Context: an optimization exercise on an open-source flow, tuned for small area. The choices shown serve that exercise and are no tape-out recipe. In this exercise RTL edits were held to simulation tests only and were not proved equivalent to the original. The series may have gaps, and a smaller design here may also do less where the tests do not look. Power figures rest on the tool's default switching activity, not on a simulated workload.

`flow/run.sh`:
```
#!/bin/bash
# synth_recipe.tcl (not shown) runs the flow's synth.tcl, then flattens the netlist and writes it again
# the make line also repeats each setting of config.mk as NAME=value (left out here)
make -C /OpenROAD-flow-scripts/flow DESIGN_CONFIG=/design/flow/config.mk WORK_HOME=/design/flow/orfs CLKGATE_MAP_FILE= SYNTH_SCRIPT=/design/flow/synth_recipe.tcl finish
```
`flow/config.mk`:
```
export PLATFORM = sky130hd
export DESIGN_NAME = CPU
export DESIGN_NICKNAME = CPU
export VERILOG_FILES = /design/flow/design.v
export SDC_FILE = /design/flow/constraint.sdc
export NUM_CORES = 4
export LEC_CHECK = 0
export ABC_AREA = 1
export CAP_MARGIN = 20
export CORE_MARGIN = 2
export CORE_UTILIZATION = 60
export SLEW_MARGIN = 20
```
`flow/constraint.sdc`:
```
create_clock -name core_clock -period 35.0 [get_ports {clk}]
set_input_delay 7.0000 -clock core_clock [delete_from_list [all_inputs] [get_ports {clk}]]
set_output_delay 7.0000 -clock core_clock [all_outputs]
set_load 0.01 [all_outputs]
```
`flow/design.v`:
```
`timescale 1ns / 1ps
module CPU (
    input         clk,
    input         reset,
    output [15:0] imem_addr,
    input  [15:0] imem_data,
    output [15:0] dmem_addr,
    output [15:0] dmem_wdata,
    output        dmem_we,
    output        dmem_re,
    input  [15:0] dmem_rdata,
    output        halt
);
    reg [3:0] ph;        
    reg [1:0] pn;        
    reg       init;      
    reg       halted;
    wire first = (ph == 4'd0);
    wire lastc = (ph == 4'd15);
    reg [15:0] g1, g2, g3, g4, g5, g6, g7;
    reg [15:0] ra, at, hi, lo;
    reg [15:0] pc;
    reg [15:0] w;
    reg [15:0] m;
    reg [3:0]  kreg;
    reg        rtop;
    reg        c, nz, cp;
    reg        sga, sgb, sa, sb, dly;
    wire [15:0] ins = imem_data;
    wire [3:0] op  = ins[15:12];
    wire [2:0] rsI = ins[11:9];
    wire [2:0] rtI = ins[8:6];
    wire [2:0] rdI = ins[5:3];
    wire [2:0] fn  = ins[2:0];
    wire isR     = (op == 4'd0) | (op == 4'd1);
    wire sgnop   = (op == 4'd1);
    wire isMD    = isR & (fn[2:1] == 2'b01);
    wire isMul   = isMD & ~fn[0];
    wire isDiv   = isMD & fn[0];
    wire isJR    = sgnop & (fn == 3'd7);
    wire isSlti  = (op == 4'd4);
    wire isCmp   = (sgnop & (fn == 3'd4 | fn == 3'd5 | fn == 3'd6)) | isSlti;
    wire isALU   = isR & ~isMD & ~isJR & ~(sgnop & fn[2]);
    wire isShift = (op == 4'd2);
    wire isAddi  = (op == 4'd3);
    wire isBneq  = (op == 4'd5);
    wire isBgtz  = (op == 4'd6);
    wire isBr    = isBneq | isBgtz;
    wire isJ     = (op == 4'd7);
    wire isLH    = (op == 4'd8);
    wire isSH    = (op == 4'd9);
    wire isMF    = (op == 4'd10);
    wire isMT    = (op == 4'd11);
    wire isHalt  = (op == 4'd15);
    wire [1:0] lastpn = (isMD | isShift) ? 2'd2 :
                        (isCmp | isBr | isLH | isSH) ? 2'd1 : 2'd0;
    wire pass0 = (pn == 2'd0);
    wire pass1 = (pn == 2'd1);
    wire pass2 = (pn == 2'd2);
    function sel8(input [2:0] s, input b1, input b2, input b3, input b4,
                  input b5, input b6, input b7);
        case (s)
            3'd1: sel8 = b1;
            3'd2: sel8 = b2;
            3'd3: sel8 = b3;
            3'd4: sel8 = b4;
            3'd5: sel8 = b5;
            3'd6: sel8 = b6;
            3'd7: sel8 = b7;
            default: sel8 = 1'b0;
        endcase
    endfunction
    wire a   = sel8(rsI, g1[0], g2[0], g3[0], g4[0], g5[0], g6[0], g7[0]);
    wire b   = sel8(rtI, g1[0], g2[0], g3[0], g4[0], g5[0], g6[0], g7[0]);
    wire a15 = sel8(rsI, g1[15], g2[15], g3[15], g4[15], g5[15], g6[15], g7[15]);
    wire b15 = sel8(rtI, g1[15], g2[15], g3[15], g4[15], g5[15], g6[15], g7[15]);
    wire [3:0] q    = (isBr | isJ) ? ph - 4'd1 : ph;
    wire [3:0] fidx = (~isJ & (q > 4'd5)) ? 4'd5 : q;
    wire       fbit = ins[fidx];
    wire useImm = isAddi | isSlti | isLH | isSH;
    wire b2     = useImm ? fbit : isBgtz ? 1'b0 : b;
    wire sub    = (isR & (fn == 3'd1)) | isCmp | isBneq;
    wire b2x    = b2 ^ sub;
    wire cin    = first ? sub : c;
    wire sum    = a ^ b2x ^ cin;
    wire cout   = (a & b2x) | (a & cin) | (b2x & cin);
    wire nzall  = nz | sum;
    reg alu_res;
    always @(*) begin
        case (fn)
            3'd4:    alu_res = a & b;
            3'd5:    alu_res = a | b;
            3'd6:    alu_res = ~(a | b);
            3'd7:    alu_res = a ^ b;
            default: alu_res = sum;
        endcase
    end
    reg fval;
    always @(*) begin
        if (isBneq)                 fval = nzall;
        else if (isBgtz)            fval = ~a & nzall;
        else if (isSlti | fn == 3'd4) fval = (a != b2) ? a : sum;
        else if (fn == 3'd5)        fval = ~nzall;
        else                        fval = ~cout;
    end
    wire pcb     = pc[ph];
    wire cinp    = (ph == 4'd1) ? 1'b1 : (first ? 1'b0 : cp);
    wire offb    = isBr & nz & ~first & fbit;
    wire npc_sum = pcb ^ offb ^ cinp;
    wire npc_cy  = (pcb & offb) | (pcb & cinp) | (offb & cinp);
    wire npc_out = isJR ? a :
                   (isJ & (ph <= 4'd12)) ? (~first & fbit) : npc_sum;
    wire npcpass = (isBr | isSH) ? pass1 : pass0;
    wire w_in = init ? 1'b0 :
                npcpass ? npc_out :
                (isSH & pass0) ? b : w[0];
    wire lastpass = (pn == lastpn);
    wire pc_load  = lastc & (init | (lastpass & ~isHalt));
    wire [3:0] cmp_in = (pass2 & ~fn[0]) ? ~ph : ph;
    wire       lt     = cmp_in < kreg;
    wire       rot    = pass1 & (lt ^ fn[0]);
    wire       sh_res = m[0] & ~(fn[2] | (~fn[1] & lt));
    wire sa_e = first ? 1'b0 : sa;
    wire sb_e = first ? 1'b0 : sb;
    wire nga  = sgnop & (first ? a15 : sga);
    wire ngb  = sgnop & (first ? b15 : sgb);
    wire da   = a ^ (nga & sa_e);           
    wire db   = b ^ (ngb & sb_e);           
    wire rstr = lastc ? rtop : hi[1];       
    wire qstr = lo[0];                      
    wire rfix = nz & (rstr ^ (sga & sa_e));
    wire qfix = nz & (qstr ^ ((sga ^ sgb) & sb_e));
    wire divp0 = ~init & isDiv & pass0;
    wire divp2 = ~init & isDiv & pass2;
    wire mulc = ~init & isMul & pass1;
    wire divc = ~init & isDiv & pass1;
    wire aen  = divc | (mulc & a);
    wire ainv = divc | (mulc & sgnop & lastc);
    wire [15:0] addb = (m ^ {16{ainv}}) & {16{aen}};
    wire [16:0] hc;
    wire [15:0] hsum;
    assign hc[0] = ainv & aen;
    genvar gi;
    generate
        for (gi = 0; gi < 16; gi = gi + 1) begin : hadd
            assign hsum[gi]    = hi[gi] ^ addb[gi] ^ hc[gi];
            assign hc[gi + 1]  = (hi[gi] & addb[gi]) | (hc[gi] & (hi[gi] ^ addb[gi]));
        end
    endgenerate
    wire        hcy  = hc[16];
    wire        s16  = sgnop ? (hi[15] ^ addb[15] ^ hcy) : hcy;
    wire        ge   = rtop | hcy;
    reg sp_str;
    always @(*) begin
        case (fn)
            3'd1:    sp_str = npc_sum;
            3'd2:    sp_str = ra[0];
            3'd3:    sp_str = at[0];
            3'd4:    sp_str = hi[0];
            3'd5:    sp_str = lo[0];
            default: sp_str = 1'b0;
        endcase
    end
    wire rbit = dmem_rdata[ph];
    wire wb = isALU   ? alu_res :
              isAddi  ? sum :
              isCmp   ? (first & nz) :
              isShift ? sh_res :
              isLH    ? rbit :
              isMF    ? sp_str : 1'b0;
    wire wpass = ((isALU | isAddi | isMF) & pass0) |
                 ((isCmp | isLH) & pass1) |
                 ((isMD | isShift) & pass2);
    wire wen   = ~init & wpass;
    wire [2:0] dest = (isAddi | isSlti | isLH) ? rtI : rdI;
    wire wbit  = ~init & wb;
    wire we1 = init | (wen & dest == 3'd1);
    wire we2 = init | (wen & dest == 3'd2);
    wire we3 = init | (wen & dest == 3'd3);
    wire we4 = init | (wen & dest == 3'd4);
    wire we5 = init | (wen & dest == 3'd5);
    wire we6 = init | (wen & dest == 3'd6);
    wire we7 = init | (wen & dest == 3'd7);
    wire mtp = ~init & isMT & pass0;
    wire ra_in = init ? 1'b0 : (mtp & fn == 3'd2) ? b : ra[0];
    wire at_in = init ? 1'b0 : (mtp & fn == 3'd3) ? b : at[0];
    wire hi_in = init ? 1'b0 :
                 (mtp & fn == 3'd4) ? b :
                 (isMD & pass0) ? 1'b0 :
                 divp2 ? rfix : hi[0];
    wire lo_in = init ? 1'b0 :
                 (mtp & fn == 3'd5) ? b :
                 divp0 ? (~first & dly) :
                 divp2 ? qfix : lo[0];
    wire m_en = pass0 | (isShift & (pass2 | rot));
    wire m_in = ~pass0 ? m[0] :
                (isLH | isSH) ? sum :
                isDiv ? db : b;
    always @(posedge clk or posedge reset) begin
        if (reset) begin
            ph     <= 4'd0;
            pn     <= 2'd0;
            init   <= 1'b1;
            halted <= 1'b0;
        end else begin
            ph <= ph + 4'd1;
            if (init) begin
                if (lastc) init <= 1'b0;
            end else begin
                if (lastc) pn <= lastpass ? 2'd0 : pn + 2'd1;
                if (isHalt) halted <= 1'b1;
            end
        end
    end
    always @(posedge clk) begin
        g1 <= {we1 ? wbit : g1[0], g1[15:1]};
        g2 <= {we2 ? wbit : g2[0], g2[15:1]};
        g3 <= {we3 ? wbit : g3[0], g3[15:1]};
        g4 <= {we4 ? wbit : g4[0], g4[15:1]};
        g5 <= {we5 ? wbit : g5[0], g5[15:1]};
        g6 <= {we6 ? wbit : g6[0], g6[15:1]};
        g7 <= {we7 ? wbit : g7[0], g7[15:1]};
        ra <= {ra_in, ra[15:1]};
        at <= {at_in, at[15:1]};
        w <= {w_in, w[15:1]};
        if (pc_load) pc <= {w_in, w[15:1]};
        if (m_en) m <= {m_in, m[15:1]};
        if (pass0 & (ph < 4'd4)) kreg <= {a, kreg[3:1]};
        c <= cout;
        if (pass0) begin
            if (isDiv)      nz <= (~first & nz) | b;
            else if (lastc) nz <= fval;
            else            nz <= (~first & nz) | sum;
        end
        cp <= npc_cy;
        if (divp0 & first) begin
            sga <= sgnop & a15;
            sgb <= sgnop & b15;
        end
        if (divp0) begin
            sa  <= sa_e | a;
            sb  <= sb_e | b;
            dly <= da;
        end else if (divp2) begin
            sa  <= sa_e | rstr;
            sb  <= sb_e | qstr;
        end
        if (divc) begin
            hi   <= {ge ? hsum[14:0] : hi[14:0], lo[15]};
            rtop <= ge ? hsum[15] : hi[15];
            lo   <= {lo[14:0], ge};
        end else begin
            hi   <= {mulc ? s16 : hi_in, hsum[15:2],
                     (divp0 & lastc) ? da : hsum[1]};
            lo   <= {mulc ? hsum[0] : lo_in, lo[15:1]};
            if (pass0) rtop <= 1'b0;
        end
    end
    assign imem_addr  = pc;
    assign dmem_addr  = m;
    assign dmem_wdata = w;
    assign dmem_we    = ~init & isSH & pass1 & first;
    assign dmem_re    = ~init & isLH & pass1;
    assign halt       = halted;
endmodule
```
Figure 1. Supply network (run 1).
Bar = 50 microns. Pins as bars on the die edge. Tap cells in grey.
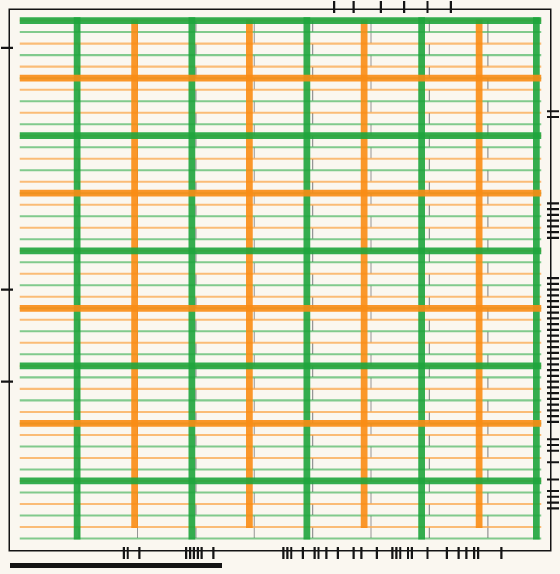
- VSS: green
- VDD: orange
- met4 straps: 9
- signal pins: 85
- rows: 45
- tap cells: 188

Figure 2. Placement by cell class (run 1).
Fill, decap, tap and diode cells in grey.
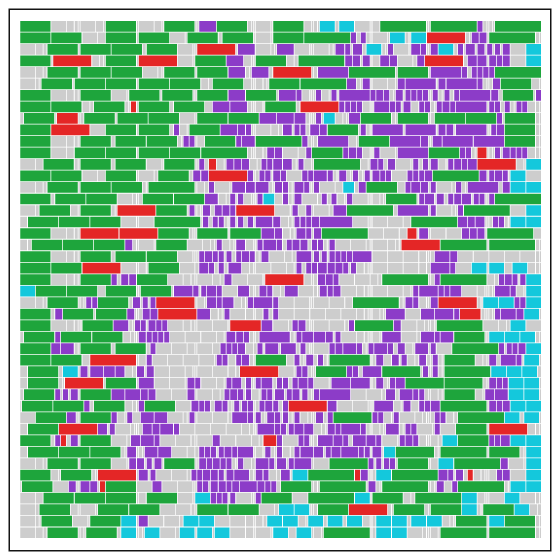
- remaining buffers and delay cells: cyan (cells 88)
- registers: green (cells 245)
- remaining logic cells: purple (cells 661)
- clock drivers and dummy loads: red (cells 40)

==> results.toml, run 1 <==
[setup_path]
worstSetupStartpointType = "input pin"
path_max_fanout = 31
max_stage_delay_ps = 640
worstPathRequired_ps = 35420
worstPathArrival_ps = 16780
cp-end-kind = "flip-flop"

[die]
die_h_microns = 128
io_pins = 85

[logic_synthesis]
ys_types = 51
synth_nets = 997

[timing]
worst_slack_ps = 18640
max_freq_mhz = 61.1
period_share_pct = 46.7

[cts]
cts_buffer_depth = 3
postCtsHoldBufs = 0
cts_resized = 0
cts_sinks = 245
clk_pin_slew_ps = 60

[grt]
grt_max_degree = 54
grt_pass1_wl_microns = 34300
antenna_found_initial = 0

[detailed_routing]
dr.pass1.iters = 5
final_antenna_net_count = 0

[finish]
syn2layout_area_growth_pct = 19.6
fin_cells = 1222

[outcome]
status = "complete, no violations"
Figure 3. Clock wires, drivers and flops (run 1).
Bar = 50 microns.
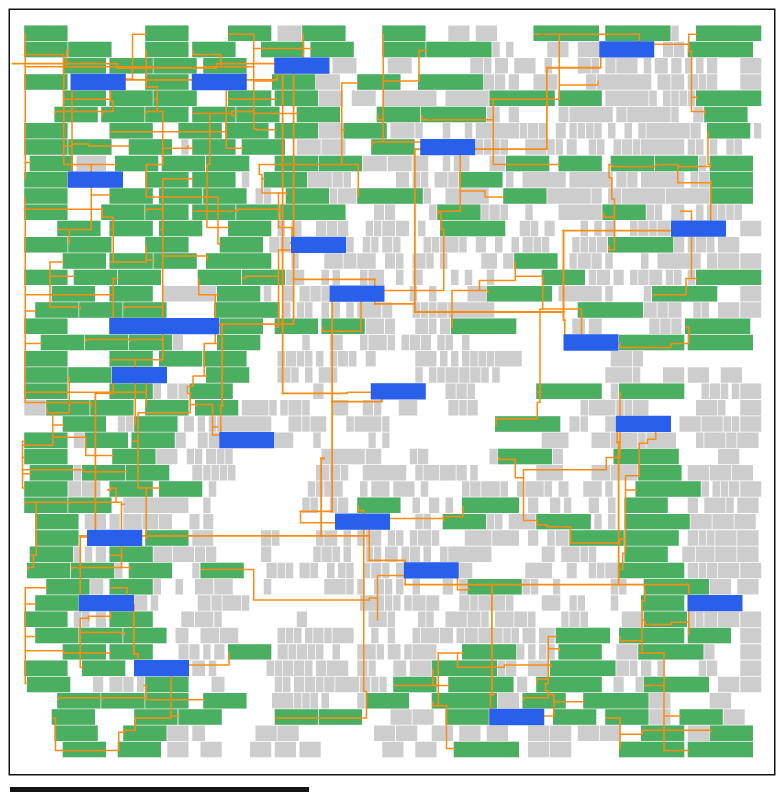
- flip-flops: green (count 245)
- clock wires: orange (length 2,610 microns)
- clock-net drivers: blue (count 23)
- routed clock nets: 24

Figure 4. Signal wires by layer (run 1).
Two of the layers only.
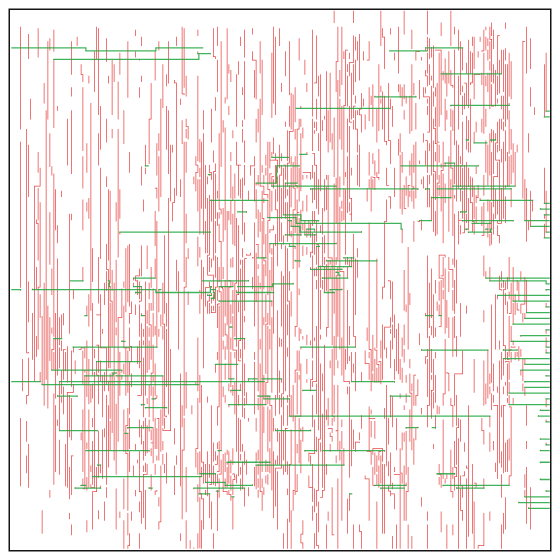
- M3: green (wire length 1,310 microns)
- M2: red (wire length 10,700 microns)

==> run 1: worst max-delay path, delay by kind of cell <==
family          cells  cell delay (ps)
simple gates        6              990
fa+ha+maj          16             6420
compound gates      3              940
buf+inv             7             1400
==> run 1: synthesized netlist by cell type, drive strengths merged (6+ instances only) <==
cell / instances / area [sq um]
nor3: 13 / 70.1
nand3: 60 / 320
nand4: 15 / 93.8
a21oi: 15 / 82.6
nand2: 158 / 633
mux2: 13 / 146
edfxtp: 43 / 1290
fa: 19 / 380
or2: 18 / 113
ha: 11 / 138
inv: 125 / 469
xor2: 9 / 78.8
o21ai: 74 / 378
dfrtp: 7 / 175
a211oi: 6 / 45.0
dfxtp: 194 / 3880
clkbuf: 20 / 77.6
buf: 7 / 35.0
o22ai: 9 / 56.3
nor2: 73 / 299
==> run 1: placed cells by master, fill, tap and decap left out, types with 10 or more instances in the layout <==
cell type | Yosys | routed
dfxtp_1 | 194 | 194
fa_1 | 19 | 19
ha_1 | 11 | 11
o21ai_0 | 66 | 66
edfxtp_1 | 43 | 43
nand4_1 | 15 | 15
nand3_1 | 56 | 56
clkdlybuf4s50_1 | 0 | 84
or2_2 | 18 | 18
inv_1 | 115 | 115
a21oi_1 | 13 | 13
nor3_1 | 12 | 12
clkbuf_16 | 0 | 27
nor2_1 | 67 | 67
mux2_2 | 13 | 13
inv_2 | 10 | 10
nand2_1 | 148 | 148
==> run 1: logic make-up after synthesis <==
group | count (synthesis) | share of synthesized area, %
compound gates | 135 | 9.14
xor+xnor | 13 | 1.24
fa+ha+maj | 30 | 5.65
mux | 18 | 2.14
flops | 245 | 58.6
simple gates | 339 | 16.8
buf+inv | 153 | 6.39
==> run 1: metrics by stage <==
step / hold WS (ps) / util (%)
finish: 322 / 72.7
floorplan: 310 / -
global placement: 310 / 67.4
global route: 320 / 72.7
detailed placement: 312 / 67.4
CTS: 321 / 72.7
==> run 1: report_power, final <==
part / switching [W] / internal, W
clock: 0.000105 / 0.000152
combinational: 0.0000614 / 0.0000437
sequential: 0.0000144 / 0.000316
==> run 1: area by class of cell <==
| type | count | area, sq um | share of cell area [%] |
|---|---|---|---|
| flip-flops and latches | 245 | 5380 | 49.0 |
| multi-input cells | 535 | 3210 | 29.3 |
| repair buffers | 88 | 871 | 7.94 |
| clock buffers | 34 | 722 | 6.58 |
| inverters | 126 | 473 | 4.31 |
| well taps | 188 | 235 | 2.14 |
| clock inverters | 6 | 76.3 | 0.696 |
==> run 1: layer usage <==
layer  vias up  part of all wire (%)  routed length [microns]
li1       3235                     -                        -
met1      3267                    41                     8730
met2       275                    50                    10700
met3        66                   6.1                     1310
met4         0                   3.4                      736
met5         -                     0                        0
==> run 1: path summary, 6_finish.rpt <==
check / from / cells past startpoint / slack (ps) / end
worst max-delay path: imem_data[1] / 32 / 18640 / hi[4]
worst min-delay path: g5[6] / 0 / 320 / g5[5]
worst max register to register: pn[1] / 31 / 25200 / hi[4]
worst min register to register: g5[6] / 0 / 320 / g5[5]
max in group asynchronous: reset / 2 / 27930 / init
min in group asynchronous: reset / 2 / 6770 / ph[1]
## Run 2: what changed since run 1
--- a/flow/config.mk
+++ b/flow/config.mk
@@ -5,8 +5,7 @@
 export SDC_FILE = /design/flow/constraint.sdc
 export NUM_CORES = 4
 export LEC_CHECK = 0
-export ABC_AREA = 1
 export CAP_MARGIN = 20
 export CORE_MARGIN = 2
-export CORE_UTILIZATION = 60
+export CORE_UTILIZATION = 40
 export SLEW_MARGIN = 20
Figure 5. Placement by cell class (run 2).
Fill, decap, tap and diode cells in grey.
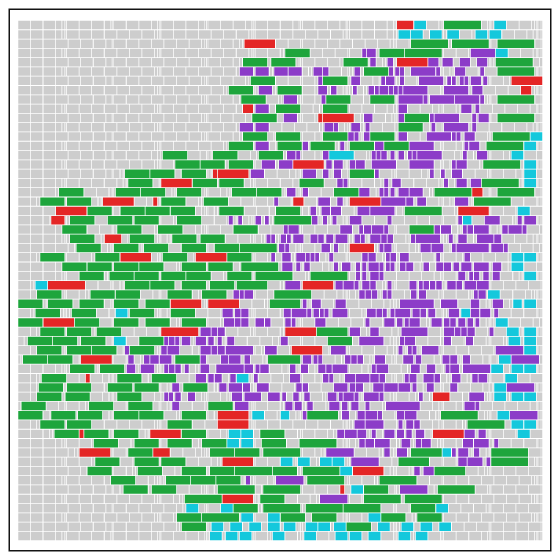
- remaining buffers and delay cells: cyan (cells 90)
- clock drivers and dummy loads: red (cells 46)
- remaining logic cells: purple (cells 524)
- registers: green (cells 245)

==> run 2 against run 1 <==
Combinational power fell by 15%. Count of clock-buffer cells in the layout up 4. Critical path depth is 6 lower. Final cell count is 0.16% higher. Clock power up 9.7%. Sequential share of layout area shrank 2.0 points. Sequential power is 1% lower. Fmax shrank 4.3%. Global-route usage shrank 10 points. Synthesized area up 3.6%. Register-to-register slack got worse by 490 ps. Total power increased by 0.60%.
==> results.toml, run 2 <==
[outcome]
status = "complete, no violations"

[cts]
postCtsHoldBufs = 0
clk_pin_slew_ps = 60
cts_resized = 0
cts_buffer_depth = 3
htree_levels = 1
cts_sinks = 245
cts-root-buf = "clkbuf_16"

[grt]
grt_max_degree = 53
antenna_found_initial = 0
grt_pass1_wl_microns = 32700

[logic_synthesis]
netlist.top_cell.by_area = "dfxtp_1"
yosys.cell_count.top_type = "dfxtp_1"
synth_edf_count = 43
synth_top_area_share_pct = 40.9
synth_ff_type = "dfxtp_1"
synth_nets = 884
ys_types = 76
yosys-top-cells-area = "dfxtp_1, edfxtp_1, fa_1"
synth_top_cells_by_count = "dfxtp_1, nand2_1, edfxtp_1"

[setup_path]
worstPathRequired_ps = 35300
cp-end-kind = "flip-flop"
path_max_fanout = 33
worstPathArrival_ps = 17400
worstSetupStartpointType = "input pin"

[detailed_routing]
dr.pass1.iters = 6
final_antenna_net_count = 0
drt_iter0_drc = 492

[timing]
hold_slack_ps = 314
period_share_pct = 48.9
rsz0062_at_grt = "false"
max_freq_mhz = 58.5
setup_violations = 0

[finish]
final_cell_mix = "dfxtp_1, clkdlybuf4s50_1, nand2_1"
layout_commonest_cell = "dfxtp_1"
syn2layout_area_growth_pct = 20.5

[die]
rows = 56
io_pins = 85
Figure 6. Supply network (run 2).
Bar = 50 microns. Pins as bars on the die edge. Tap cells in grey.
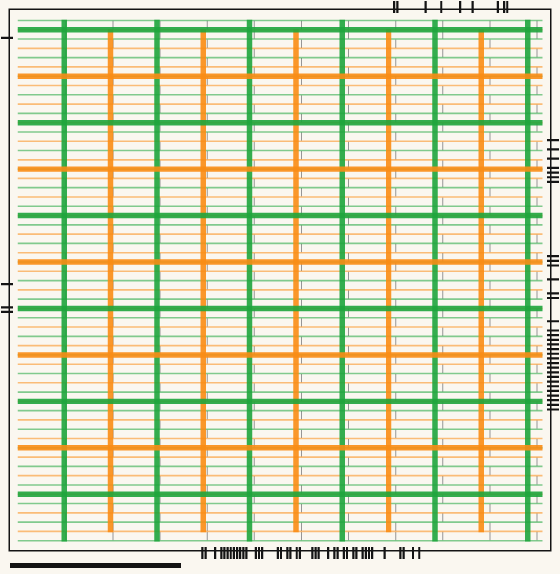
- VDD: orange
- VSS: green
- met1 rails: 57
- met4 straps: 11
- rows: 56
- met5 straps: 11
- tap cells: 319

## run 2: cell count changes in the layout (fill, tap and decap cells not counted), sizes merged, moves of 19 or more
cell	before	now
a21oi	15	34
inv	128	41
o21ai	74	38
nor2	73	36
nand3	60	16
nand2	158	75
## run 2: cell families (layout without fill, tap and decap cells)
family	after synthesis	count (layout)	synth area share (%)
simple gates	207	207	11.0
fa+ha+maj	30	30	5.45
flops	245	245	56.6
compound gates	165	165	12.4
xor+xnor	35	35	3.23
buf+inv	90	175	4.35
mux	48	48	6.95
## run 2: layout make-up
type | instances | area, sq um
fillers | 2139 | 12000
clock inverters | 8 | 126
flip-flops and latches | 245 | 5380
inverters | 39 | 146
clock buffers | 38 | 778
multi-input cells | 485 | 3720
repair buffers | 90 | 898
well taps | 319 | 399
## run 2: final timing paths
path	depth (start not counted)	slack [ps]	to	start
hold reg to reg	0	310	g4[3]	g4[4]
hold / removal	0	310	g4[3]	g4[4]
max in group asynchronous	2	27890	init	reset
min in group asynchronous	2	6770	ph[3]	reset
setup reg to reg	25	24710	rtop	ph[1]
setup / recovery	26	17900	rtop	imem_data[1]
## run 2: metal layers
metal | GRT usage (%) | vias up | part of all wire [%]
met5 | 0 | - | 0
met4 | 4.38 | 0 | 1.7
met3 | 4.27 | 31 | 8.2
met2 | 23.9 | 208 | 41
met1 | 24.8 | 2977 | 49
li1 | - | 3020 | -
## run 2: where the power goes
group          switching (W)  total [W]  internal, W
Combinational      0.0000485  0.0000892    0.0000408
Clock               0.000111   0.000282     0.000171
Sequential         0.0000147   0.000326     0.000311
Total               0.000174   0.000697     0.000523
## run 2: worst max-delay path, stage by stage
cell,delay [ps]
clkdlybuf4s50_1,860
nor2b_1,480
nand2_1,140
nor3_1,560
a21o_1,710
xor2_1,190
nand2_1,100
fa_1,440
fa_1,390
fa_1,380
fa_1,390
fa_1,390
fa_1,390
fa_1,390
fa_1,410
fa_1,400
fa_1,390
fa_1,390
fa_1,390
fa_1,390
fa_1,410
fa_1,420
fa_1,420
nand2b_2,460
nor2_1,80
a2111oi_0,420
## run 2: stage by stage
step / instance area [sq um] / setup WS, ps / power, W / cells / utilization [%]
global placement: 10500 / 16990 / 0.000419 / 1177 / 44.9
floorplan: 9500 / 19300 / 0.000379 / 820 / -
CTS: 11400 / 17230 / 0.000704 / 1223 / 48.8
detailed placement: 10500 / 16630 / 0.000419 / 1177 / 44.9
global route: 11400 / 17300 / 0.000726 / 1224 / 48.9
finish: 11400 / 17900 / 0.000697 / 1224 / 48.9
## Run 3: what changed since run 2
==> flow/flow/run.sh (new file) <==
#!/bin/bash
set -euo pipefail
export BUFFER_PORTS_ARGS="-buffer_cell sky130_fd_sc_hd__buf_1"
export CTS_ARGS="-sink_clustering_enable -repair_clock_nets -buf_list sky130_fd_sc_hd__clkbuf_4 -dont_use_dummy_load"
bash standard.sh > standard.log 2>&1
==> flow/standard.sh (new file) <==
#!/bin/bash
# synth_recipe.tcl (not shown) runs the flow's synth.tcl, then flattens the netlist and writes it again
# the make line also repeats each setting of config.mk as NAME=value (left out here)
make -C /OpenROAD-flow-scripts/flow DESIGN_CONFIG=/design/flow/config.mk WORK_HOME=/design/flow/orfs CLKGATE_MAP_FILE= SYNTH_SCRIPT=/design/flow/synth_recipe.tcl "${@:-finish}"
--- a/flow/config.mk
+++ b/flow/config.mk
@@ -5,7 +5,8 @@
 export SDC_FILE = /design/flow/constraint.sdc
 export NUM_CORES = 4
 export LEC_CHECK = 0
+export ABC_AREA = 1
 export CAP_MARGIN = 20
 export CORE_MARGIN = 2
-export CORE_UTILIZATION = 40
+export CORE_UTILIZATION = 60
 export SLEW_MARGIN = 20
removed: flow/run.sh
Figure 7. Path with the least slack (run 3).
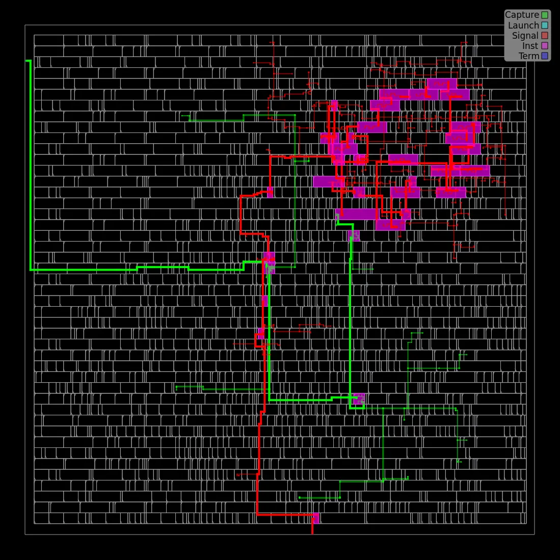
setup ws final: 18,620 ps
fin cells: 1,242
final core utilization: 66.9%

==> run 3 against run 2 <==
Largest power group unchanged. Critical path depth increased by 7. Combinational power increased by 2%. Via count grew 9.5%. Routed wire length up 0.57%. Largest cell class unchanged. Die area is 35% lower. Clock power is 41% lower. Still clean on timing, DRC and antenna. Critical path type unchanged. Total power down 16%.
==> results.toml, run 3 <==
[cts]
cts_buffer_depth = 3
cts_resized = 0
postCtsHoldBufs = 0
cts-root-buf = "clkbuf_4"

[finish]
fillCellCount = 1210
multi_input_area_sq_um = 3210
final_cell_mix = "dfxtp_1, nand2_1, inv_1"
syn2layout_area_growth_pct = 10.0

[setup_path]
reg2reg_from = "pn[1]"
worstPathArrival_ps = 16810
cp-end-kind = "flip-flop"
slowest_stage = "nand2_1"

[hold_path]
hold_start = "g5[3]"
whs_endpoint = "g5[2]"

[die]
io_pins = 85
die_h_microns = 128

[detailed_routing]
drt_iter0_drc = 564
wl_met2_microns = 10300
dr.pass1.iters = 5

[grt]
antenna_found_initial = 1
grt_pass1_wl_microns = 33400

[logic_synthesis]
synth_top_cells_by_count = "dfxtp_1, nand2_1, inv_1"
synth_ff_type = "dfxtp_1"
synth_top_area_share_pct = 42.4
synth_edf_count = 43
ys_types = 51

[timing]
rsz0062_at_grt = "false"
setup_violations = 0
max_freq_mhz = 61.1

[outcome]
status = "complete, no violations"
Figure 8. Signal wires by layer (run 3).
Two of the layers only.
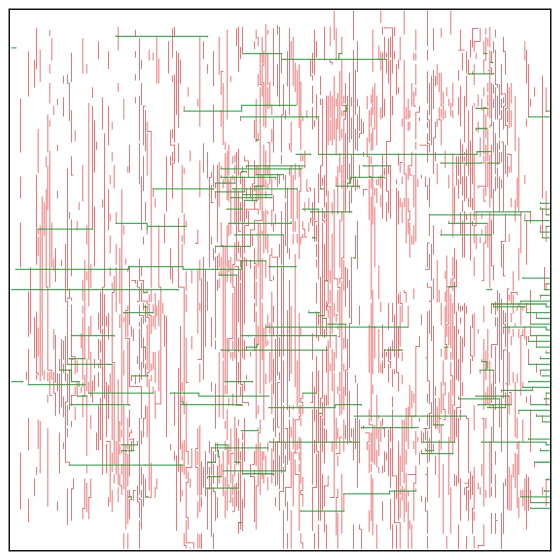
- M3: green (wire length 1,250 microns)
- M2: red (wire length 10,300 microns)

==> run 3: through the flow <==
| stage | instances | total power (W) | hold WS [ps] | worst slack, ps |
|---|---|---|---|---|
| after detailed placement | 1183 | 0.000426 | 312 | 18140 |
| after floorplan | 933 | 0.000394 | 310 | 19750 |
| after CTS | 1241 | 0.000592 | 249 | 18730 |
| after global placement | 1183 | 0.000420 | 310 | 18440 |
| after global routing | 1242 | 0.000621 | 252 | 18160 |
| final | 1242 | 0.000586 | 270 | 18620 |
==> run 3: worst max path at each step <==
stage,endpoint,slack (ps),depth (start not counted)
2_1_floorplan,hi[15],19750,30
3_3_place_gp,hi[15],18440,32
3_5_place_dp,rtop,18140,33
4_1_cts,rtop,18730,33
5_1_grt,rtop,18160,33
6_report,rtop,18620,33
==> run 3: cell families (layout without fill, tap and decap cells) <==
family / count (synthesis) / after routing / share of synthesized area [%]
adders and majority gates: 30 / 30 / 5.65
DFF: 245 / 245 / 58.6
xor gates and xnor gates: 13 / 13 / 1.24
muxes: 18 / 18 / 2.14
and+or+nand+nor: 339 / 339 / 16.8
AOI/OAI and AO/OA: 135 / 135 / 9.14
other: 0 / 1 / 0
buffers and inverters: 153 / 273 / 6.39
==> run 3: routing by layer <==
metal	GRT usage (%)	vias to the layer above
met5	0	-
met4	10.1	0
met3	5.49	51
met2	45.2	257
met1	32.2	3221
li1	-	3301
==> run 3: worst max-delay path, delay by kind of cell <==
family | cells | cell delay [ps]
compound gates | 2 | 260
fa+ha+maj | 16 | 6430
buf+inv | 7 | 1560
simple gates | 8 | 1540
==> run 3: cell type report <==
class                           count  area share (%)
Tap cell                          188            2.33
Antenna cell                        1          0.0248
Multi-Input combinational cell    535            31.8
Clock buffer                       58            4.32
Timing Repair Buffer               89            3.50
Inverter                          126            4.69
Sequential cell                   245            53.3
==> run 3: power breakdown <==
group | internal (W) | switching [W] | total (W)
combinational | 0.0000311 | 0.0000601 | 0.0000912
sequential | 0.000316 | 0.0000138 | 0.000330
clock | 0.0000748 | 0.0000903 | 0.000165
## Run 4: what changed since run 3
--- a/flow/design.v
+++ b/flow/design.v
@@ -25,7 +25,7 @@
     reg [3:0]  kreg;
     reg        rtop;
     reg        c, nz, cp;
-    reg        sga, sgb, sa, sb, dly;
+    reg        sga, sgb, sa, sb, dly, rsg;
     wire [15:0] ins = imem_data;
     wire [3:0] op  = ins[15:12];
     wire [2:0] rsI = ins[11:9];
@@ -52,11 +52,12 @@
     wire isMF    = (op == 4'd10);
     wire isMT    = (op == 4'd11);
     wire isHalt  = (op == 4'd15);
-    wire [1:0] lastpn = (isMD | isShift) ? 2'd2 :
+    wire [1:0] lastpn = isDiv ? 2'd3 : (isMul | isShift) ? 2'd2 :
                         (isCmp | isBr | isLH | isSH) ? 2'd1 : 2'd0;
     wire pass0 = (pn == 2'd0);
     wire pass1 = (pn == 2'd1);
     wire pass2 = (pn == 2'd2);
+    wire pass3 = (pn == 2'd3);
     function sel8(input [2:0] s, input b1, input b2, input b3, input b4,
                   input b5, input b6, input b7);
         case (s)
@@ -72,8 +73,6 @@
     endfunction
     wire a   = sel8(rsI, g1[0], g2[0], g3[0], g4[0], g5[0], g6[0], g7[0]);
     wire b   = sel8(rtI, g1[0], g2[0], g3[0], g4[0], g5[0], g6[0], g7[0]);
-    wire a15 = sel8(rsI, g1[15], g2[15], g3[15], g4[15], g5[15], g6[15], g7[15]);
-    wire b15 = sel8(rtI, g1[15], g2[15], g3[15], g4[15], g5[15], g6[15], g7[15]);
     wire [3:0] q    = (isBr | isJ) ? ph - 4'd1 : ph;
     wire [3:0] fidx = (~isJ & (q > 4'd5)) ? 4'd5 : q;
     wire       fbit = ins[fidx];
@@ -120,22 +119,25 @@
     wire       lt     = cmp_in < kreg;
     wire       rot    = pass1 & (lt ^ fn[0]);
     wire       sh_res = m[0] & ~(fn[2] | (~fn[1] & lt));
+    wire divp0 = ~init & isDiv & pass0;
+    wire divp1 = ~init & isDiv & pass1;
+    wire divp3 = ~init & isDiv & pass3;
     wire sa_e = first ? 1'b0 : sa;
     wire sb_e = first ? 1'b0 : sb;
-    wire nga  = sgnop & (first ? a15 : sga);
-    wire ngb  = sgnop & (first ? b15 : sgb);
-    wire da   = a ^ (nga & sa_e);           
-    wire db   = b ^ (ngb & sb_e);           
+    wire da   = lo[0] ^ (sga & sa_e);       
+    wire dbm  = m[0] ^ (sgb & sb_e);        
     wire rstr = lastc ? rtop : hi[1];       
+    wire radd = rsg & m[0];                 
+    wire cc_e = first ? 1'b0 : c;
+    wire rc   = rstr ^ radd ^ cc_e;
+    wire rcy  = (rstr & radd) | (rstr & cc_e) | (radd & cc_e);
     wire qstr = lo[0];                      
-    wire rfix = nz & (rstr ^ (sga & sa_e));
+    wire rfix = nz & (rc ^ (sga & sa_e));
     wire qfix = nz & (qstr ^ ((sga ^ sgb) & sb_e));
-    wire divp0 = ~init & isDiv & pass0;
-    wire divp2 = ~init & isDiv & pass2;
     wire mulc = ~init & isMul & pass1;
-    wire divc = ~init & isDiv & pass1;
+    wire divc = ~init & isDiv & pass2;
     wire aen  = divc | (mulc & a);
-    wire ainv = divc | (mulc & sgnop & lastc);
+    wire ainv = divc ? ~rsg : (mulc & sgnop & lastc);
     wire [15:0] addb = (m ^ {16{ainv}}) & {16{aen}};
     wire [16:0] hc;
     wire [15:0] hsum;
@@ -149,7 +151,7 @@
     endgenerate
     wire        hcy  = hc[16];
     wire        s16  = sgnop ? (hi[15] ^ addb[15] ^ hcy) : hcy;
-    wire        ge   = rtop | hcy;
+    wire        t16  = rtop ^ ainv ^ hcy;    
     reg sp_str;
     always @(*) begin
         case (fn)
@@ -170,7 +172,7 @@
               isMF    ? sp_str : 1'b0;
     wire wpass = ((isALU | isAddi | isMF) & pass0) |
                  ((isCmp | isLH) & pass1) |
-                 ((isMD | isShift) & pass2);
+                 ((isMul | isShift) & pass2) | (isDiv & pass3);
     wire wen   = ~init & wpass;
     wire [2:0] dest = (isAddi | isSlti | isLH) ? rtI : rdI;
     wire wbit  = ~init & wb;
@@ -187,15 +189,17 @@
     wire hi_in = init ? 1'b0 :
                  (mtp & fn == 3'd4) ? b :
                  (isMD & pass0) ? 1'b0 :
-                 divp2 ? rfix : hi[0];
+                 divp3 ? rfix : hi[0];
     wire lo_in = init ? 1'b0 :
                  (mtp & fn == 3'd5) ? b :
-                 divp0 ? (~first & dly) :
-                 divp2 ? qfix : lo[0];
-    wire m_en = pass0 | (isShift & (pass2 | rot));
-    wire m_in = ~pass0 ? m[0] :
+                 divp0 ? a :
+                 divp1 ? (~first & dly) :
+                 divp3 ? qfix : lo[0];
+    wire m_en = pass0 | (isShift & (pass2 | rot)) | (isDiv & (pass1 | pass3));
+    wire m_in = divp1 ? dbm :
+                ~pass0 ? m[0] :
                 (isLH | isSH) ? sum :
-                isDiv ? db : b;
+                b;
     always @(posedge clk or posedge reset) begin
         if (reset) begin
             ph     <= 4'd0;
@@ -226,34 +230,38 @@
         if (pc_load) pc <= {w_in, w[15:1]};
         if (m_en) m <= {m_in, m[15:1]};
         if (pass0 & (ph < 4'd4)) kreg <= {a, kreg[3:1]};
-        c <= cout;
+        c <= divp3 ? rcy : cout;
         if (pass0) begin
             if (isDiv)      nz <= (~first & nz) | b;
             else if (lastc) nz <= fval;
             else            nz <= (~first & nz) | sum;
         end
         cp <= npc_cy;
-        if (divp0 & first) begin
-            sga <= sgnop & a15;
-            sgb <= sgnop & b15;
-        end
-        if (divp0) begin
-            sa  <= sa_e | a;
-            sb  <= sb_e | b;
+        if (divp0 & lastc) begin
+            sga <= sgnop & a;
+            sgb <= sgnop & b;
+        end
+        if (divp1) begin
+            sa  <= sa_e | lo[0];
+            sb  <= sb_e | m[0];
             dly <= da;
-        end else if (divp2) begin
-            sa  <= sa_e | rstr;
+        end else if (divp3) begin
+            sa  <= sa_e | rc;
             sb  <= sb_e | qstr;
         end
         if (divc) begin
-            hi   <= {ge ? hsum[14:0] : hi[14:0], lo[15]};
-            rtop <= ge ? hsum[15] : hi[15];
-            lo   <= {lo[14:0], ge};
+            hi   <= {hsum[14:0], lo[15]};
+            rtop <= hsum[15];
+            rsg  <= t16;
+            lo   <= {lo[14:0], ~t16};
         end else begin
             hi   <= {mulc ? s16 : hi_in, hsum[15:2],
-                     (divp0 & lastc) ? da : hsum[1]};
+                     (divp1 & lastc) ? da : hsum[1]};
             lo   <= {mulc ? hsum[0] : lo_in, lo[15:1]};
-            if (pass0) rtop <= 1'b0;
+            if (pass0) begin
+                rtop <= 1'b0;
+                rsg  <= 1'b0;
+            end
         end
     end
     assign imem_addr  = pc;
==> flow/flow/run.sh (replaced) <==
#!/bin/bash
set -euo pipefail
export BUFFER_PORTS_ARGS="-buffer_cell sky130_fd_sc_hd__buf_1"
export CTS_ARGS="-sink_clustering_enable -repair_clock_nets -buf_list sky130_fd_sc_hd__clkbuf_4 -dont_use_dummy_load -sink_clustering_size 10 -sink_clustering_max_diameter 60"
bash standard.sh > standard.log 2>&1
Figure 9. Path with the least slack (run 4).
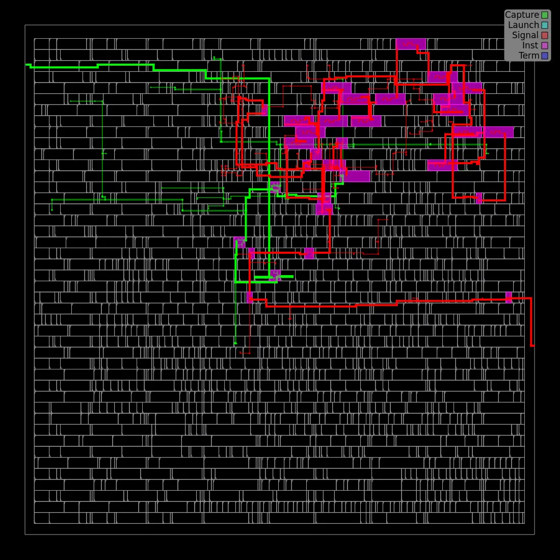
setup ws final: 18,330 ps
shortest period the worst path allows: 16,670 ps

==> run 4 against run 3 <==
First-iteration DRC count fell by 11%. Total power decreased by 13%. Combinational power decreased by 23%. Sequential cell count up 1. Final cell count fell by 8.0%. Highest routed layer unchanged.
==> results.toml, run 4 <==
[cts]
cts_resized = 0
htree_levels = 1
postCtsHoldBufs = 0
cts-root-buf = "clkbuf_4"
clk_pin_slew_ps = 110
cts_buffer_depth = 3
cts_tree = "yes"
cts_buffers = 28
cts_sinks = 246

[setup_path]
worst_path_most_repeated_cell = "fa_1"
worstPathArrival_ps = 17200
max_stage_delay_ps = 800
crit_family = "adder cells"
worstPathRequired_ps = 35530
slowest_stage = "clkinv_1"
path_max_fanout = 34
cp-end-kind = "flip-flop"
worstSetupStartpointType = "input pin"
critPathBufInv = 4

[detailed_routing]
drt_iter0_drc = 500
final_antenna_net_count = 0
dr.pass1.iters = 5

[die]
rows = 44
io_pins = 85
die_h_microns = 126
die_width_microns = 126

[logic_synthesis]
synth_ff_type = "dfxtp_1"
ys_types = 50
ys_seq_area_share_pct = 60.8
netlist.top_cell.by_area = "dfxtp_1"
synth_edf_count = 44
synth_top_cells_by_count = "dfxtp_1, nand2_1, inv_1"
async_flop_share_pct = 3.25
synth_nets = 930
yosys-top-cells-area = "dfxtp_1, edfxtp_1, nand2_1"
yosys.cell_count.top_type = "dfxtp_1"
synth_top_area_share_pct = 43.7

[finish]
syn2layout_area_growth_pct = 7.71
fillCellCount = 1146
final_cell_mix = "dfxtp_1, nand2_1, buf_1"
layout_commonest_cell = "dfxtp_1"

[pwr]
p_comb_share_pct = 13.7
peakVddDrop_mv = 0.0480
power.internal_w = 0.000373
swShare_pct = 27.2
power_frac_clock_pct = 23.0
sequentialPowerShare_pct = 63.3
p_sw_w = 0.000139

[grt]
grt_pass1_wl_microns = 30700
antenna_found_initial = 1
grt_max_degree = 35

[hold_path]
hp-class = "flip-flop to flip-flop"

[place]
place_ws_ps = 17700

[outcome]
status = "complete, no violations"

[timing]
max_freq_mhz = 60.0
rsz0062_at_grt = "false"
period_share_pct = 47.6
setup_violations = 0

[job]
drv_cap = 0
Figure 10. Clock wires, drivers and flops (run 4).
Bar = 50 microns.
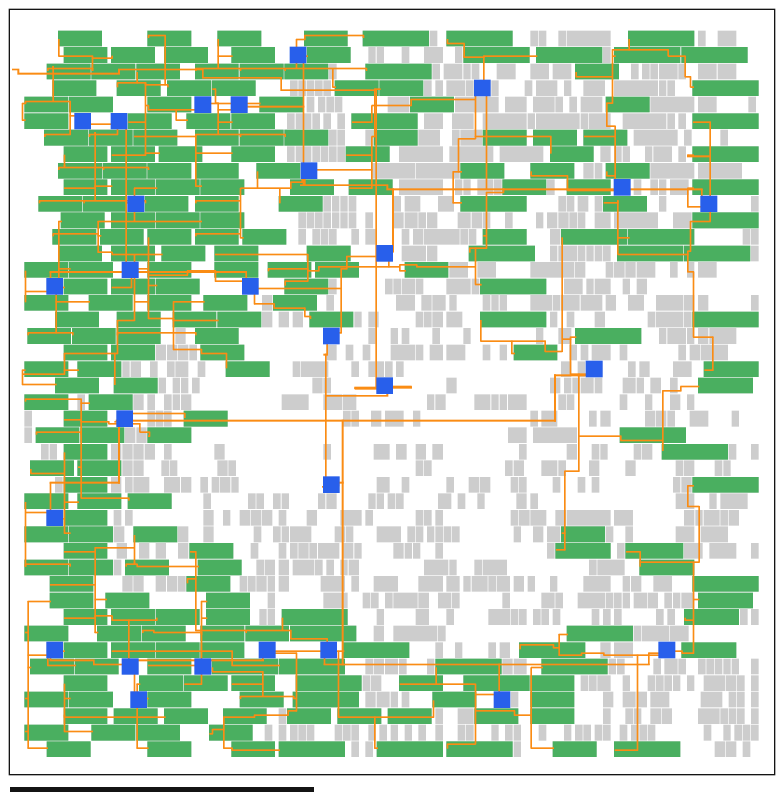
- clock-net drivers: blue (count 28)
- clock wires: orange (length 2,430 microns)
- flip-flops: green (count 246)
- flops lie: all over the die
- routed clock nets: 29

run 4: cell count changes after synthesis, moves of 9 or more:
cell and change:
nand4_1 -9, xor2_1 +18, nand2_1 +27, nand3_1 -12
o21ai_0 -13, inv_1 -34, or2_2 -16, mux2_2 -13
run 4: logic make-up (layout without fill, tap and decap cells):
group,after synthesis,count (layout),synth area share [%]
AO/OA/AOI/OAI,110,110,7.40
XOR/XNOR,32,32,3.15
adder cells (fa/ha/maj),32,32,6.19
buffers and inverters,109,203,4.81
flip-flops,246,246,60.8
multiplexers,11,11,1.24
other,0,1,0
AND/OR/NAND/NOR,324,324,16.4
run 4: metrics by stage:
stage,util [%],power (W),area (sq um),instances,hold slack [ps]
final,66.1,0.000512,9580,1143,308
after global routing,66.1,0.000538,9570,1142,319
after CTS,66.1,0.000516,9570,1142,311
after detailed placement,64.7,0.000401,9360,1114,312
after global placement,64.6,0.000398,9360,1113,312
after floorplan,-,0.000374,8890,864,310
run 4: cell type report:
type	count	area, sq um	share of cell area (%)
inverters	89	335	3.50
diodes	1	2.50	0.0261
multi-input cells	509	3060	32.0
well taps	184	230	2.40
flip-flops and latches	246	5410	56.5
clock buffers	28	210	2.19
repair buffers	86	330	3.45
run 4: routing by layer:
metal	vias up	part of all wire [%]	global-route usage, %
met2	169	46	38.4
met3	27	5.2	3.78
met5	-	0	0
li1	2985	-	-
met1	2895	48	35.4
met4	0	1.2	4.01
run 4: power by group through the flow:
stage	combinational [W]	sequential (W)	clock [W]
after floorplan	0.0000425	0.000332	0
final	0.0000700	0.000324	0.000118
after global routing	0.0000786	0.000327	0.000132
after detailed placement	0.0000698	0.000331	0
after global placement	0.0000684	0.000330	0
after CTS	0.0000702	0.000325	0.000121
run 4: final timing paths:
| path | depth (start not counted) | slack [ps] | end | startpoint |
|---|---|---|---|---|
| worst min-delay path | 0 | 310 | g2[1] | g2[2] |
| worst min register to register | 0 | 310 | g2[1] | g2[2] |
| worst max-delay path | 30 | 18330 | lo[0] | imem_data[0] |
| max in group asynchronous | 2 | 28460 | init | reset |
| worst max register to register | 28 | 24370 | lo[0] | init |
| min in group asynchronous | 2 | 6260 | ph[0] | reset |
## Run 5: what changed since run 4
--- a/flow/design.v
+++ b/flow/design.v
@@ -14,7 +14,6 @@
     reg [3:0] ph;        
     reg [1:0] pn;        
     reg       init;      
-    reg       halted;
     wire first = (ph == 4'd0);
     wire lastc = (ph == 4'd15);
     reg [15:0] g1, g2, g3, g4, g5, g6, g7;
@@ -25,7 +24,7 @@
     reg [3:0]  kreg;
     reg        rtop;
     reg        c, nz, cp;
-    reg        sga, sgb, sa, sb, dly, rsg;
+    reg        sga, sgb, sa, sb, dly, rsg, fdel;
     wire [15:0] ins = imem_data;
     wire [3:0] op  = ins[15:12];
     wire [2:0] rsI = ins[11:9];
@@ -73,8 +72,7 @@
     endfunction
     wire a   = sel8(rsI, g1[0], g2[0], g3[0], g4[0], g5[0], g6[0], g7[0]);
     wire b   = sel8(rtI, g1[0], g2[0], g3[0], g4[0], g5[0], g6[0], g7[0]);
-    wire [3:0] q    = (isBr | isJ) ? ph - 4'd1 : ph;
-    wire [3:0] fidx = (~isJ & (q > 4'd5)) ? 4'd5 : q;
+    wire [3:0] fidx = (~isJ & (ph > 4'd5)) ? 4'd5 : ph;
     wire       fbit = ins[fidx];
     wire useImm = isAddi | isSlti | isLH | isSH;
     wire b2     = useImm ? fbit : isBgtz ? 1'b0 : b;
@@ -102,14 +100,16 @@
         else if (fn == 3'd5)        fval = ~nzall;
         else                        fval = ~cout;
     end
-    wire pcb     = pc[ph];
+    wire [15:0] selbus = dmem_re ? dmem_rdata : pc;
+    wire        selbit = selbus[ph];
+    wire pcb     = selbit;
     wire cinp    = (ph == 4'd1) ? 1'b1 : (first ? 1'b0 : cp);
-    wire offb    = isBr & nz & ~first & fbit;
+    wire offb    = isBr & nz & ~first & fdel;
     wire npc_sum = pcb ^ offb ^ cinp;
     wire npc_cy  = (pcb & offb) | (pcb & cinp) | (offb & cinp);
     wire npc_out = isJR ? a :
-                   (isJ & (ph <= 4'd12)) ? (~first & fbit) : npc_sum;
-    wire npcpass = (isBr | isSH) ? pass1 : pass0;
+                   (isJ & (ph <= 4'd12)) ? (~first & fdel) : npc_sum;
+    wire npcpass = isLH ? pass0 : lastpass;
     wire w_in = init ? 1'b0 :
                 npcpass ? npc_out :
                 (isSH & pass0) ? b : w[0];
@@ -163,7 +163,7 @@
             default: sp_str = 1'b0;
         endcase
     end
-    wire rbit = dmem_rdata[ph];
+    wire rbit = selbit;
     wire wb = isALU   ? alu_res :
               isAddi  ? sum :
               isCmp   ? (first & nz) :
@@ -205,14 +205,12 @@
             ph     <= 4'd0;
             pn     <= 2'd0;
             init   <= 1'b1;
-            halted <= 1'b0;
         end else begin
             ph <= ph + 4'd1;
             if (init) begin
                 if (lastc) init <= 1'b0;
             end else begin
                 if (lastc) pn <= lastpass ? 2'd0 : pn + 2'd1;
-                if (isHalt) halted <= 1'b1;
             end
         end
     end
@@ -237,6 +235,7 @@
             else            nz <= (~first & nz) | sum;
         end
         cp <= npc_cy;
+        fdel <= fbit;
         if (divp0 & lastc) begin
             sga <= sgnop & a;
             sgb <= sgnop & b;
@@ -269,5 +268,5 @@
     assign dmem_wdata = w;
     assign dmem_we    = ~init & isSH & pass1 & first;
     assign dmem_re    = ~init & isLH & pass1;
-    assign halt       = halted;
+    assign halt       = ~init & isHalt;
 endmodule
==> flow/flow/run.sh (replaced) <==
#!/bin/bash
# The standard layout (standard.sh, unchanged synthesis), with two changes
# made through ORFS variables: port buffers use the smallest buffer, and CTS
# uses small clock buffers in clusters of at most 8 sinks, without dummy loads.
set -euo pipefail
export BUFFER_PORTS_ARGS="-buffer_cell sky130_fd_sc_hd__buf_1"
export CTS_ARGS="-sink_clustering_enable -repair_clock_nets -buf_list sky130_fd_sc_hd__clkbuf_4 -dont_use_dummy_load -sink_clustering_size 8 -sink_clustering_max_diameter 60"
bash standard.sh > standard.log 2>&1
Figure 11. Clock wires, drivers and flops (run 5).
Bar = 50 microns.
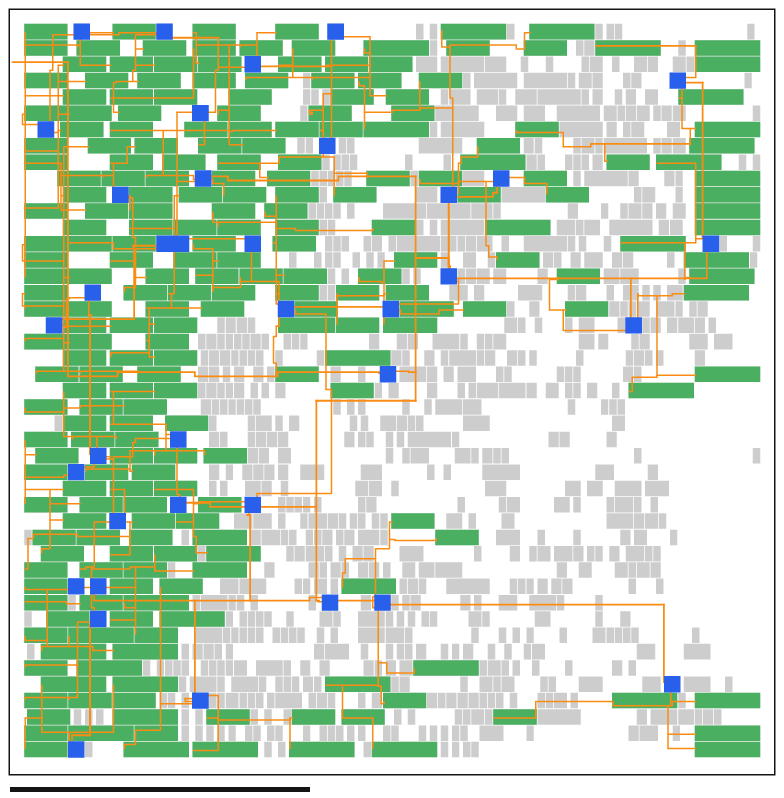
- flip-flops: green (count 246)
- clock-net drivers: blue (count 37)
- clock wires: orange (length 2,610 microns)
- routed clock nets: 38

==> run 5 against run 4 <==
Final cell count is 5.7% higher. Register-to-register slack better by 20 ps. Die area is 2.6% higher. Clock power is 14% higher. Sequential share of layout area is 1.6 points lower. Utilization is 0.59 points lower. Global-route usage is 2.8 points higher. Still clean on timing, DRC and antenna. Clock skew is 43 ps higher. Critical path type unchanged. Synthesized area is 2.7% higher. Cell area is 2.9% higher. Fmax is 2.2% lower. First-iteration DRC count is 13% lower. Highest routed layer unchanged.
==> results.toml, run 5 <==
[timing]
period_share_pct = 48.7
max_freq_mhz = 58.6
rsz0062_at_grt = "false"

[finish]
layout_commonest_cell = "nand2_1"
postLayoutCellArea_sq_um = 9850

[job]
drv_cap = 0

[logic_synthesis]
synth_top_family_by_area = "simple AND/OR/NAND/NOR gates"
synth_top_cells_by_count = "nand2_1, dfxtp_1, inv_1"
yosys-top-cells-area = "dfxtp_1, edfxtp_1, nand2_1"
ys_types = 54
synth_xor_xnor_area_share_pct = 1.34
netlist.top_cell.by_area = "dfxtp_1"

[cts]
cts_sinks = 246

[setup_path]
r2r-end = "lo[0]"
max_stage_delay_ps = 830
crit_family = "adder cells"
r2r_slack_ps = 24390
path_max_fanout = 33
cp-end-kind = "flip-flop"
critPathCapture = "lo[0]"
worstSetupStartpointType = "input pin"
worst_path_most_repeated_cell = "fa_1"

[die]
rows = 45

[pwr]
power.internal_w = 0.000391
p_comb_share_pct = 14.0

[hold_path]
hp-class = "flip-flop to flip-flop"

[outcome]
status = "complete, no violations"
Figure 12. Signal wires by layer (run 5).
Two of the layers only.
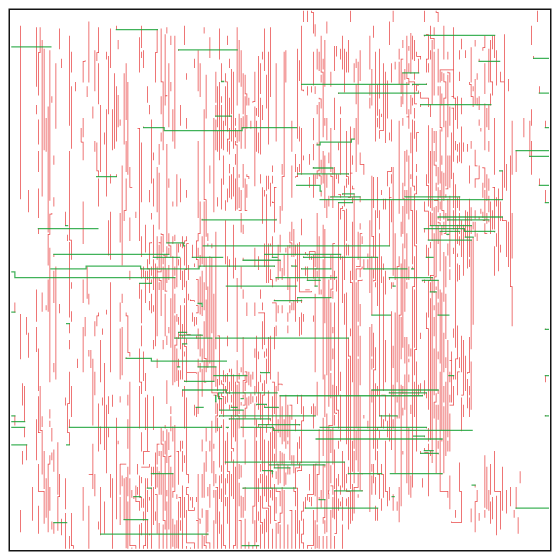
- M3: green (wire length 1,280 microns)
- M2: red (wire length 9,790 microns)

run 5: changes by cell type in the layout (fill, tap and decap cells not counted), sizes merged, moves of 9 or more:
| cell | previous run | this run |
|---|---|---|
| xor2 | 27 | 11 |
| nand3 | 49 | 76 |
| nand2 | 189 | 214 |
| inv | 87 | 104 |
| or2 | 2 | 17 |
| clkbuf | 28 | 37 |
| o21ai | 56 | 41 |
run 5: worst min-delay path by stage:
stage,startpoint,end,depth (start not counted)
after floorplan,at[1],at[0],0
after global placement,g3[5],g3[4],0
after global routing,g4[8],g4[7],0
after CTS,g4[8],g4[7],0
final,g4[8],g4[7],0
after detailed placement,g7[15],g7[14],0
run 5: final cells by class:
type / instances / area, sq um / share of cell area (%)
tap: 188 / 235 / 2.39
inverter: 107 / 402 / 4.08
timing repair buffer: 85 / 323 / 3.28
antenna: 1 / 2.50 / 0.0254
sequential: 246 / 5400 / 54.8
multi-input combinational: 544 / 3210 / 32.6
clock buffer: 37 / 278 / 2.82
run 5: cells by family (layout without fill, tap and decap cells):
family,Yosys count,in the layout
xor gates and xnor gates,14,14
other,0,1
adders and majority gates,32,32
AOI/OAI and AO/OA,96,96
buffers and inverters,131,229
DFF,246,246
and+or+nand+nor,392,392
muxes,10,10
run 5: through the flow:
step	hold WS, ps	util, %	std cells
5_1_grt	275	65.6	1208
4_1_cts	263	65.5	1207
3_5_place_dp	312	63.7	1170
3_3_place_gp	311	63.7	1170
2_1_floorplan	310	-	921
6_report	280	65.6	1208
run 5: layer usage:
layer	track usage (%)	part of all wire (%)	routed length, microns	up-vias
li1	-	-	-	3154
met1	35.3	44	9180	3033
met2	43.1	47	9790	227
met3	5.61	6.1	1280	53
met4	11.0	3.4	710	0
met5	0	0	0	-
run 5: power by group through the flow:
| stage | Combinational [W] | Sequential (W) | Clock, W |
|---|---|---|---|
| 2_1_floorplan | 0.0000453 | 0.000338 | 0 |
| 3_3_place_gp | 0.0000739 | 0.000336 | 0 |
| 3_5_place_dp | 0.0000757 | 0.000338 | 0 |
| 4_1_cts | 0.0000761 | 0.000332 | 0.000140 |
| 5_1_grt | 0.0000847 | 0.000334 | 0.000149 |
| 6_report | 0.0000761 | 0.000332 | 0.000134 |
run 5: worst reg2reg max path: cells and delay by family (launching register included):
kind	cells	cell delay (ps)
simple gates	4	1290
xor+xnor	1	160
flops	1	400
buf+inv	4	760
fa+ha+maj	17	6780
compound gates	3	1150
## Run 6: what changed since run 5
--- a/flow/design.v
+++ b/flow/design.v
@@ -14,6 +14,7 @@
     reg [3:0] ph;        
     reg [1:0] pn;        
     reg       init;      
+    reg       halted;
     wire first = (ph == 4'd0);
     wire lastc = (ph == 4'd15);
     reg [15:0] g1, g2, g3, g4, g5, g6, g7;
@@ -109,7 +110,7 @@
     wire npc_cy  = (pcb & offb) | (pcb & cinp) | (offb & cinp);
     wire npc_out = isJR ? a :
                    (isJ & (ph <= 4'd12)) ? (~first & fdel) : npc_sum;
-    wire npcpass = isLH ? pass0 : lastpass;
+    wire npcpass = (isBr | isSH) ? pass1 : pass0;
     wire w_in = init ? 1'b0 :
                 npcpass ? npc_out :
                 (isSH & pass0) ? b : w[0];
@@ -205,12 +206,14 @@
             ph     <= 4'd0;
             pn     <= 2'd0;
             init   <= 1'b1;
+            halted <= 1'b0;
         end else begin
             ph <= ph + 4'd1;
             if (init) begin
                 if (lastc) init <= 1'b0;
             end else begin
                 if (lastc) pn <= lastpass ? 2'd0 : pn + 2'd1;
+                if (isHalt) halted <= 1'b1;
             end
         end
     end
@@ -268,5 +271,5 @@
     assign dmem_wdata = w;
     assign dmem_we    = ~init & isSH & pass1 & first;
     assign dmem_re    = ~init & isLH & pass1;
-    assign halt       = ~init & isHalt;
+    assign halt       = halted;
 endmodule
==> flow/flow/run.sh (replaced) <==
#!/bin/bash
# The standard layout (standard.sh), with three changes:
#  1. after the standard synthesis, the combinational logic between the
#     flip-flops is re-mapped by ABC for area (reabc.ys); the flip-flops keep
#     their instances, names and cell types;
#  2. port buffers use the smallest buffer;
#  3. CTS uses small clock buffers in clusters of at most 8 sinks, without
#     dummy loads.
set -euo pipefail
export BUFFER_PORTS_ARGS="-buffer_cell sky130_fd_sc_hd__buf_1"
export CTS_ARGS="-sink_clustering_enable -repair_clock_nets -buf_list sky130_fd_sc_hd__clkbuf_4 -dont_use_dummy_load -sink_clustering_size 8 -sink_clustering_max_diameter 60"
W=$PWD
R=$W/orfs/results/$FLOW_PLATFORM/CPU/base
bash standard.sh $R/1_2_yosys.v > synth.log 2>&1
mkdir -p $W/reabc
cp $R/1_2_yosys.v $W/reabc/1_2_yosys_std.v
cp $W/flow/reabc.ys $W/flow/reabc.abc $W/reabc/
cp $FLOW_HOME/platforms/$FLOW_PLATFORM/lib/sky130_fd_sc_hd__tt_025C_1v80.lib $W/reabc/
(cd $W/reabc && $FLOW_HOME/../tools/install/yosys/bin/yosys -s reabc.ys > $W/reabc.log 2>&1)
cp $W/reabc/1_2_yosys.v $R/1_2_yosys.v
rm -f $W/reabc/sky130_fd_sc_hd__tt_025C_1v80.lib
bash standard.sh > standard.log 2>&1
==> flow/flow/reabc.abc (new file) <==
strash
&get -n
&deepsyn -T 30
&put
dch -f
amap
topo
==> flow/flow/reabc.ys (new file) <==
# Re-map the combinational logic of the standard synthesis for area.
# Flip-flops (and tie cells) are kept as they are: same instances, names and
# cell types; only the logic between them is re-optimised by ABC.
read_liberty -ignore_miss_func sky130_fd_sc_hd__tt_025C_1v80.lib
read_verilog 1_2_yosys_std.v
hierarchy -top CPU
blackbox sky130_fd_sc_hd__df* sky130_fd_sc_hd__edf* sky130_fd_sc_hd__conb*
flatten
hierarchy -top CPU
rename -hide w:*.*
opt_clean
abc -script reabc.abc -liberty sky130_fd_sc_hd__tt_025C_1v80.lib -dont_use sky130_fd_sc_hd__probe_p_8 -dont_use sky130_fd_sc_hd__probec_p_8 -dont_use sky130_fd_sc_hd__lpflow_bleeder_1 -dont_use sky130_fd_sc_hd__lpflow_clkbufkapwr_1 -dont_use sky130_fd_sc_hd__lpflow_clkbufkapwr_16 -dont_use sky130_fd_sc_hd__lpflow_clkbufkapwr_2 -dont_use sky130_fd_sc_hd__lpflow_clkbufkapwr_4 -dont_use sky130_fd_sc_hd__lpflow_clkbufkapwr_8 -dont_use sky130_fd_sc_hd__lpflow_clkinvkapwr_1 -dont_use sky130_fd_sc_hd__lpflow_clkinvkapwr_16 -dont_use sky130_fd_sc_hd__lpflow_clkinvkapwr_2 -dont_use sky130_fd_sc_hd__lpflow_clkinvkapwr_4 -dont_use sky130_fd_sc_hd__lpflow_clkinvkapwr_8 -dont_use sky130_fd_sc_hd__lpflow_decapkapwr_12 -dont_use sky130_fd_sc_hd__lpflow_decapkapwr_3 -dont_use sky130_fd_sc_hd__lpflow_decapkapwr_4 -dont_use sky130_fd_sc_hd__lpflow_decapkapwr_6 -dont_use sky130_fd_sc_hd__lpflow_decapkapwr_8 -dont_use sky130_fd_sc_hd__lpflow_inputiso0n_1 -dont_use sky130_fd_sc_hd__lpflow_inputiso0p_1 -dont_use sky130_fd_sc_hd__lpflow_inputiso1n_1 -dont_use sky130_fd_sc_hd__lpflow_inputiso1p_1 -dont_use sky130_fd_sc_hd__lpflow_inputisolatch_1 -dont_use sky130_fd_sc_hd__lpflow_isobufsrc_1 -dont_use sky130_fd_sc_hd__lpflow_isobufsrc_16 -dont_use sky130_fd_sc_hd__lpflow_isobufsrc_2 -dont_use sky130_fd_sc_hd__lpflow_isobufsrc_4 -dont_use sky130_fd_sc_hd__lpflow_isobufsrc_8 -dont_use sky130_fd_sc_hd__lpflow_isobufsrckapwr_16 -dont_use sky130_fd_sc_hd__lpflow_lsbuf_lh_hl_isowell_tap_1 -dont_use sky130_fd_sc_hd__lpflow_lsbuf_lh_hl_isowell_tap_2 -dont_use sky130_fd_sc_hd__lpflow_lsbuf_lh_hl_isowell_tap_4 -dont_use sky130_fd_sc_hd__lpflow_lsbuf_lh_isowell_4 -dont_use sky130_fd_sc_hd__lpflow_lsbuf_lh_isowell_tap_1 -dont_use sky130_fd_sc_hd__lpflow_lsbuf_lh_isowell_tap_2 -dont_use sky130_fd_sc_hd__lpflow_lsbuf_lh_isowell_tap_4 
stat -liberty sky130_fd_sc_hd__tt_025C_1v80.lib
setundef -zero
opt_clean -purge
hilomap -singleton -hicell sky130_fd_sc_hd__conb_1 HI -locell sky130_fd_sc_hd__conb_1 LO
insbuf -buf sky130_fd_sc_hd__buf_1 A X
opt_clean -purge
stat -liberty sky130_fd_sc_hd__tt_025C_1v80.lib
write_verilog -noattr -nohex -nodec 1_2_yosys.v
Figure 13. Clock wires, drivers and flops (run 6).
Bar = 20 microns.
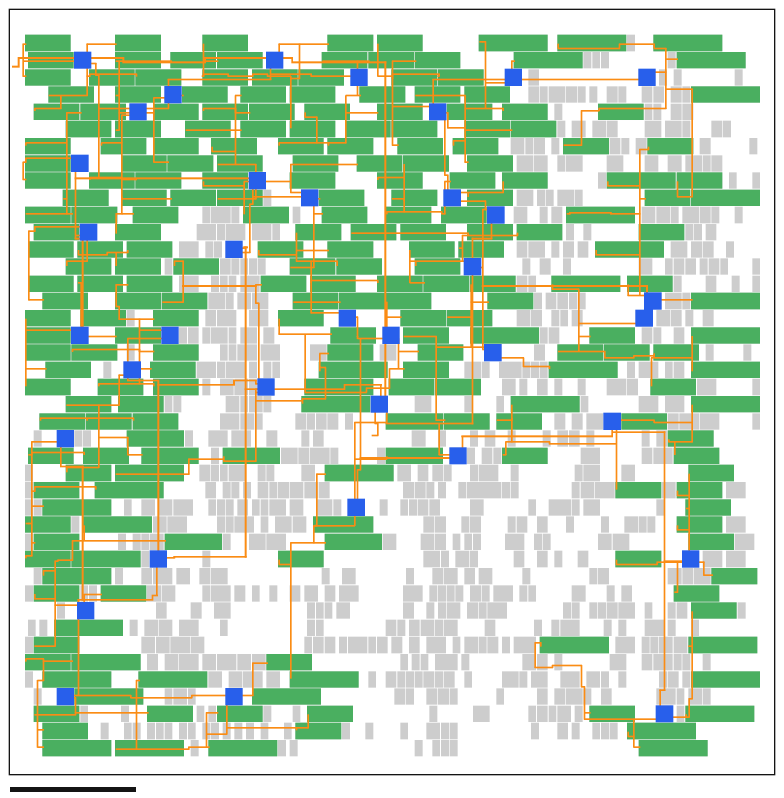
- flip-flops: green (count 247)
- clock-net drivers: blue (count 36)
- clock wires: orange (length 2,530 microns)
- routed clock nets: 37
- flops lie: all over the die

==> run 6 against run 5 <==
Still clean. Clock skew down 43 ps. Final cell count decreased by 11%. Cell area decreased by 8.1%. First-iteration DRC count rose by 2.1%. Largest power group unchanged.
==> results.toml, run 6 <==
[hold_path]
hp-class = "flip-flop to flip-flop"
min_path_cells = 0
whs_endpoint = "g1[1]"

[timing]
period_minus_slack_ps = 16110
setup_violations = 0
worst_slack_ps = 18890
max_freq_mhz = 62.1
rsz0062_at_grt = "false"

[setup_path]
r2r_slack_ps = 27380
worstPathArrival_ps = 9110
cp-end-kind = "output port"
rr_worst_depth = 41
r2r-end = "lo[0]"
reg2reg_from = "ph[0]"
worstPathRequired_ps = 28000

[cts]
postCtsHoldBufs = 0
cts_buffers = 36
cts_tree = "yes"
cts_sinks = 247
cts_resized = 0
cts-root-buf = "clkbuf_4"
htree_levels = 2
clk_pin_slew_ps = 110

[detailed_routing]
final_antenna_net_count = 0
drt_iter0_drc = 442
dr.pass1.iters = 5

[finish]
final_cell_mix = "dfxtp_1, nor2_1, buf_1"
postLayoutCellArea_sq_um = 9060
syn2layout_area_growth_pct = 10.6

[outcome]
status = "complete, no violations"

[grt]
antenna_found_initial = 1

[die]
die_width_microns = 121
io_pins = 85
die_h_microns = 121

[pwr]
peakVddDrop_mv = 0.0413

[place]
place_ws_ps = 18980
placed_cell_area_sq_um = 8780

[job]
drv_cap = 0

[logic_synthesis]
synth_nets = 812
Figure 14. Placement by cell class (run 6).
Fill, decap, tap and diode cells in grey.
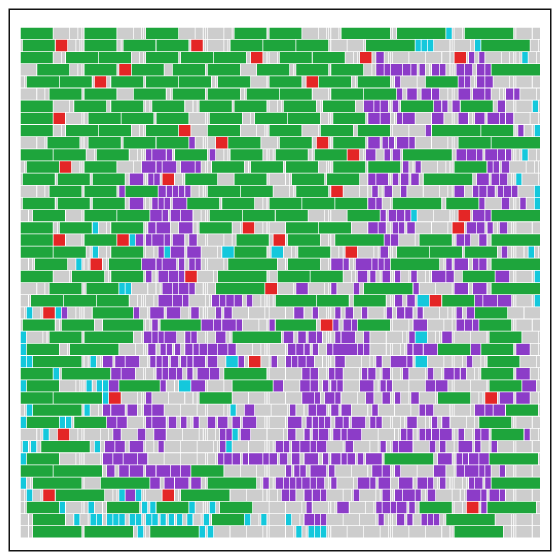
- registers: green (cells 247)
- remaining buffers and delay cells: cyan (cells 91)
- remaining logic cells: purple (cells 530)
- clock-net drivers: red (cells 36)

==> run 6: area by class of cell <==
class	instances	area (sq um)
multi-input combinational	455	2490
tap	176	220
timing repair buffer	91	368
sequential	247	5430
inverter	75	282
clock buffer	36	270
antenna	1	2.50
fill	1048	4240
==> run 6: per-stage QoR <==
stage	total power [W]	instances	util [%]	hold slack (ps)
after CTS	0.000577	1080	68.1	315
after detailed placement	0.000447	1044	66.1	312
final	0.000572	1081	68.1	316
after floorplan	0.000415	778	-	310
after global placement	0.000442	1044	66.1	312
after global routing	0.000606	1081	68.1	304
==> run 6: critical path: stages <==
cell      delay (ps)
buf_1            240
clkinv_1         220
nor3_1           360
clkinv_1         190
nor2_1           160
nand3_1          430
clkinv_1         320
buf_1            180
==> run 6: how the worst max path moves through the flow <==
stage               slack [ps]       to
floorplan                19660    lo[0]
global placement         19180  dmem_re
detailed placement       18980  dmem_re
CTS                      18950  dmem_re
finish                   18890  dmem_re
global route             18700  dmem_re
==> run 6: where the power goes <==
part	internal [W]	switching [W]	total (W)
logic	0.0000393	0.0000632	0.000102
registers	0.000322	0.0000173	0.000339
clock network	0.0000477	0.0000832	0.000131
total	0.000409	0.000164	0.000572
==> run 6: routing by layer <==
| layer | track usage, % | wire length (microns) | share of wire [%] |
|---|---|---|---|
| met5 | 0 | 0 | 0 |
| met3 | 6.65 | 1350 | 7.6 |
| met1 | 30.9 | 7520 | 42 |
| met4 | 11.3 | 463 | 2.6 |
| met2 | 41.1 | 8410 | 47 |
## Run 7: what changed since run 6
==> flow/flow/reabc.abc (replaced) <==
strash
&get -n
&deepsyn -T 40
&put
dch -f
amap -F 50 -A 50 -C 1000
topo
Figure 15. Path with the least slack (run 7).
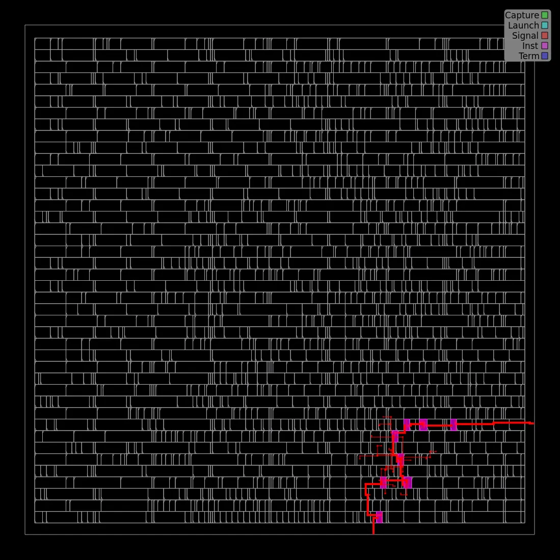
setup ws final: 19,240 ps
final core utilization: 67.8%
fin cells: 1,048
setup TNS: 0 ps
shortest period the worst path allows: 15,760 ps

==> run 7 against run 6 <==
Still clean on timing, DRC and antenna. Sequential share of layout area grew 0.75 points. Hold slack gained 3.2 ps. Non-clock buffer count shrank 1.
==> results.toml, run 7 <==
[outcome]
status = "complete, no violations"

[cts]
cts_buffers = 37
cts_tree = "yes"
clk_pin_slew_ps = 90
cts_resized = 0
cts_sinks = 247
postCtsHoldBufs = 0
htree_levels = 2
cts-root-buf = "clkbuf_4"
cts_buffer_depth = 3

[grt]
grtUsageTotal_pct = 26.8
grt_max_degree = 36
grt_pass1_wl_microns = 30300
antenna_found_initial = 1

[pwr]
peakVddDrop_mv = 0.0452
p_total_w = 0.000581

[detailed_routing]
drc = 0
highest_layer = "met4"
met1_length_microns = 7860
wl_met2_microns = 9430
drt_iter0_drc = 705
dr.pass1.iters = 6
wl_met3_microns = 1340
final_antenna_net_count = 0

[setup_path]
cp-end-kind = "output port"
worstSetupStartpointType = "input pin"
worstPathArrival_ps = 8760
path_max_fanout = 6
r2r_slack_ps = 27720
worstPathRequired_ps = 28000

[die]
die_width_microns = 120
rows = 42
io_pins = 85
die_h_microns = 120

[logic_synthesis]
synth_nets = 780
syn_inst = 746

[finish]
n_antenna_cell = 0
final_cell_mix = "dfxtp_1, nor2_1, buf_1"
nNetsFinal = 908
layout_commonest_cell = "dfxtp_1"
syn2layout_area_growth_pct = 10.7
fillCellCount = 1002
postLayoutCellArea_sq_um = 8940

[timing]
slew_viol_final = 0
setup_violations = 0
hold_slack_ps = 319
max_freq_mhz = 63.4
rsz0062_at_grt = "false"

[place]
placed_cell_area_sq_um = 8670

[job]
drv_cap = 0

[hold_path]
hp-class = "flip-flop to flip-flop"
Figure 16. Signal wires by layer (run 7).
Two of the layers only.
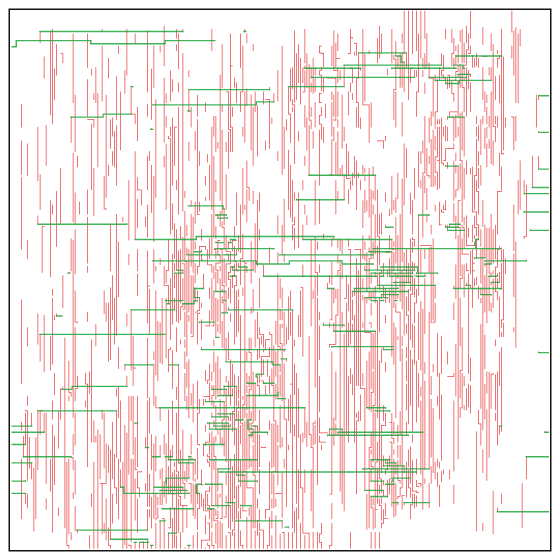
- M3: green (wire length 1,340 microns)
- M2: red (wire length 9,430 microns)

==> run 7: path summary, 6_finish.rpt <==
kind,from,to,cells after the start
max,imem_data[15],dmem_we,8
min,g1[4],g1[3],0
max reg2reg,ph[2],hi[15],42
min reg2reg,g1[4],g1[3],0
max in group asynchronous,reset,init,2
min in group asynchronous,reset,ph[0],2
==> run 7: stage by stage <==
step / setup WS, ps / utilization, % / cells
2_1_floorplan: 19640 / - / 746
4_1_cts: 19310 / 67.8 / 1048
3_5_place_dp: 19320 / 65.7 / 1011
3_3_place_gp: 19410 / 65.7 / 1011
5_1_grt: 19070 / 67.8 / 1048
6_report: 19240 / 67.8 / 1048
==> run 7: area by class of cell <==
class | instances | area (sq um) | share of cell area (%)
sequential | 247 | 5430 | 60.7
multi-input combinational | 432 | 2410 | 27.0
timing repair buffer | 90 | 360 | 4.03
clock buffer | 37 | 278 | 3.11
inverter | 66 | 248 | 2.77
tap | 176 | 220 | 2.46
==> run 7: per-layer routing <==
layer / GRT usage, % / vias to the layer above
met1: 33.4 / 2935
met5: 0 / -
li1: - / 2965
met3: 6.04 / 68
met2: 45.2 / 326
met4: 11.3 / 0
==> run 7: report_power, final <==
part / switching, W / total [W] / internal, W
combinational: 0.0000675 / 0.000106 / 0.0000389
clock: 0.0000870 / 0.000136 / 0.0000489
sequential: 0.0000171 / 0.000339 / 0.000322
total: 0.000172 / 0.000581 / 0.000409
==> run 7: critical path, cell delays in order <==
cell	delay, ps
buf_1	210
clkinv_1	230
nor3_1	390
clkinv_1	220
nor2_1	230
clkinv_1	110
nor3_1	180
buf_1	190
## Run 8: what changed since run 7
--- a/flow/config.mk
+++ b/flow/config.mk
@@ -9,4 +9,5 @@
 export CAP_MARGIN = 20
 export CORE_MARGIN = 2
 export CORE_UTILIZATION = 60
+export GPL_TIMING_DRIVEN = 0
 export SLEW_MARGIN = 20
Figure 17. Signal wires by layer (run 8).
Two of the layers only.
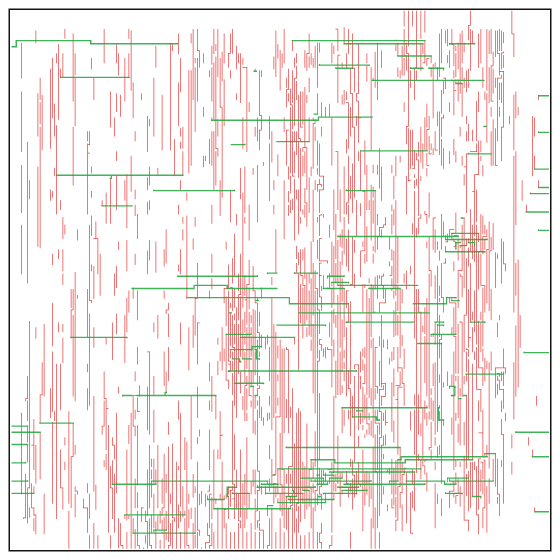
- M2: red (wire length 8,350 microns)
- M3: green (wire length 1,150 microns)

==> run 8 against run 7 <==
Still clean. Sequential power about the same. Non-clock buffer count unchanged. Critical path type unchanged. Cell area about the same. Count of clock-buffer cells in the layout unchanged. Global-route usage down 2.0 points. Utilization about the same. Synthesized area unchanged.
==> results.toml, run 8 <==
[cts]
clk_pin_slew_ps = 90
post_cts_buffers = 0
htree_levels = 2
cts-root-buf = "clkbuf_4"
cts_resized = 0
cts_tree = "yes"
cts_buffers = 37
cts_buffer_depth = 3
postCtsHoldBufs = 0
cts_sinks = 247

[die]
io_pins = 85
rows = 42
core_area_sq_um = 13200
die_h_microns = 120
die_width_microns = 120

[finish]
final_core_util_pct = 67.8
layout_commonest_cell = "dfxtp_1"
syn2layout_area_growth_pct = 10.7
final_cell_mix = "dfxtp_1, nor2_1, buf_1"
nNetsFinal = 908
drive_above_1_share_pct = 5.16

[job]
drv_cap = 0

[grt]
grt_max_degree = 36
grtUsageTotal_pct = 24.8
antenna_found_initial = 1
grt_pass1_wl_microns = 28200

[setup_path]
worstSetupStartpointType = "input pin"
worstPathRequired_ps = 28000
worstPathArrival_ps = 8850
path_max_fanout = 6
cp-end-kind = "output port"
r2r_slack_ps = 27540

[place]
io_buffer_count = 84
dp.cells = 1011
routabilityCongestion = 0.991

[detailed_routing]
wl_per_cell_microns = 16.9
dr.pass1.iters = 5
drc = 0
drt_iter0_drc = 489
wl_microns = 17700
post_drt_via_cell_ratio = 5.80
final_antenna_net_count = 0

[logic_synthesis]
syn_area_sq_um = 8080
syn_inst = 746
synth.avg_cell_area_sq_um = 10.8
synth_nets = 780

[timing]
rsz0062_at_grt = "false"
max_freq_mhz = 63.1
tightestPinTransition_ps = 1140
hold_slack_ps = 293
setup_violations = 0
finalSetupTns_ps = 0
slew_viol_final = 0
max_slew_margin_pct = 21.8
period_share_pct = 45.3

[pwr]
power_density_nw_per_um2 = 64.4
peakVddDrop_mv = 0.0501

[hold_path]
hp-class = "flip-flop to flip-flop"

[outcome]
status = "complete, no violations"
Figure 18. Path with the least slack (run 8).
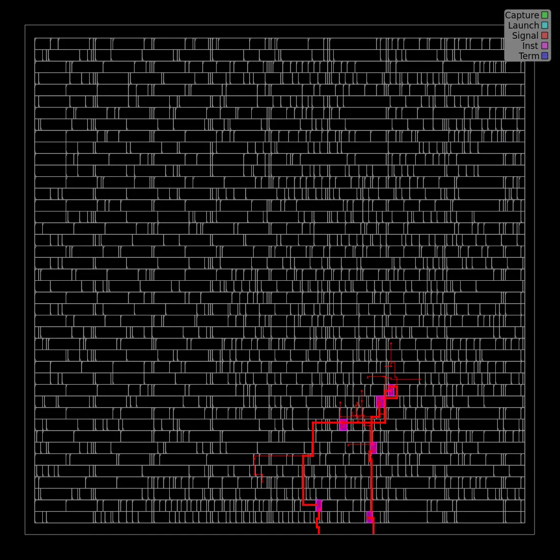
fin cells: 1,049
shortest period the worst path allows: 15,850 ps

-- run 8: layout make-up --
cell class                      instances  area (sq um)
Antenna cell                            1          2.50
Buffer                                  1          3.75
Clock buffer                           37           278
Fill cell                            1007          4240
Inverter                               66           248
Multi-Input combinational cell        432          2410
Sequential cell                       247          5430
Tap cell                              176           220
Timing Repair Buffer                   89           360
-- run 8: stage by stage --
step	total power (W)	setup WS (ps)	cell area (sq um)
floorplan	0.000416	19640	8080
global placement	0.000442	16530	8610
detailed placement	0.000449	19220	8670
CTS	0.000580	19210	8940
global route	0.000609	19070	8950
finish	0.000576	19150	8950
-- run 8: worst paths after layout --
check,start,to,cells after the start
worst max-delay path,imem_data[15],dmem_re,6
worst min-delay path,at[1],at[0],0
worst max register to register,init,hi[15],44
worst min register to register,at[1],at[0],0
max in group asynchronous,reset,init,2
min in group asynchronous,reset,pn[1],2
-- run 8: critical path, stage by stage --
cell and delay (ps):
buf_1 220, clkinv_1 230, nor3_1 390, clkinv_1 240, nor3_1 550, buf_1 210
-- run 8: power by group --
group          leakage (nW)  switching, W  total, W  internal, W
sequential             2.11     0.0000167  0.000338     0.000322
combinational         0.980     0.0000665  0.000105    0.0000390
clock                 0.170     0.0000831  0.000132    0.0000489
-- run 8: layer usage --
layer	track usage [%]	vias to the layer above	wire (microns)
met5	0	-	0
met4	10.7	0	408
met3	4.90	38	1150
met2	39.1	238	8350
met1	33.7	2829	7800
li1	-	2978	-
## Run 9: what changed since run 8
--- a/flow/design.v
+++ b/flow/design.v
@@ -14,7 +14,6 @@
     reg [3:0] ph;        
     reg [1:0] pn;        
     reg       init;      
-    reg       halted;
     wire first = (ph == 4'd0);
     wire lastc = (ph == 4'd15);
     reg [15:0] g1, g2, g3, g4, g5, g6, g7;
@@ -110,7 +109,7 @@
     wire npc_cy  = (pcb & offb) | (pcb & cinp) | (offb & cinp);
     wire npc_out = isJR ? a :
                    (isJ & (ph <= 4'd12)) ? (~first & fdel) : npc_sum;
-    wire npcpass = (isBr | isSH) ? pass1 : pass0;
+    wire npcpass = isLH ? pass0 : lastpass;
     wire w_in = init ? 1'b0 :
                 npcpass ? npc_out :
                 (isSH & pass0) ? b : w[0];
@@ -206,14 +205,12 @@
             ph     <= 4'd0;
             pn     <= 2'd0;
             init   <= 1'b1;
-            halted <= 1'b0;
         end else begin
             ph <= ph + 4'd1;
             if (init) begin
                 if (lastc) init <= 1'b0;
             end else begin
                 if (lastc) pn <= lastpass ? 2'd0 : pn + 2'd1;
-                if (isHalt) halted <= 1'b1;
             end
         end
     end
@@ -271,5 +268,5 @@
     assign dmem_wdata = w;
     assign dmem_we    = ~init & isSH & pass1 & first;
     assign dmem_re    = ~init & isLH & pass1;
-    assign halt       = halted;
+    assign halt       = ~init & isHalt;
 endmodule
--- a/flow/config.mk
+++ b/flow/config.mk
@@ -9,5 +9,4 @@
 export CAP_MARGIN = 20
 export CORE_MARGIN = 2
 export CORE_UTILIZATION = 60
-export GPL_TIMING_DRIVEN = 0
 export SLEW_MARGIN = 20
Figure 19. Path with the least slack (run 9).
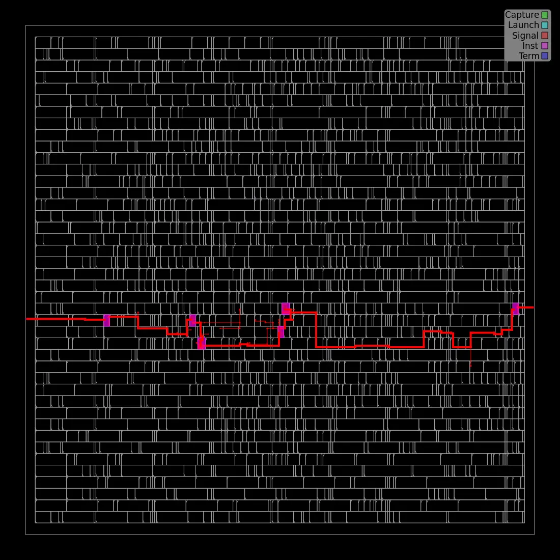
shortest period the worst path allows: 16,070 ps
fin cells: 1,054

==> run 9 against run 8 <==
Still clean. Final cell count up 0.48%. Synthesized cell count increased by 0.54%. Combinational power about the same. Largest cell class unchanged. Highest routed layer unchanged.
==> results.toml, run 9 <==
[timing]
rsz0062_at_grt = "false"
tightestPinTransition_ps = 846
setup_violations = 0
max_slew_margin_pct = 43.2
period_share_pct = 45.9

[place]
io_buffer_count = 84
routabilityCongestion = 0.901
dp.cells = 1017

[hold_path]
min_path_cells = 0

[die]
rows = 42
die_width_microns = 120

[setup_path]
cp-end-kind = "output port"
crit_path_cell_trace = "buf_1, clkinv_1, nor3_1, clkinv_1, nor3_1, buf_1"
max_stage_delay_ps = 680
worstPathArrival_ps = 9070
cp.depth = 6
worstSetupStartpointType = "input pin"
worstPathRequired_ps = 28000
critPathBufInv = 4
slowest_stage = "nor3_1"

[finish]
drive_above_1_share_pct = 5.25
multi_input_area_sq_um = 2360
fillCellCount = 1066
final_cell_mix = "dfxtp_1, nor2_1, buf_1"
nNetsFinal = 913
syn2layout_area_growth_pct = 10.9

[grt]
grt_max_degree = 37
antenna_found_initial = 1
grtUsageTotal_pct = 25.2

[detailed_routing]
wl_per_cell_microns = 16.9
final_antenna_net_count = 0
drt_iter0_drc = 489
wl_microns = 17800
dr.pass1.iters = 5
post_drt_via_cell_ratio = 5.82

[cts]
cts_buffer_depth = 3
cts-root-buf = "clkbuf_4"
cts_resized = 0
cts_tree = "yes"
cts_buffers = 36
clk_pin_slew_ps = 100
htree_levels = 2
cts_sinks = 246

[outcome]
status = "complete, no violations"

[logic_synthesis]
syn_area_sq_um = 8020
synth_nets = 784
syn_inst = 750
Figure 20. Supply network (run 9).
Bar = 20 microns. Pins as bars on the die edge. Tap cells in grey.
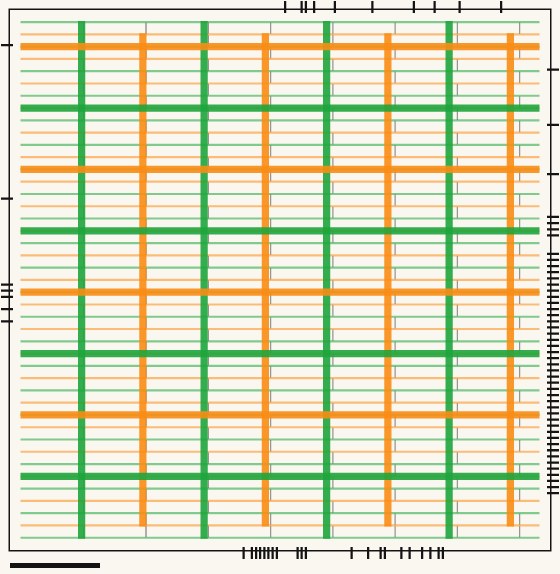
- VSS: green
- VDD: orange
- tap cells: 176
- signal pins: 85

run 9: power by group:
group / switching [W] / total (W) / leakage [nW] / internal, W
clock: 0.0000819 / 0.000130 / 0.166 / 0.0000476
sequential: 0.0000174 / 0.000340 / 2.10 / 0.000322
combinational: 0.0000693 / 0.000107 / 0.943 / 0.0000374
run 9: per-stage QoR:
step           worst slack (ps)  utilization, %  power, W  hold slack (ps)  cell area [sq um]
3_3_place_gp              19140            65.6  0.000445              309               8620
5_1_grt                   18740            67.7  0.000610              289               8900
3_5_place_dp              19020            65.6  0.000451              312               8620
4_1_cts                   19020            67.7  0.000580              284               8890
6_report                  18930            67.7  0.000576              279               8900
2_1_floorplan             18710               -  0.000417              310               8020
run 9: area by class of cell:
| cell class | count | area share (%) |
|---|---|---|
| Inverter | 73 | 3.08 |
| Timing Repair Buffer | 91 | 4.14 |
| Multi-Input combinational cell | 431 | 26.5 |
| Antenna cell | 1 | 0.0281 |
| Sequential cell | 246 | 60.7 |
| Tap cell | 176 | 2.48 |
| Clock buffer | 36 | 3.04 |
run 9: worst paths after layout:
| kind | from | endpoint | slack (ps) |
|---|---|---|---|
| setup / recovery | imem_data[15] | dmem_re | 18930 |
| hold / removal | ra[14] | ra[13] | 280 |
| setup reg to reg | init | rsg | 27600 |
| hold reg to reg | ra[14] | ra[13] | 280 |
| max in group asynchronous | reset | init | 28510 |
| min in group asynchronous | reset | ph[0] | 6270 |
run 9: routing by layer:
| metal | GRT usage (%) | share of wire (%) | vias to the layer above | routed length [microns] |
|---|---|---|---|---|
| li1 | - | - | 2980 | - |
| met1 | 35.6 | 46 | 2884 | 8180 |
| met2 | 38.5 | 45 | 235 | 7960 |
| met3 | 5.56 | 7.0 | 36 | 1250 |
| met4 | 8.97 | 2.3 | 0 | 403 |
| met5 | 0 | 0 | - | 0 |
## Run 10: what changed since run 9
==> flow/flow/reabc.abc (replaced) <==
strash
&get -n
&deepsyn -T 40
&put
dch -f
amap -F 50 -A 50 -C 1000
strash
&get -n
&deepsyn -T 40
&put
dch -f
amap -F 50 -A 50 -C 1000
topo
Figure 21. Placement by cell class (run 10).
Fill, decap, tap and diode cells in grey.
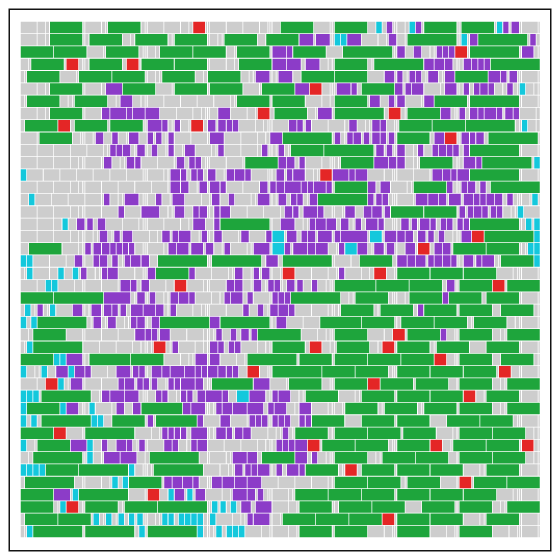
- remaining logic cells: purple (cells 496)
- remaining buffers and delay cells: cyan (cells 89)
- clock-net drivers: red (cells 36)
- registers: green (cells 246)

==> run 10 against run 9 <==
Synthesized cell count shrank 1.1%. Critical path depth did not move. Via count grew 0.39%. Non-clock buffer count down 2. Routed wire length grew 4.1%. Count of clock-buffer cells in the layout stayed put. Critical endpoint unchanged. Combinational power is 8% higher. Still clean. Register-to-register slack worse by 290 ps. Fmax is 0.39% lower. Synthesized area shrank 0.30%. Sequential share of layout area grew 0.18 points. Die area is 0.28% lower.
==> results.toml, run 10 <==
[outcome]
status = "complete, no violations"

[setup_path]
worstSetupStartpointType = "input pin"
critPathBufInv = 4
crit_family = "simple AND/OR/NAND/NOR gates"
cp-end-kind = "output port"
worstPathArrival_ps = 9130

[die]
die_h_microns = 119
core_area_sq_um = 13100

[grt]
grtUsageTotal_pct = 26.3

[finish]
syn2layout_area_growth_pct = 10.9
final_cell_mix = "dfxtp_1, nor2_1, buf_1"
layout_commonest_cell = "dfxtp_1"

[cts]
postCtsHoldBufs = 0
cts_resized = 0
clk_pin_slew_ps = 80
cts_buffers = 36

[hold_path]
whs_endpoint = "g4[3]"
hold_start = "g4[4]"

[pwr]
power_frac_clock_pct = 22.3
swShare_pct = 29.8
power_density_nw_per_um2 = 66.7

[timing]
setup_violations = 0
hold_slack_ps = 308
tightestPinTransition_ps = 1060
finalSetupTns_ps = 0

[job]
drv_cap = 0

[place]
place_ws_ps = 18940

[detailed_routing]
drc = 0
drt_iter0_drc = 613
Figure 22. Clock wires, drivers and flops (run 10).
Bar = 20 microns.
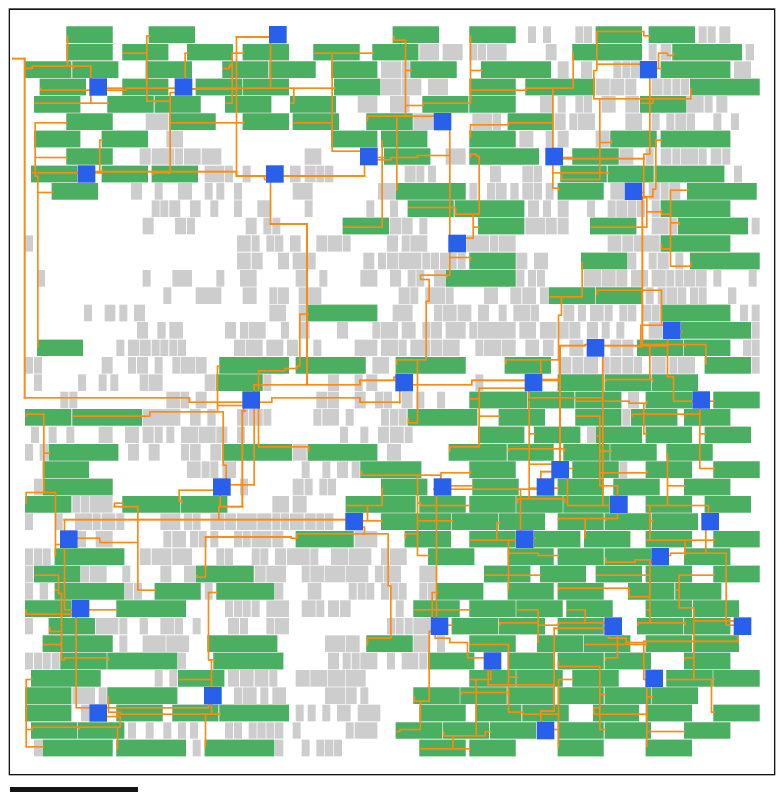
- flip-flops: green (count 246)
- clock wires: orange (length 2,490 microns)
- clock-net drivers: blue (count 36)
- routed clock nets: 37

==> run 10: metal layers <==
metal | vias up | wire length, microns | track usage (%) | part of all wire [%]
li1 | 2947 | - | - | -
met1 | 2883 | 7950 | 33.7 | 43
met2 | 278 | 8780 | 43.1 | 47
met3 | 51 | 1280 | 5.70 | 6.9
met4 | 0 | 513 | 11.4 | 2.8
met5 | - | 0 | 0 | 0
==> run 10: layout make-up <==
cell class | count | area (sq um) | share of cell area, %
diodes | 1 | 2.50 | 0.0282
flip-flops and latches | 246 | 5400 | 60.9
multi-input cells | 428 | 2370 | 26.7
clock buffers | 36 | 270 | 3.05
inverters | 68 | 255 | 2.88
repair buffers | 89 | 353 | 3.98
well taps | 176 | 220 | 2.48
==> run 10: how the worst max path moves through the flow <==
stage	startpoint	end	slack [ps]	depth (start not counted)
2_1_floorplan	imem_data[13]	rsg	19050	41
3_3_place_gp	imem_data[15]	dmem_re	19100	6
3_5_place_dp	imem_data[15]	dmem_re	18940	6
4_1_cts	imem_data[15]	dmem_re	18920	6
5_1_grt	imem_data[15]	dmem_re	18710	6
6_report	imem_data[15]	dmem_re	18870	6
==> run 10: per-stage QoR <==
| stage | util [%] | total power, W | cell area, sq um |
|---|---|---|---|
| final | 67.5 | 0.000591 | 8870 |
| after detailed placement | 65.4 | 0.000463 | 8590 |
| after floorplan | - | 0.000428 | 8000 |
| after global placement | 65.4 | 0.000456 | 8590 |
| after global routing | 67.5 | 0.000622 | 8870 |
| after CTS | 67.4 | 0.000593 | 8860 |
==> run 10: power groups by stage <==
stage	registers, W	logic (W)	clock network [W]
2_1_floorplan	0.000348	0.0000794	0
3_3_place_gp	0.000347	0.000109	0
3_5_place_dp	0.000350	0.000114	0
4_1_cts	0.000343	0.000114	0.000135
5_1_grt	0.000347	0.000129	0.000145
6_report	0.000344	0.000116	0.000132
## Run 11: what changed since run 10
==> flow/flow/reabc.abc (replaced) <==
strash
&get -n
&deepsyn -T 30
&put
dch -f
amap -F 50 -A 50 -C 1000
strash
&get -n
&deepsyn -T 30
&put
dch -f
amap -F 50 -A 50 -C 1000
strash
&get -n
&deepsyn -T 30
&put
dch -f
amap -F 50 -A 50 -C 1000
topo
Figure 23. Path with the least slack (run 11).
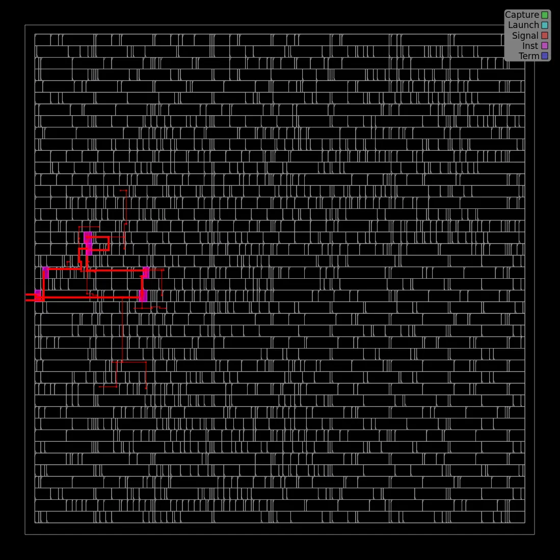
setup ws final: 18,970 ps
fin cells: 1,030

==> run 11 against run 10 <==
Still clean on timing, DRC and antenna. Via count fell by 1.8%. Non-clock buffer count is 1 lower. Setup slack improved by 110 ps. Die area is 0.64% lower. Clock power about the same. Synthesized cell count down 1.6%. Largest cell class unchanged.
==> results.toml, run 11 <==
[outcome]
status = "complete, no violations"

[setup_path]
slowest_stage = "nor3_1"
worstPathRequired_ps = 28000
crit_path_cell_trace = "buf_1, clkinv_1, nor3_1, clkinv_1, nor3_1, buf_1"
crit_family = "simple AND/OR/NAND/NOR gates"
cp-end-kind = "output port"
worstPathArrival_ps = 9030
critPathBufInv = 4

[die]
core_area_sq_um = 13100

[timing]
slew_viol_final = 0
setup_violations = 0
max_freq_mhz = 62.4

[cts]
cts_buffer_depth = 3
cts_tree = "yes"
htree_levels = 2
cts_resized = 0
clk_pin_slew_ps = 80
cts-root-buf = "clkbuf_4"
post_cts_buffers = 0

[pwr]
peakVddDrop_mv = 0.0408
p_comb_share_pct = 19.5
swShare_pct = 29.8
power_density_nw_per_um2 = 67.6
p_total_w = 0.000595

[grt]
grt_pass1_wl_microns = 29300
antenna_found_initial = 0

[place]
routabilityCongestion = 0.938
io_buffer_count = 84

[detailed_routing]
wl_microns = 18000
wl_per_cell_microns = 17.5
dr.pass1.iters = 6
post_drt_via_cell_ratio = 5.87
drt_iter0_drc = 497
drc = 0

[finish]
syn2layout_area_growth_pct = 10.7
layout_commonest_cell = "dfxtp_1"
nNetsFinal = 890

[hold_path]
hp-class = "flip-flop to flip-flop"

[logic_synthesis]
syn_area_sq_um = 7950
syn_inst = 730
synth.avg_cell_area_sq_um = 10.9

[job]
drv_cap = 0
Figure 24. Clock wires, drivers and flops (run 11).
Bar = 20 microns.
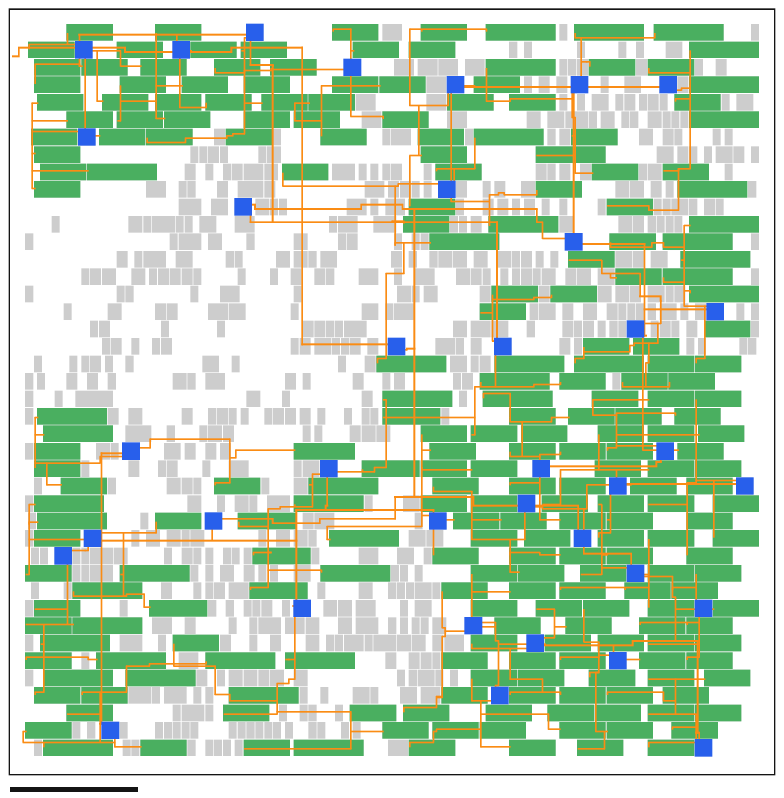
- clock wires: orange (length 2,550 microns)
- flip-flops: green (count 246)
- clock-net drivers: blue (count 36)
- flops lie: all over the die
- routed clock nets: 37

## run 11: per-layer routing
| layer | up-vias | share of wire [%] | wire length [microns] | GRT usage, % |
|---|---|---|---|---|
| li1 | 2904 | - | - | - |
| met1 | 2832 | 44 | 7950 | 35.0 |
| met2 | 272 | 46 | 8280 | 41.1 |
| met3 | 40 | 7.4 | 1340 | 6.23 |
| met4 | 0 | 2.4 | 431 | 9.15 |
| met5 | - | 0 | 0 | 0 |
## run 11: per-stage QoR
stage	utilization [%]	hold slack (ps)	cells	setup WS, ps	area, sq um
4_1_cts	67.2	307	1030	19000	8790
3_5_place_dp	65.1	312	994	19020	8520
3_3_place_gp	65.1	310	994	19220	8520
6_report	67.3	322	1030	18970	8800
2_1_floorplan	-	310	730	19820	7950
5_1_grt	67.3	310	1030	18720	8800
## run 11: cell type report
class	count	area [sq um]	area share, %
flip-flops and latches	246	5400	61.4
clock buffers	36	270	3.07
inverters	59	221	2.52
repair buffers	88	345	3.92
well taps	176	220	2.50
multi-input cells	425	2340	26.6
## run 11: worst register-to-register path, delay by kind of cell, from the launching register on
family          cells  cell delay, ps
simple gates       31            3560
compound gates      9            1820
flops               1             460
buf+inv             3            1170
## run 11: path summary, 6_finish.rpt
kind | start | to | slack (ps) | depth (start not counted)
max | imem_data[15] | dmem_re | 18970 | 6
min | g2[12] | g2[11] | 320 | 0
max reg2reg | pn[1] | lo[0] | 27890 | 43
min reg2reg | g2[12] | g2[11] | 320 | 0
max in group asynchronous | reset | init | 28430 | 2
min in group asynchronous | reset | ph[1] | 6310 | 2
## run 11: power by group through the flow
| stage | clock network, W | logic [W] | registers [W] |
|---|---|---|---|
| final | 0.000133 | 0.000116 | 0.000346 |
| after global placement | 0 | 0.000110 | 0.000349 |
| after detailed placement | 0 | 0.000114 | 0.000352 |
| after global routing | 0.000148 | 0.000130 | 0.000350 |
| after floorplan | 0 | 0.0000804 | 0.000350 |
| after CTS | 0.000137 | 0.000115 | 0.000346 |
## Run 12: what changed since run 11
==> flow/flow/reabc.abc (replaced) <==
strash
&get -n
&deepsyn -T 40
&put
dch -f
amap -F 50 -A 50 -C 1000
topo
--- a/flow/config.mk
+++ b/flow/config.mk
@@ -6,7 +6,7 @@
 export NUM_CORES = 4
 export LEC_CHECK = 0
 export ABC_AREA = 1
-export CAP_MARGIN = 20
+export CAP_MARGIN = 0
 export CORE_MARGIN = 2
 export CORE_UTILIZATION = 60
-export SLEW_MARGIN = 20
+export SLEW_MARGIN = 0
Figure 25. Signal wires by layer (run 12).
Two of the layers only.
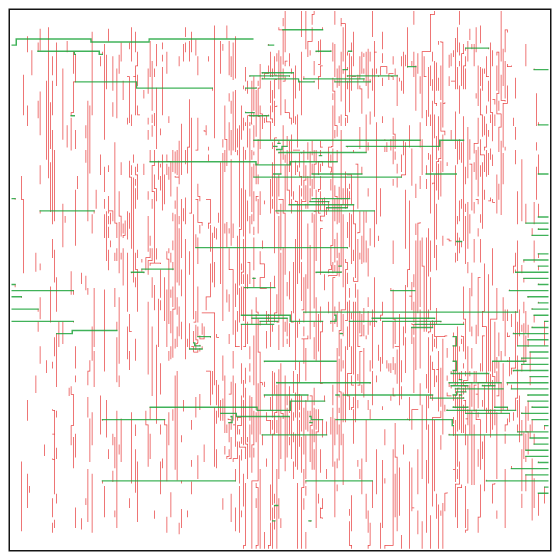
- M3: green (wire length 1,250 microns)
- M2: red (wire length 7,960 microns)

==> run 12 against run 11 <==
Via count up 1.4%. Hold slack lost 43 ps. Non-clock buffer count grew 3.
==> results.toml, run 12 <==
[outcome]
status = "complete, no violations"

[die]
io_pins = 85
core_area_sq_um = 13100
die_h_microns = 120

[detailed_routing]
wl_microns = 17800
post_drt_via_cell_ratio = 5.82
drc = 0
met1_length_microns = 8180
wl_met3_microns = 1250
drt_iter0_drc = 489

[finish]
syn2layout_area_growth_pct = 10.9
nNetsFinal = 913
multi_input_area_sq_um = 2360
final_core_util_pct = 67.7
fillCellCount = 1066

[setup_path]
crit_path_cell_trace = "buf_1, clkinv_1, nor3_1, clkinv_1, nor3_1, buf_1"
cp-end-kind = "output port"
crit_family = "simple AND/OR/NAND/NOR gates"
worstSetupStartpointType = "input pin"

[timing]
max_slew_margin_pct = 43.2
setup_violations = 0

[pwr]
swShare_pct = 29.3
power_frac_clock_pct = 22.5
sequentialPowerShare_pct = 59.0
power_density_nw_per_um2 = 64.7

[cts]
post_cts_buffers = 0
cts_buffer_depth = 3
cts_sinks = 246
cts-root-buf = "clkbuf_4"
postCtsHoldBufs = 0

[grt]
grtUsageTotal_pct = 25.2

[logic_synthesis]
syn_inst = 750

[job]
drv_cap = 0
Figure 26. Placement by cell class (run 12).
Fill, decap, tap and diode cells in grey.
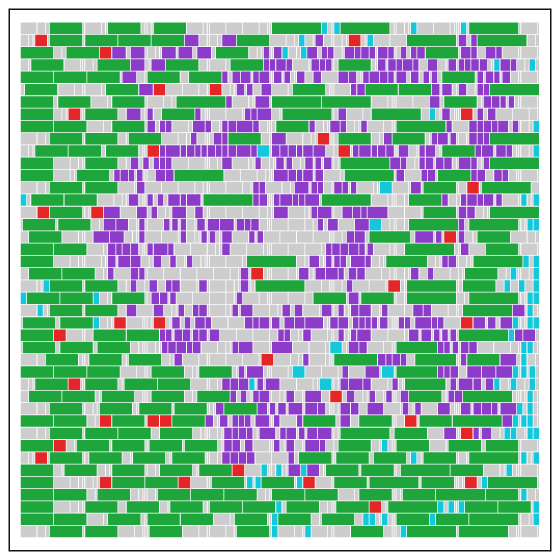
- remaining logic cells: purple (cells 504)
- remaining buffers and delay cells: cyan (cells 91)
- registers: green (cells 246)
- clock-net drivers: red (cells 36)

## run 12: area by class of cell
cell class                      count  share of cell area [%]
Antenna cell                        1                  0.0281
Clock buffer                       36                    3.04
Sequential cell                   246                    60.7
Tap cell                          176                    2.48
Inverter                           73                    3.08
Multi-Input combinational cell    431                    26.5
Timing Repair Buffer               91                    4.14
## run 12: path summary, 6_finish.rpt
| check | from | endpoint | slack [ps] | cells after the start |
|---|---|---|---|---|
| min in group asynchronous | reset | ph[0] | 6270 | 2 |
| worst max-delay path | imem_data[15] | dmem_re | 18930 | 6 |
| max in group asynchronous | reset | init | 28510 | 2 |
| worst min register to register | ra[14] | ra[13] | 280 | 0 |
| worst min-delay path | ra[14] | ra[13] | 280 | 0 |
| worst max register to register | init | rsg | 27600 | 43 |
## run 12: worst reg2reg max path: cells and delay by family (launching register included)
family	cells	cell delay [ps]
AOI/OAI and AO/OA	20	3350
buffers and inverters	4	1000
DFF	1	670
and+or+nand+nor	19	2140
## run 12: metrics by stage
stage / std cells / hold WS (ps) / power, W / worst slack, ps / cell area, sq um
after global placement: 1017 / 309 / 0.000445 / 19140 / 8620
final: 1054 / 279 / 0.000576 / 18930 / 8900
after CTS: 1053 / 284 / 0.000580 / 19020 / 8890
after floorplan: 750 / 310 / 0.000417 / 18710 / 8020
after detailed placement: 1017 / 312 / 0.000451 / 19020 / 8620
after global routing: 1054 / 289 / 0.000610 / 18740 / 8900
## run 12: per-layer routing
| metal | track usage (%) | vias to the layer above |
|---|---|---|
| li1 | - | 2980 |
| met1 | 35.6 | 2884 |
| met2 | 38.5 | 235 |
| met3 | 5.56 | 36 |
| met4 | 8.97 | 0 |
| met5 | 0 | - |
## run 12: power by group through the flow
stage | combinational, W | sequential (W) | clock [W]
2_1_floorplan | 0.0000719 | 0.000345 | 0
3_3_place_gp | 0.000101 | 0.000344 | 0
3_5_place_dp | 0.000105 | 0.000346 | 0
4_1_cts | 0.000105 | 0.000340 | 0.000135
5_1_grt | 0.000120 | 0.000343 | 0.000147
6_report | 0.000107 | 0.000340 | 0.000130
## Run 13: what changed since run 12
--- a/flow/config.mk
+++ b/flow/config.mk
@@ -6,7 +6,7 @@
 export NUM_CORES = 4
 export LEC_CHECK = 0
 export ABC_AREA = 1
-export CAP_MARGIN = 0
+export CAP_MARGIN = 20
 export CORE_MARGIN = 2
-export CORE_UTILIZATION = 60
-export SLEW_MARGIN = 0
+export CORE_UTILIZATION = 75
+export SLEW_MARGIN = 20
Figure 27. Path with the least slack (run 13).
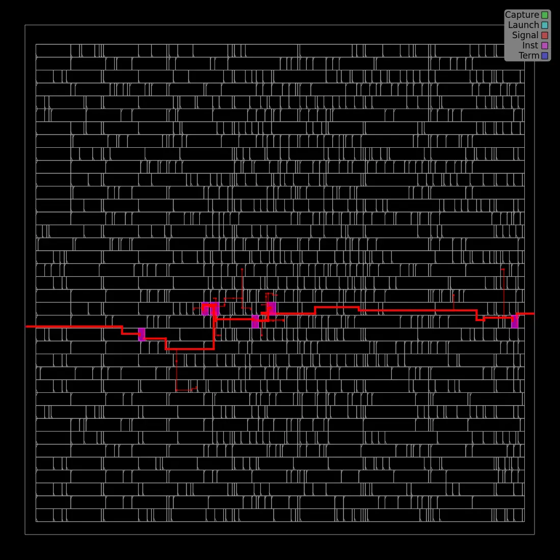
fin cells: 1,013
shortest period the worst path allows: 16,110 ps
final core utilization: 85.3%
setup ws final: 18,890 ps

==> run 13 against run 12 <==
Still clean on timing, DRC and antenna. Clock skew shrank 18 ps. Synthesized area is the same. Critical path depth is the same. Die area shrank 19%. Setup slack lost 41 ps. Utilization grew 18 points. Routed wire length grew 14%. Total power grew 1.5%. Hold slack gained 16 ps. Sequential power is essentially flat. Register-to-register slack lost 460 ps. Critical endpoint unchanged. Highest routed layer is now met5.
==> results.toml, run 13 <==
[outcome]
status = "complete, no violations"

[detailed_routing]
wl_per_cell_microns = 20.1
drc = 0
wl_microns = 20300
final_antenna_net_count = 0
drt_iter0_drc = 1146
dr.pass1.iters = 6

[job]
drv_cap = 0

[setup_path]
rr_worst_depth = 45
cp-end-kind = "output port"
worstSetupStartpointType = "input pin"
path_max_fanout = 6

[die]
die_width_microns = 107
io_pins = 85
die_h_microns = 107
core_area_sq_um = 10400

[finish]
n_antenna_cell = 0
postLayoutCellArea_sq_um = 8840
final_cell_mix = "dfxtp_1, nor2_1, buf_1"
drive_above_1_share_pct = 5.25
layout_commonest_cell = "dfxtp_1"
nNetsFinal = 913
syn2layout_area_growth_pct = 10.2
fillCellCount = 509

[timing]
slew_viol_final = 0
period_share_pct = 46.0
finalSetupTns_ps = 0
rsz0062_at_grt = "false"

[cts]
cts_buffer_depth = 3
htree_levels = 2
cts-root-buf = "clkbuf_4"
cts_buffers = 36
post_cts_buffers = 0
cts_tree = "yes"

[place]
place_ws_ps = 19010
routabilityCongestion = 0.971
io_buffer_count = 84
placed_cell_area_sq_um = 8570

[grt]
grt_max_degree = 37
antenna_found_initial = 1
grtUsageTotal_pct = 35.6
grt_pass1_wl_microns = 31600

[logic_synthesis]
synth.avg_cell_area_sq_um = 10.7
synth_nets = 784
syn_area_sq_um = 8020
syn_inst = 750

[pwr]
power_density_nw_per_um2 = 66.1
Figure 28. Signal wires by layer (run 13).
Two of the layers only.
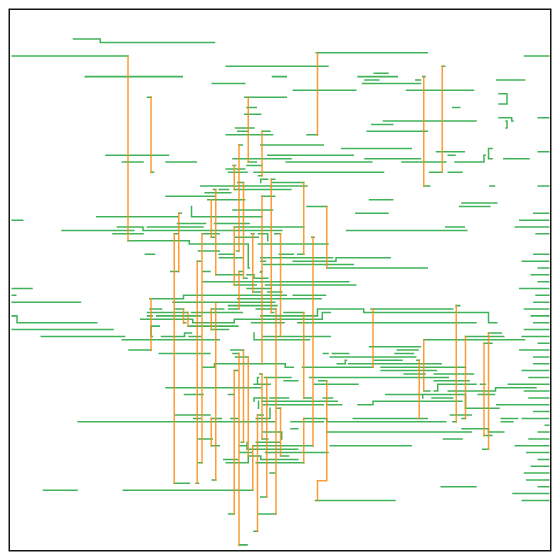
- M3: green (wire length 2,260 microns)
- M4: orange (wire length 982 microns)

[run 13: changes by cell type in the layout (fill, tap and decap cells not counted)]
cell,previous run,this run
diode_2,1,0
[run 13: layout make-up]
class	instances	area, sq um	share of cell area [%]
inverters	73	274	3.10
flip-flops and latches	246	5400	61.1
multi-input cells	431	2360	26.7
clock buffers	36	270	3.06
repair buffers	91	368	4.16
well taps	136	170	1.92
[run 13: where the power goes]
| group | total (W) | internal (W) | switching [W] |
|---|---|---|---|
| combinational | 0.000111 | 0.0000374 | 0.0000740 |
| clock | 0.000132 | 0.0000477 | 0.0000842 |
| sequential | 0.000341 | 0.000322 | 0.0000188 |
| total | 0.000584 | 0.000407 | 0.000177 |
[run 13: final timing paths]
| check | start | to |
|---|---|---|
| hold / removal | g1[7] | g1[6] |
| min in group asynchronous | reset | ph[1] |
| setup / recovery | imem_data[15] | dmem_re |
| max in group asynchronous | reset | init |
| setup reg to reg | ph[1] | lo[0] |
| hold reg to reg | g1[7] | g1[6] |
[run 13: routing by layer]
metal	wire length [microns]	part of all wire, %	vias to the layer above	GRT usage [%]
li1	-	-	2986	-
met1	7650	38	3071	45.4
met2	9410	46	504	58.2
met3	2260	11	117	8.66
met4	981	4.8	2	15.7
met5	9	0.044	-	0
[run 13: worst max-delay path, cell delays in order]
cell and delay, ps:
buf_1 220, clkinv_1 200, nor3_1 510, clkinv_1 290, nor3_1 680, buf_1 210
[run 13: metrics by stage]
| stage | power (W) | cells | hold slack, ps |
|---|---|---|---|
| after floorplan | 0.000417 | 750 | 310 |
| after global placement | 0.000443 | 977 | 311 |
| after detailed placement | 0.000453 | 977 | 312 |
| after CTS | 0.000582 | 1013 | 295 |
| after global routing | 0.000608 | 1013 | 301 |
| final | 0.000584 | 1013 | 296 |
## Run 14: what changed since run 13
--- a/flow/design.v
+++ b/flow/design.v
@@ -14,6 +14,7 @@
     reg [3:0] ph;        
     reg [1:0] pn;        
     reg       init;      
+    reg       halted;
     wire first = (ph == 4'd0);
     wire lastc = (ph == 4'd15);
     reg [15:0] g1, g2, g3, g4, g5, g6, g7;
@@ -24,7 +25,7 @@
     reg [3:0]  kreg;
     reg        rtop;
     reg        c, nz, cp;
-    reg        sga, sgb, sa, sb, dly, rsg, fdel;
+    reg        sga, sgb, sa, sb, dly, rsg;
     wire [15:0] ins = imem_data;
     wire [3:0] op  = ins[15:12];
     wire [2:0] rsI = ins[11:9];
@@ -72,7 +73,8 @@
     endfunction
     wire a   = sel8(rsI, g1[0], g2[0], g3[0], g4[0], g5[0], g6[0], g7[0]);
     wire b   = sel8(rtI, g1[0], g2[0], g3[0], g4[0], g5[0], g6[0], g7[0]);
-    wire [3:0] fidx = (~isJ & (ph > 4'd5)) ? 4'd5 : ph;
+    wire [3:0] q    = (isBr | isJ) ? ph - 4'd1 : ph;
+    wire [3:0] fidx = (~isJ & (q > 4'd5)) ? 4'd5 : q;
     wire       fbit = ins[fidx];
     wire useImm = isAddi | isSlti | isLH | isSH;
     wire b2     = useImm ? fbit : isBgtz ? 1'b0 : b;
@@ -100,16 +102,14 @@
         else if (fn == 3'd5)        fval = ~nzall;
         else                        fval = ~cout;
     end
-    wire [15:0] selbus = dmem_re ? dmem_rdata : pc;
-    wire        selbit = selbus[ph];
-    wire pcb     = selbit;
+    wire pcb     = pc[ph];
     wire cinp    = (ph == 4'd1) ? 1'b1 : (first ? 1'b0 : cp);
-    wire offb    = isBr & nz & ~first & fdel;
+    wire offb    = isBr & nz & ~first & fbit;
     wire npc_sum = pcb ^ offb ^ cinp;
     wire npc_cy  = (pcb & offb) | (pcb & cinp) | (offb & cinp);
     wire npc_out = isJR ? a :
-                   (isJ & (ph <= 4'd12)) ? (~first & fdel) : npc_sum;
-    wire npcpass = isLH ? pass0 : lastpass;
+                   (isJ & (ph <= 4'd12)) ? (~first & fbit) : npc_sum;
+    wire npcpass = (isBr | isSH) ? pass1 : pass0;
     wire w_in = init ? 1'b0 :
                 npcpass ? npc_out :
                 (isSH & pass0) ? b : w[0];
@@ -163,7 +163,7 @@
             default: sp_str = 1'b0;
         endcase
     end
-    wire rbit = selbit;
+    wire rbit = dmem_rdata[ph];
     wire wb = isALU   ? alu_res :
               isAddi  ? sum :
               isCmp   ? (first & nz) :
@@ -205,12 +205,14 @@
             ph     <= 4'd0;
             pn     <= 2'd0;
             init   <= 1'b1;
+            halted <= 1'b0;
         end else begin
             ph <= ph + 4'd1;
             if (init) begin
                 if (lastc) init <= 1'b0;
             end else begin
                 if (lastc) pn <= lastpass ? 2'd0 : pn + 2'd1;
+                if (isHalt) halted <= 1'b1;
             end
         end
     end
@@ -235,7 +237,6 @@
             else            nz <= (~first & nz) | sum;
         end
         cp <= npc_cy;
-        fdel <= fbit;
         if (divp0 & lastc) begin
             sga <= sgnop & a;
             sgb <= sgnop & b;
@@ -268,5 +269,5 @@
     assign dmem_wdata = w;
     assign dmem_we    = ~init & isSH & pass1 & first;
     assign dmem_re    = ~init & isLH & pass1;
-    assign halt       = ~init & isHalt;
+    assign halt       = halted;
 endmodule
==> flow/flow/reabc.abc (replaced) <==
strash
&get -n
&deepsyn -T 30
&put
dch -f
amap
topo
--- a/flow/config.mk
+++ b/flow/config.mk
@@ -8,5 +8,5 @@
 export ABC_AREA = 1
 export CAP_MARGIN = 20
 export CORE_MARGIN = 2
-export CORE_UTILIZATION = 75
+export CORE_UTILIZATION = 60
 export SLEW_MARGIN = 20
Figure 29. Clock wires, drivers and flops (run 14).
Bar = 20 microns.
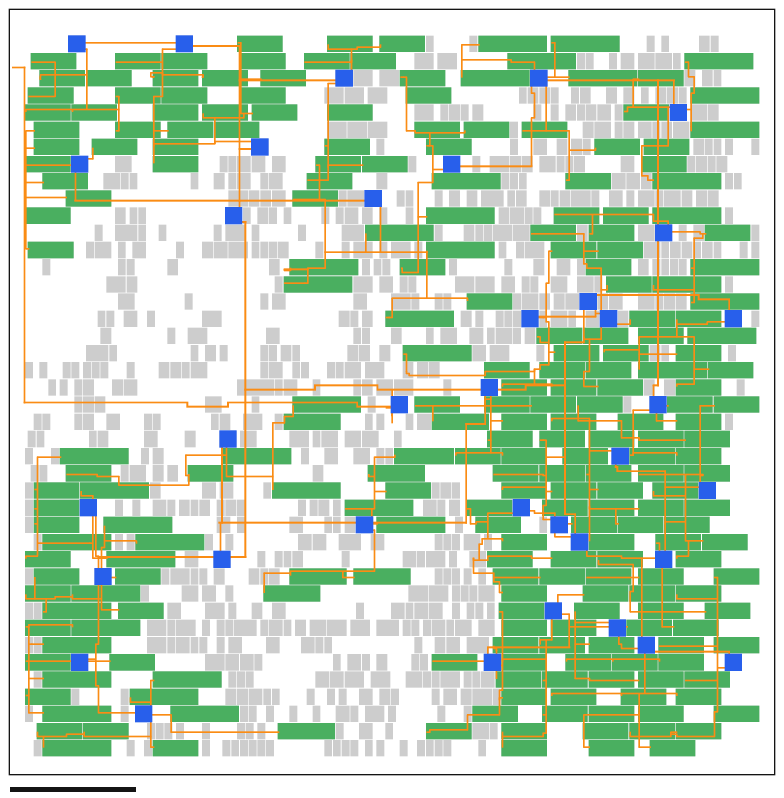
- flip-flops: green (count 246)
- clock wires: orange (length 2,410 microns)
- clock-net drivers: blue (count 36)
- flops lie: all over the die
- routed clock nets: 37

==> run 14 against run 13 <==
Register-to-register slack worse by 500 ps. Clock skew fell by 0.83 ps. Sequential power is essentially flat. Global-route usage shrank 8.4 points. Fmax up 2.8%. Critical endpoint is now dmem_we.
==> results.toml, run 14 <==
[finish]
syn2layout_area_growth_pct = 10.4
final_core_util_pct = 68.2
drive_above_1_share_pct = 4.69
nNetsFinal = 952
layout_commonest_cell = "dfxtp_1"
postLayoutCellArea_sq_um = 9060

[job]
drv_cap = 0

[timing]
max_slew_margin_pct = 35.9
tightestPinTransition_ps = 957
finalSetupTns_ps = 0
slew_viol_final = 0
period_minus_slack_ps = 15670

[hold_path]
hp-class = "flip-flop to flip-flop"
hold_start = "g1[11]"
min_path_cells = 0

[setup_path]
rr_worst_depth = 39
r2r-end = "rtop"
path_max_fanout = 6
worstSetupStartpointType = "input pin"
worstPathRequired_ps = 28000
reg2reg_from = "init"
cp-end-kind = "output port"
r2r_slack_ps = 26640

[cts]
postCtsHoldBufs = 0
htree_levels = 2
cts_sinks = 246
cts_buffers = 36
cts_buffer_depth = 3
post_cts_buffers = 0

[place]
place_ws_ps = 19440
io_buffer_count = 84
routabilityCongestion = 0.971

[logic_synthesis]
syn_inst = 793
synth_nets = 827

[outcome]
status = "complete, no violations"

[pwr]
power_density_nw_per_um2 = 63.4
peakVddDrop_mv = 0.0369

[die]
die_width_microns = 121

[detailed_routing]
wl_microns = 19200
wl_per_cell_microns = 17.6
drc = 0
Figure 30. Supply network (run 14).
Bar = 20 microns. Pins as bars on the die edge. Tap cells in grey.
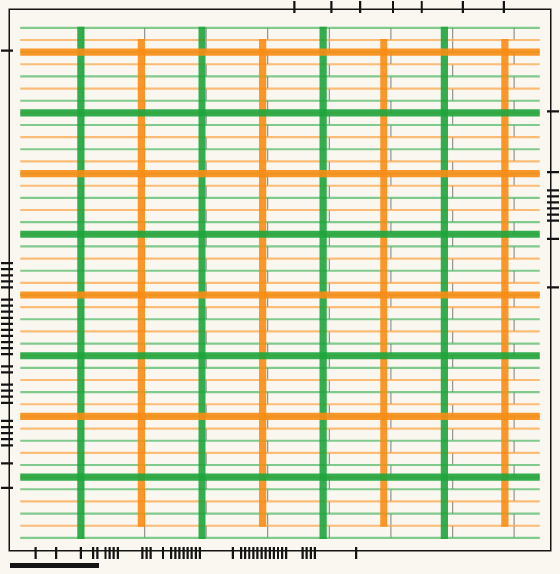
- VDD: orange
- VSS: green
- rows: 42
- tap cells: 176

## run 14: metal layers
metal / global-route usage (%) / routed length (microns) / vias up
met5: 0 / 0 / -
met4: 10.1 / 486 / 0
met3: 5.40 / 1180 / 44
met2: 45.3 / 9220 / 251
met1: 35.2 / 8340 / 2999
li1: - / - / 3087
## run 14: cell type report
cell class              instances  area, sq um  share of cell area, %
flip-flops and latches        246         5410                   59.7
multi-input cells             469         2520                   27.9
repair buffers                 88          345                   3.81
inverters                      77          289                   3.19
clock buffers                  36          270                   2.98
well taps                     176          220                   2.43
diodes                          2         5.00                 0.0552
## run 14: worst max path at each step
| stage | startpoint | end | slack, ps |
|---|---|---|---|
| floorplan | imem_data[15] | dmem_we | 19900 |
| global placement | imem_data[15] | dmem_we | 19650 |
| detailed placement | imem_data[15] | dmem_we | 19440 |
| CTS | imem_data[15] | dmem_we | 19420 |
| global route | imem_data[15] | dmem_we | 19130 |
| finish | imem_data[15] | dmem_we | 19330 |
## run 14: through the flow
step | cells | hold WS, ps
after floorplan | 793 | 310
after global placement | 1056 | 312
after detailed placement | 1056 | 312
after CTS | 1092 | 320
after global routing | 1094 | 329
final | 1094 | 305
## run 14: power by group
group	switching, W	internal [W]	total (W)
Sequential	0.0000203	0.000320	0.000340
Combinational	0.0000647	0.0000393	0.000104
Clock	0.0000824	0.0000476	0.000130
## run 14: critical path, cell delays in order
cell and delay [ps]:
buf_1 140, clkinv_1 170, nor3_1 480, clkinv_1 300, nor4_1 380, buf_1 200

==> gallery <==
Signal wires by layer.
Two of the layers only.
(a)
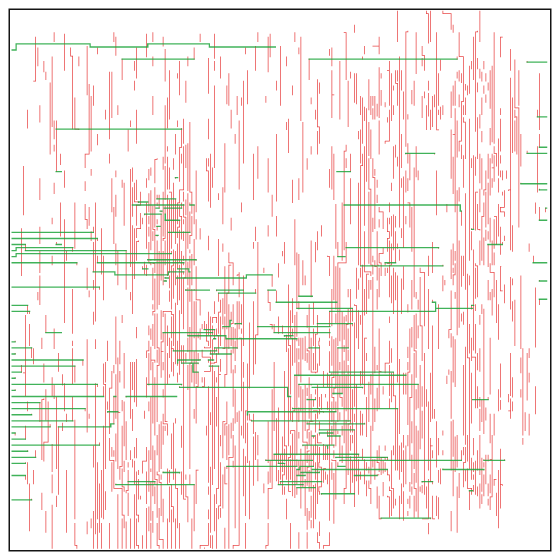
(b)
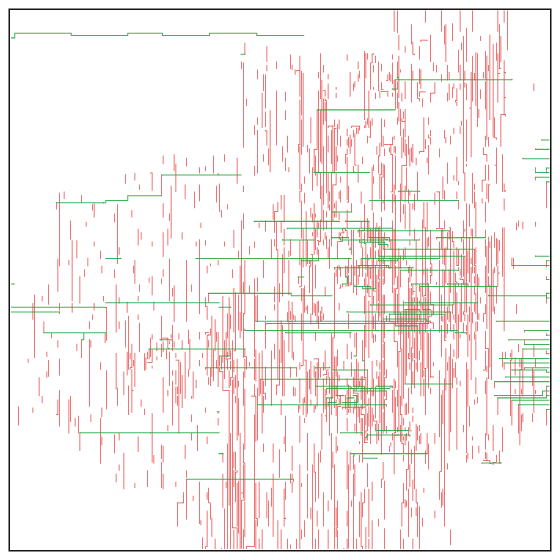
(c)
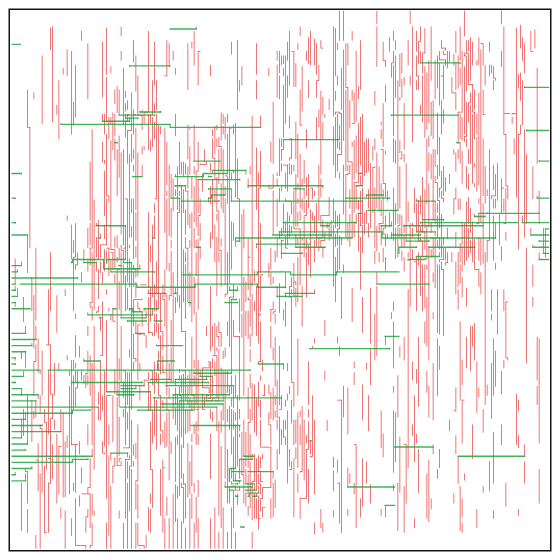
(d)
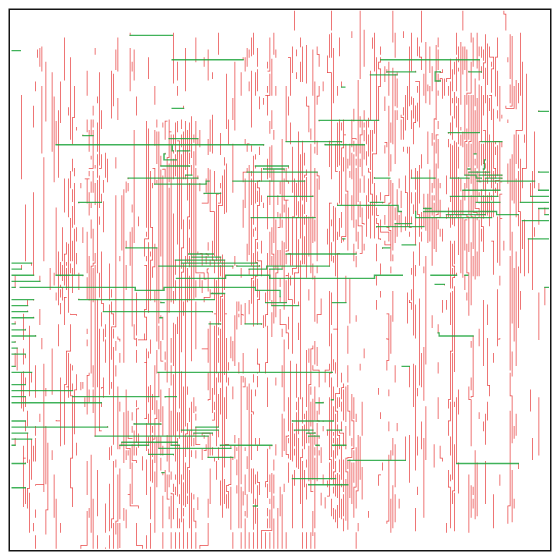
(e)
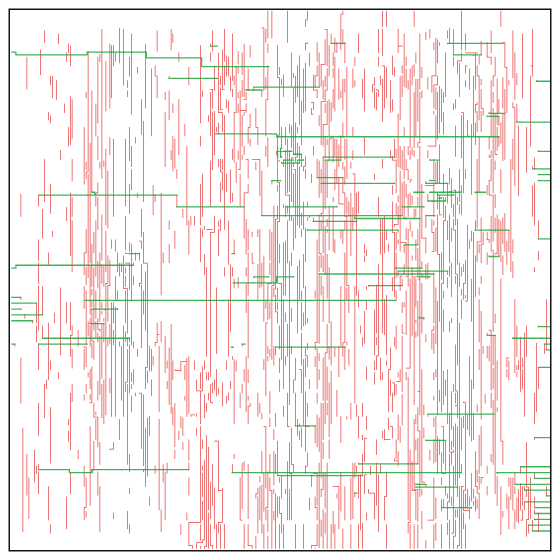
| picture | from |
|---|---|
| (d) | run 14 |
| (e) | run 4 |
| (b) | run 2 |
| (c) | run 10 |
| (a) | run 6 |


==> layout pictures side by side <==
Path with the least slack.
Plate I
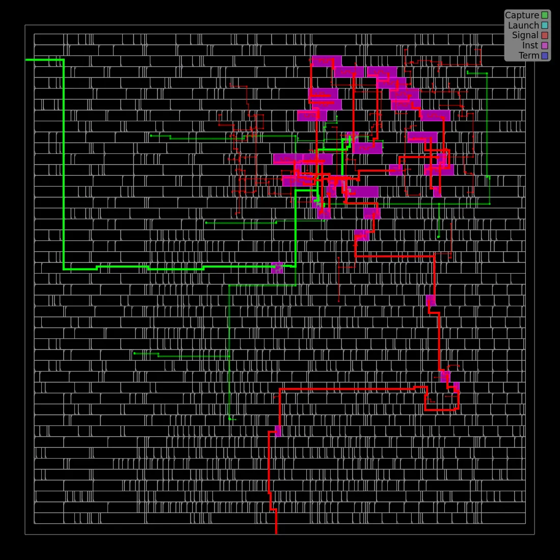
Plate II
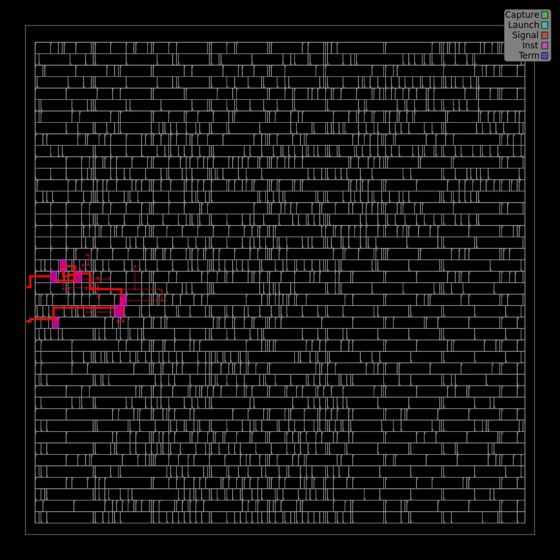
Plate III
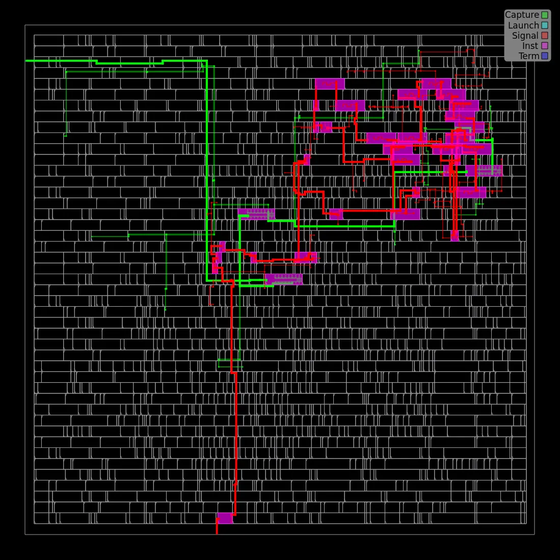
For run 14, see Plate II.
For run 5, see Plate I.
For run 1, see Plate III.

-- port drivers added, routing unchanged --
The flow's constraints put no driver on any port. The routed layouts listed below were extracted and timed again, unchanged, in two steps. Step 1, drivers: a clkbuf_16 drives clk and a buf_2 each remaining input, both assumed. Step 2, shift: input delay + t, output delay - t, t = (earliest + latest rising clock arrival at the registers) / 2. This alone moves slack from input paths to output paths. Slacks: no drivers / after step 1 / after step 2; pairs: no drivers / after step 1.
run | t, ns | slack for setup (ns) | hold WS [ns] | clock arrival spread, ns
run 1 | 0.561 | 18.641 / 18.663 / 18.102 | 0.322 / 0.322 / 0.322 | 0.011 / 0.011
run 2 | 0.581 | 17.897 / 17.921 / 17.339 | 0.314 / 0.314 / 0.314 | 0.027 / 0.027
run 3 | 0.668 | 18.625 / 18.637 / 17.969 | 0.270 / 0.270 / 0.270 | 0.075 / 0.076
run 4 | 0.657 | 18.326 / 18.331 / 17.675 | 0.308 / 0.308 / 0.308 | 0.036 / 0.037
run 5 | 0.627 | 17.943 / 17.935 / 17.307 | 0.280 / 0.280 / 0.280 | 0.083 / 0.083
run 6 | 0.617 | 18.886 / 18.865 / 18.865 | 0.316 / 0.316 / 0.316 | 0.036 / 0.036
run 7 | 0.617 | 19.239 / 19.217 / 19.217 | 0.319 / 0.319 / 0.319 | 0.050 / 0.051
run 8 | 0.620 | 19.149 / 19.127 / 19.127 | 0.293 / 0.293 / 0.293 | 0.064 / 0.064
run 9 | 0.622 | 18.930 / 18.899 / 18.899 | 0.279 / 0.279 / 0.279 | 0.069 / 0.070
run 10 | 0.617 | 18.868 / 18.837 / 18.837 | 0.308 / 0.308 / 0.308 | 0.048 / 0.049
run 11 | 0.639 | 18.973 / 18.944 / 18.944 | 0.322 / 0.322 / 0.322 | 0.042 / 0.041
run 12 | 0.622 | 18.930 / 18.899 / 18.899 | 0.279 / 0.279 / 0.279 | 0.069 / 0.070
run 13 | 0.589 | 18.888 / 18.846 / 18.846 | 0.296 / 0.296 / 0.296 | 0.055 / 0.054
run 14 | 0.620 | 19.334 / 19.310 / 19.310 | 0.305 / 0.305 / 0.305 | 0.054 / 0.054
After both steps setup and hold are still met in every run listed. For run 3, which loses most, drivers alone change the setup slack by +0.012 ns; drivers and shift together by -0.656 ns.
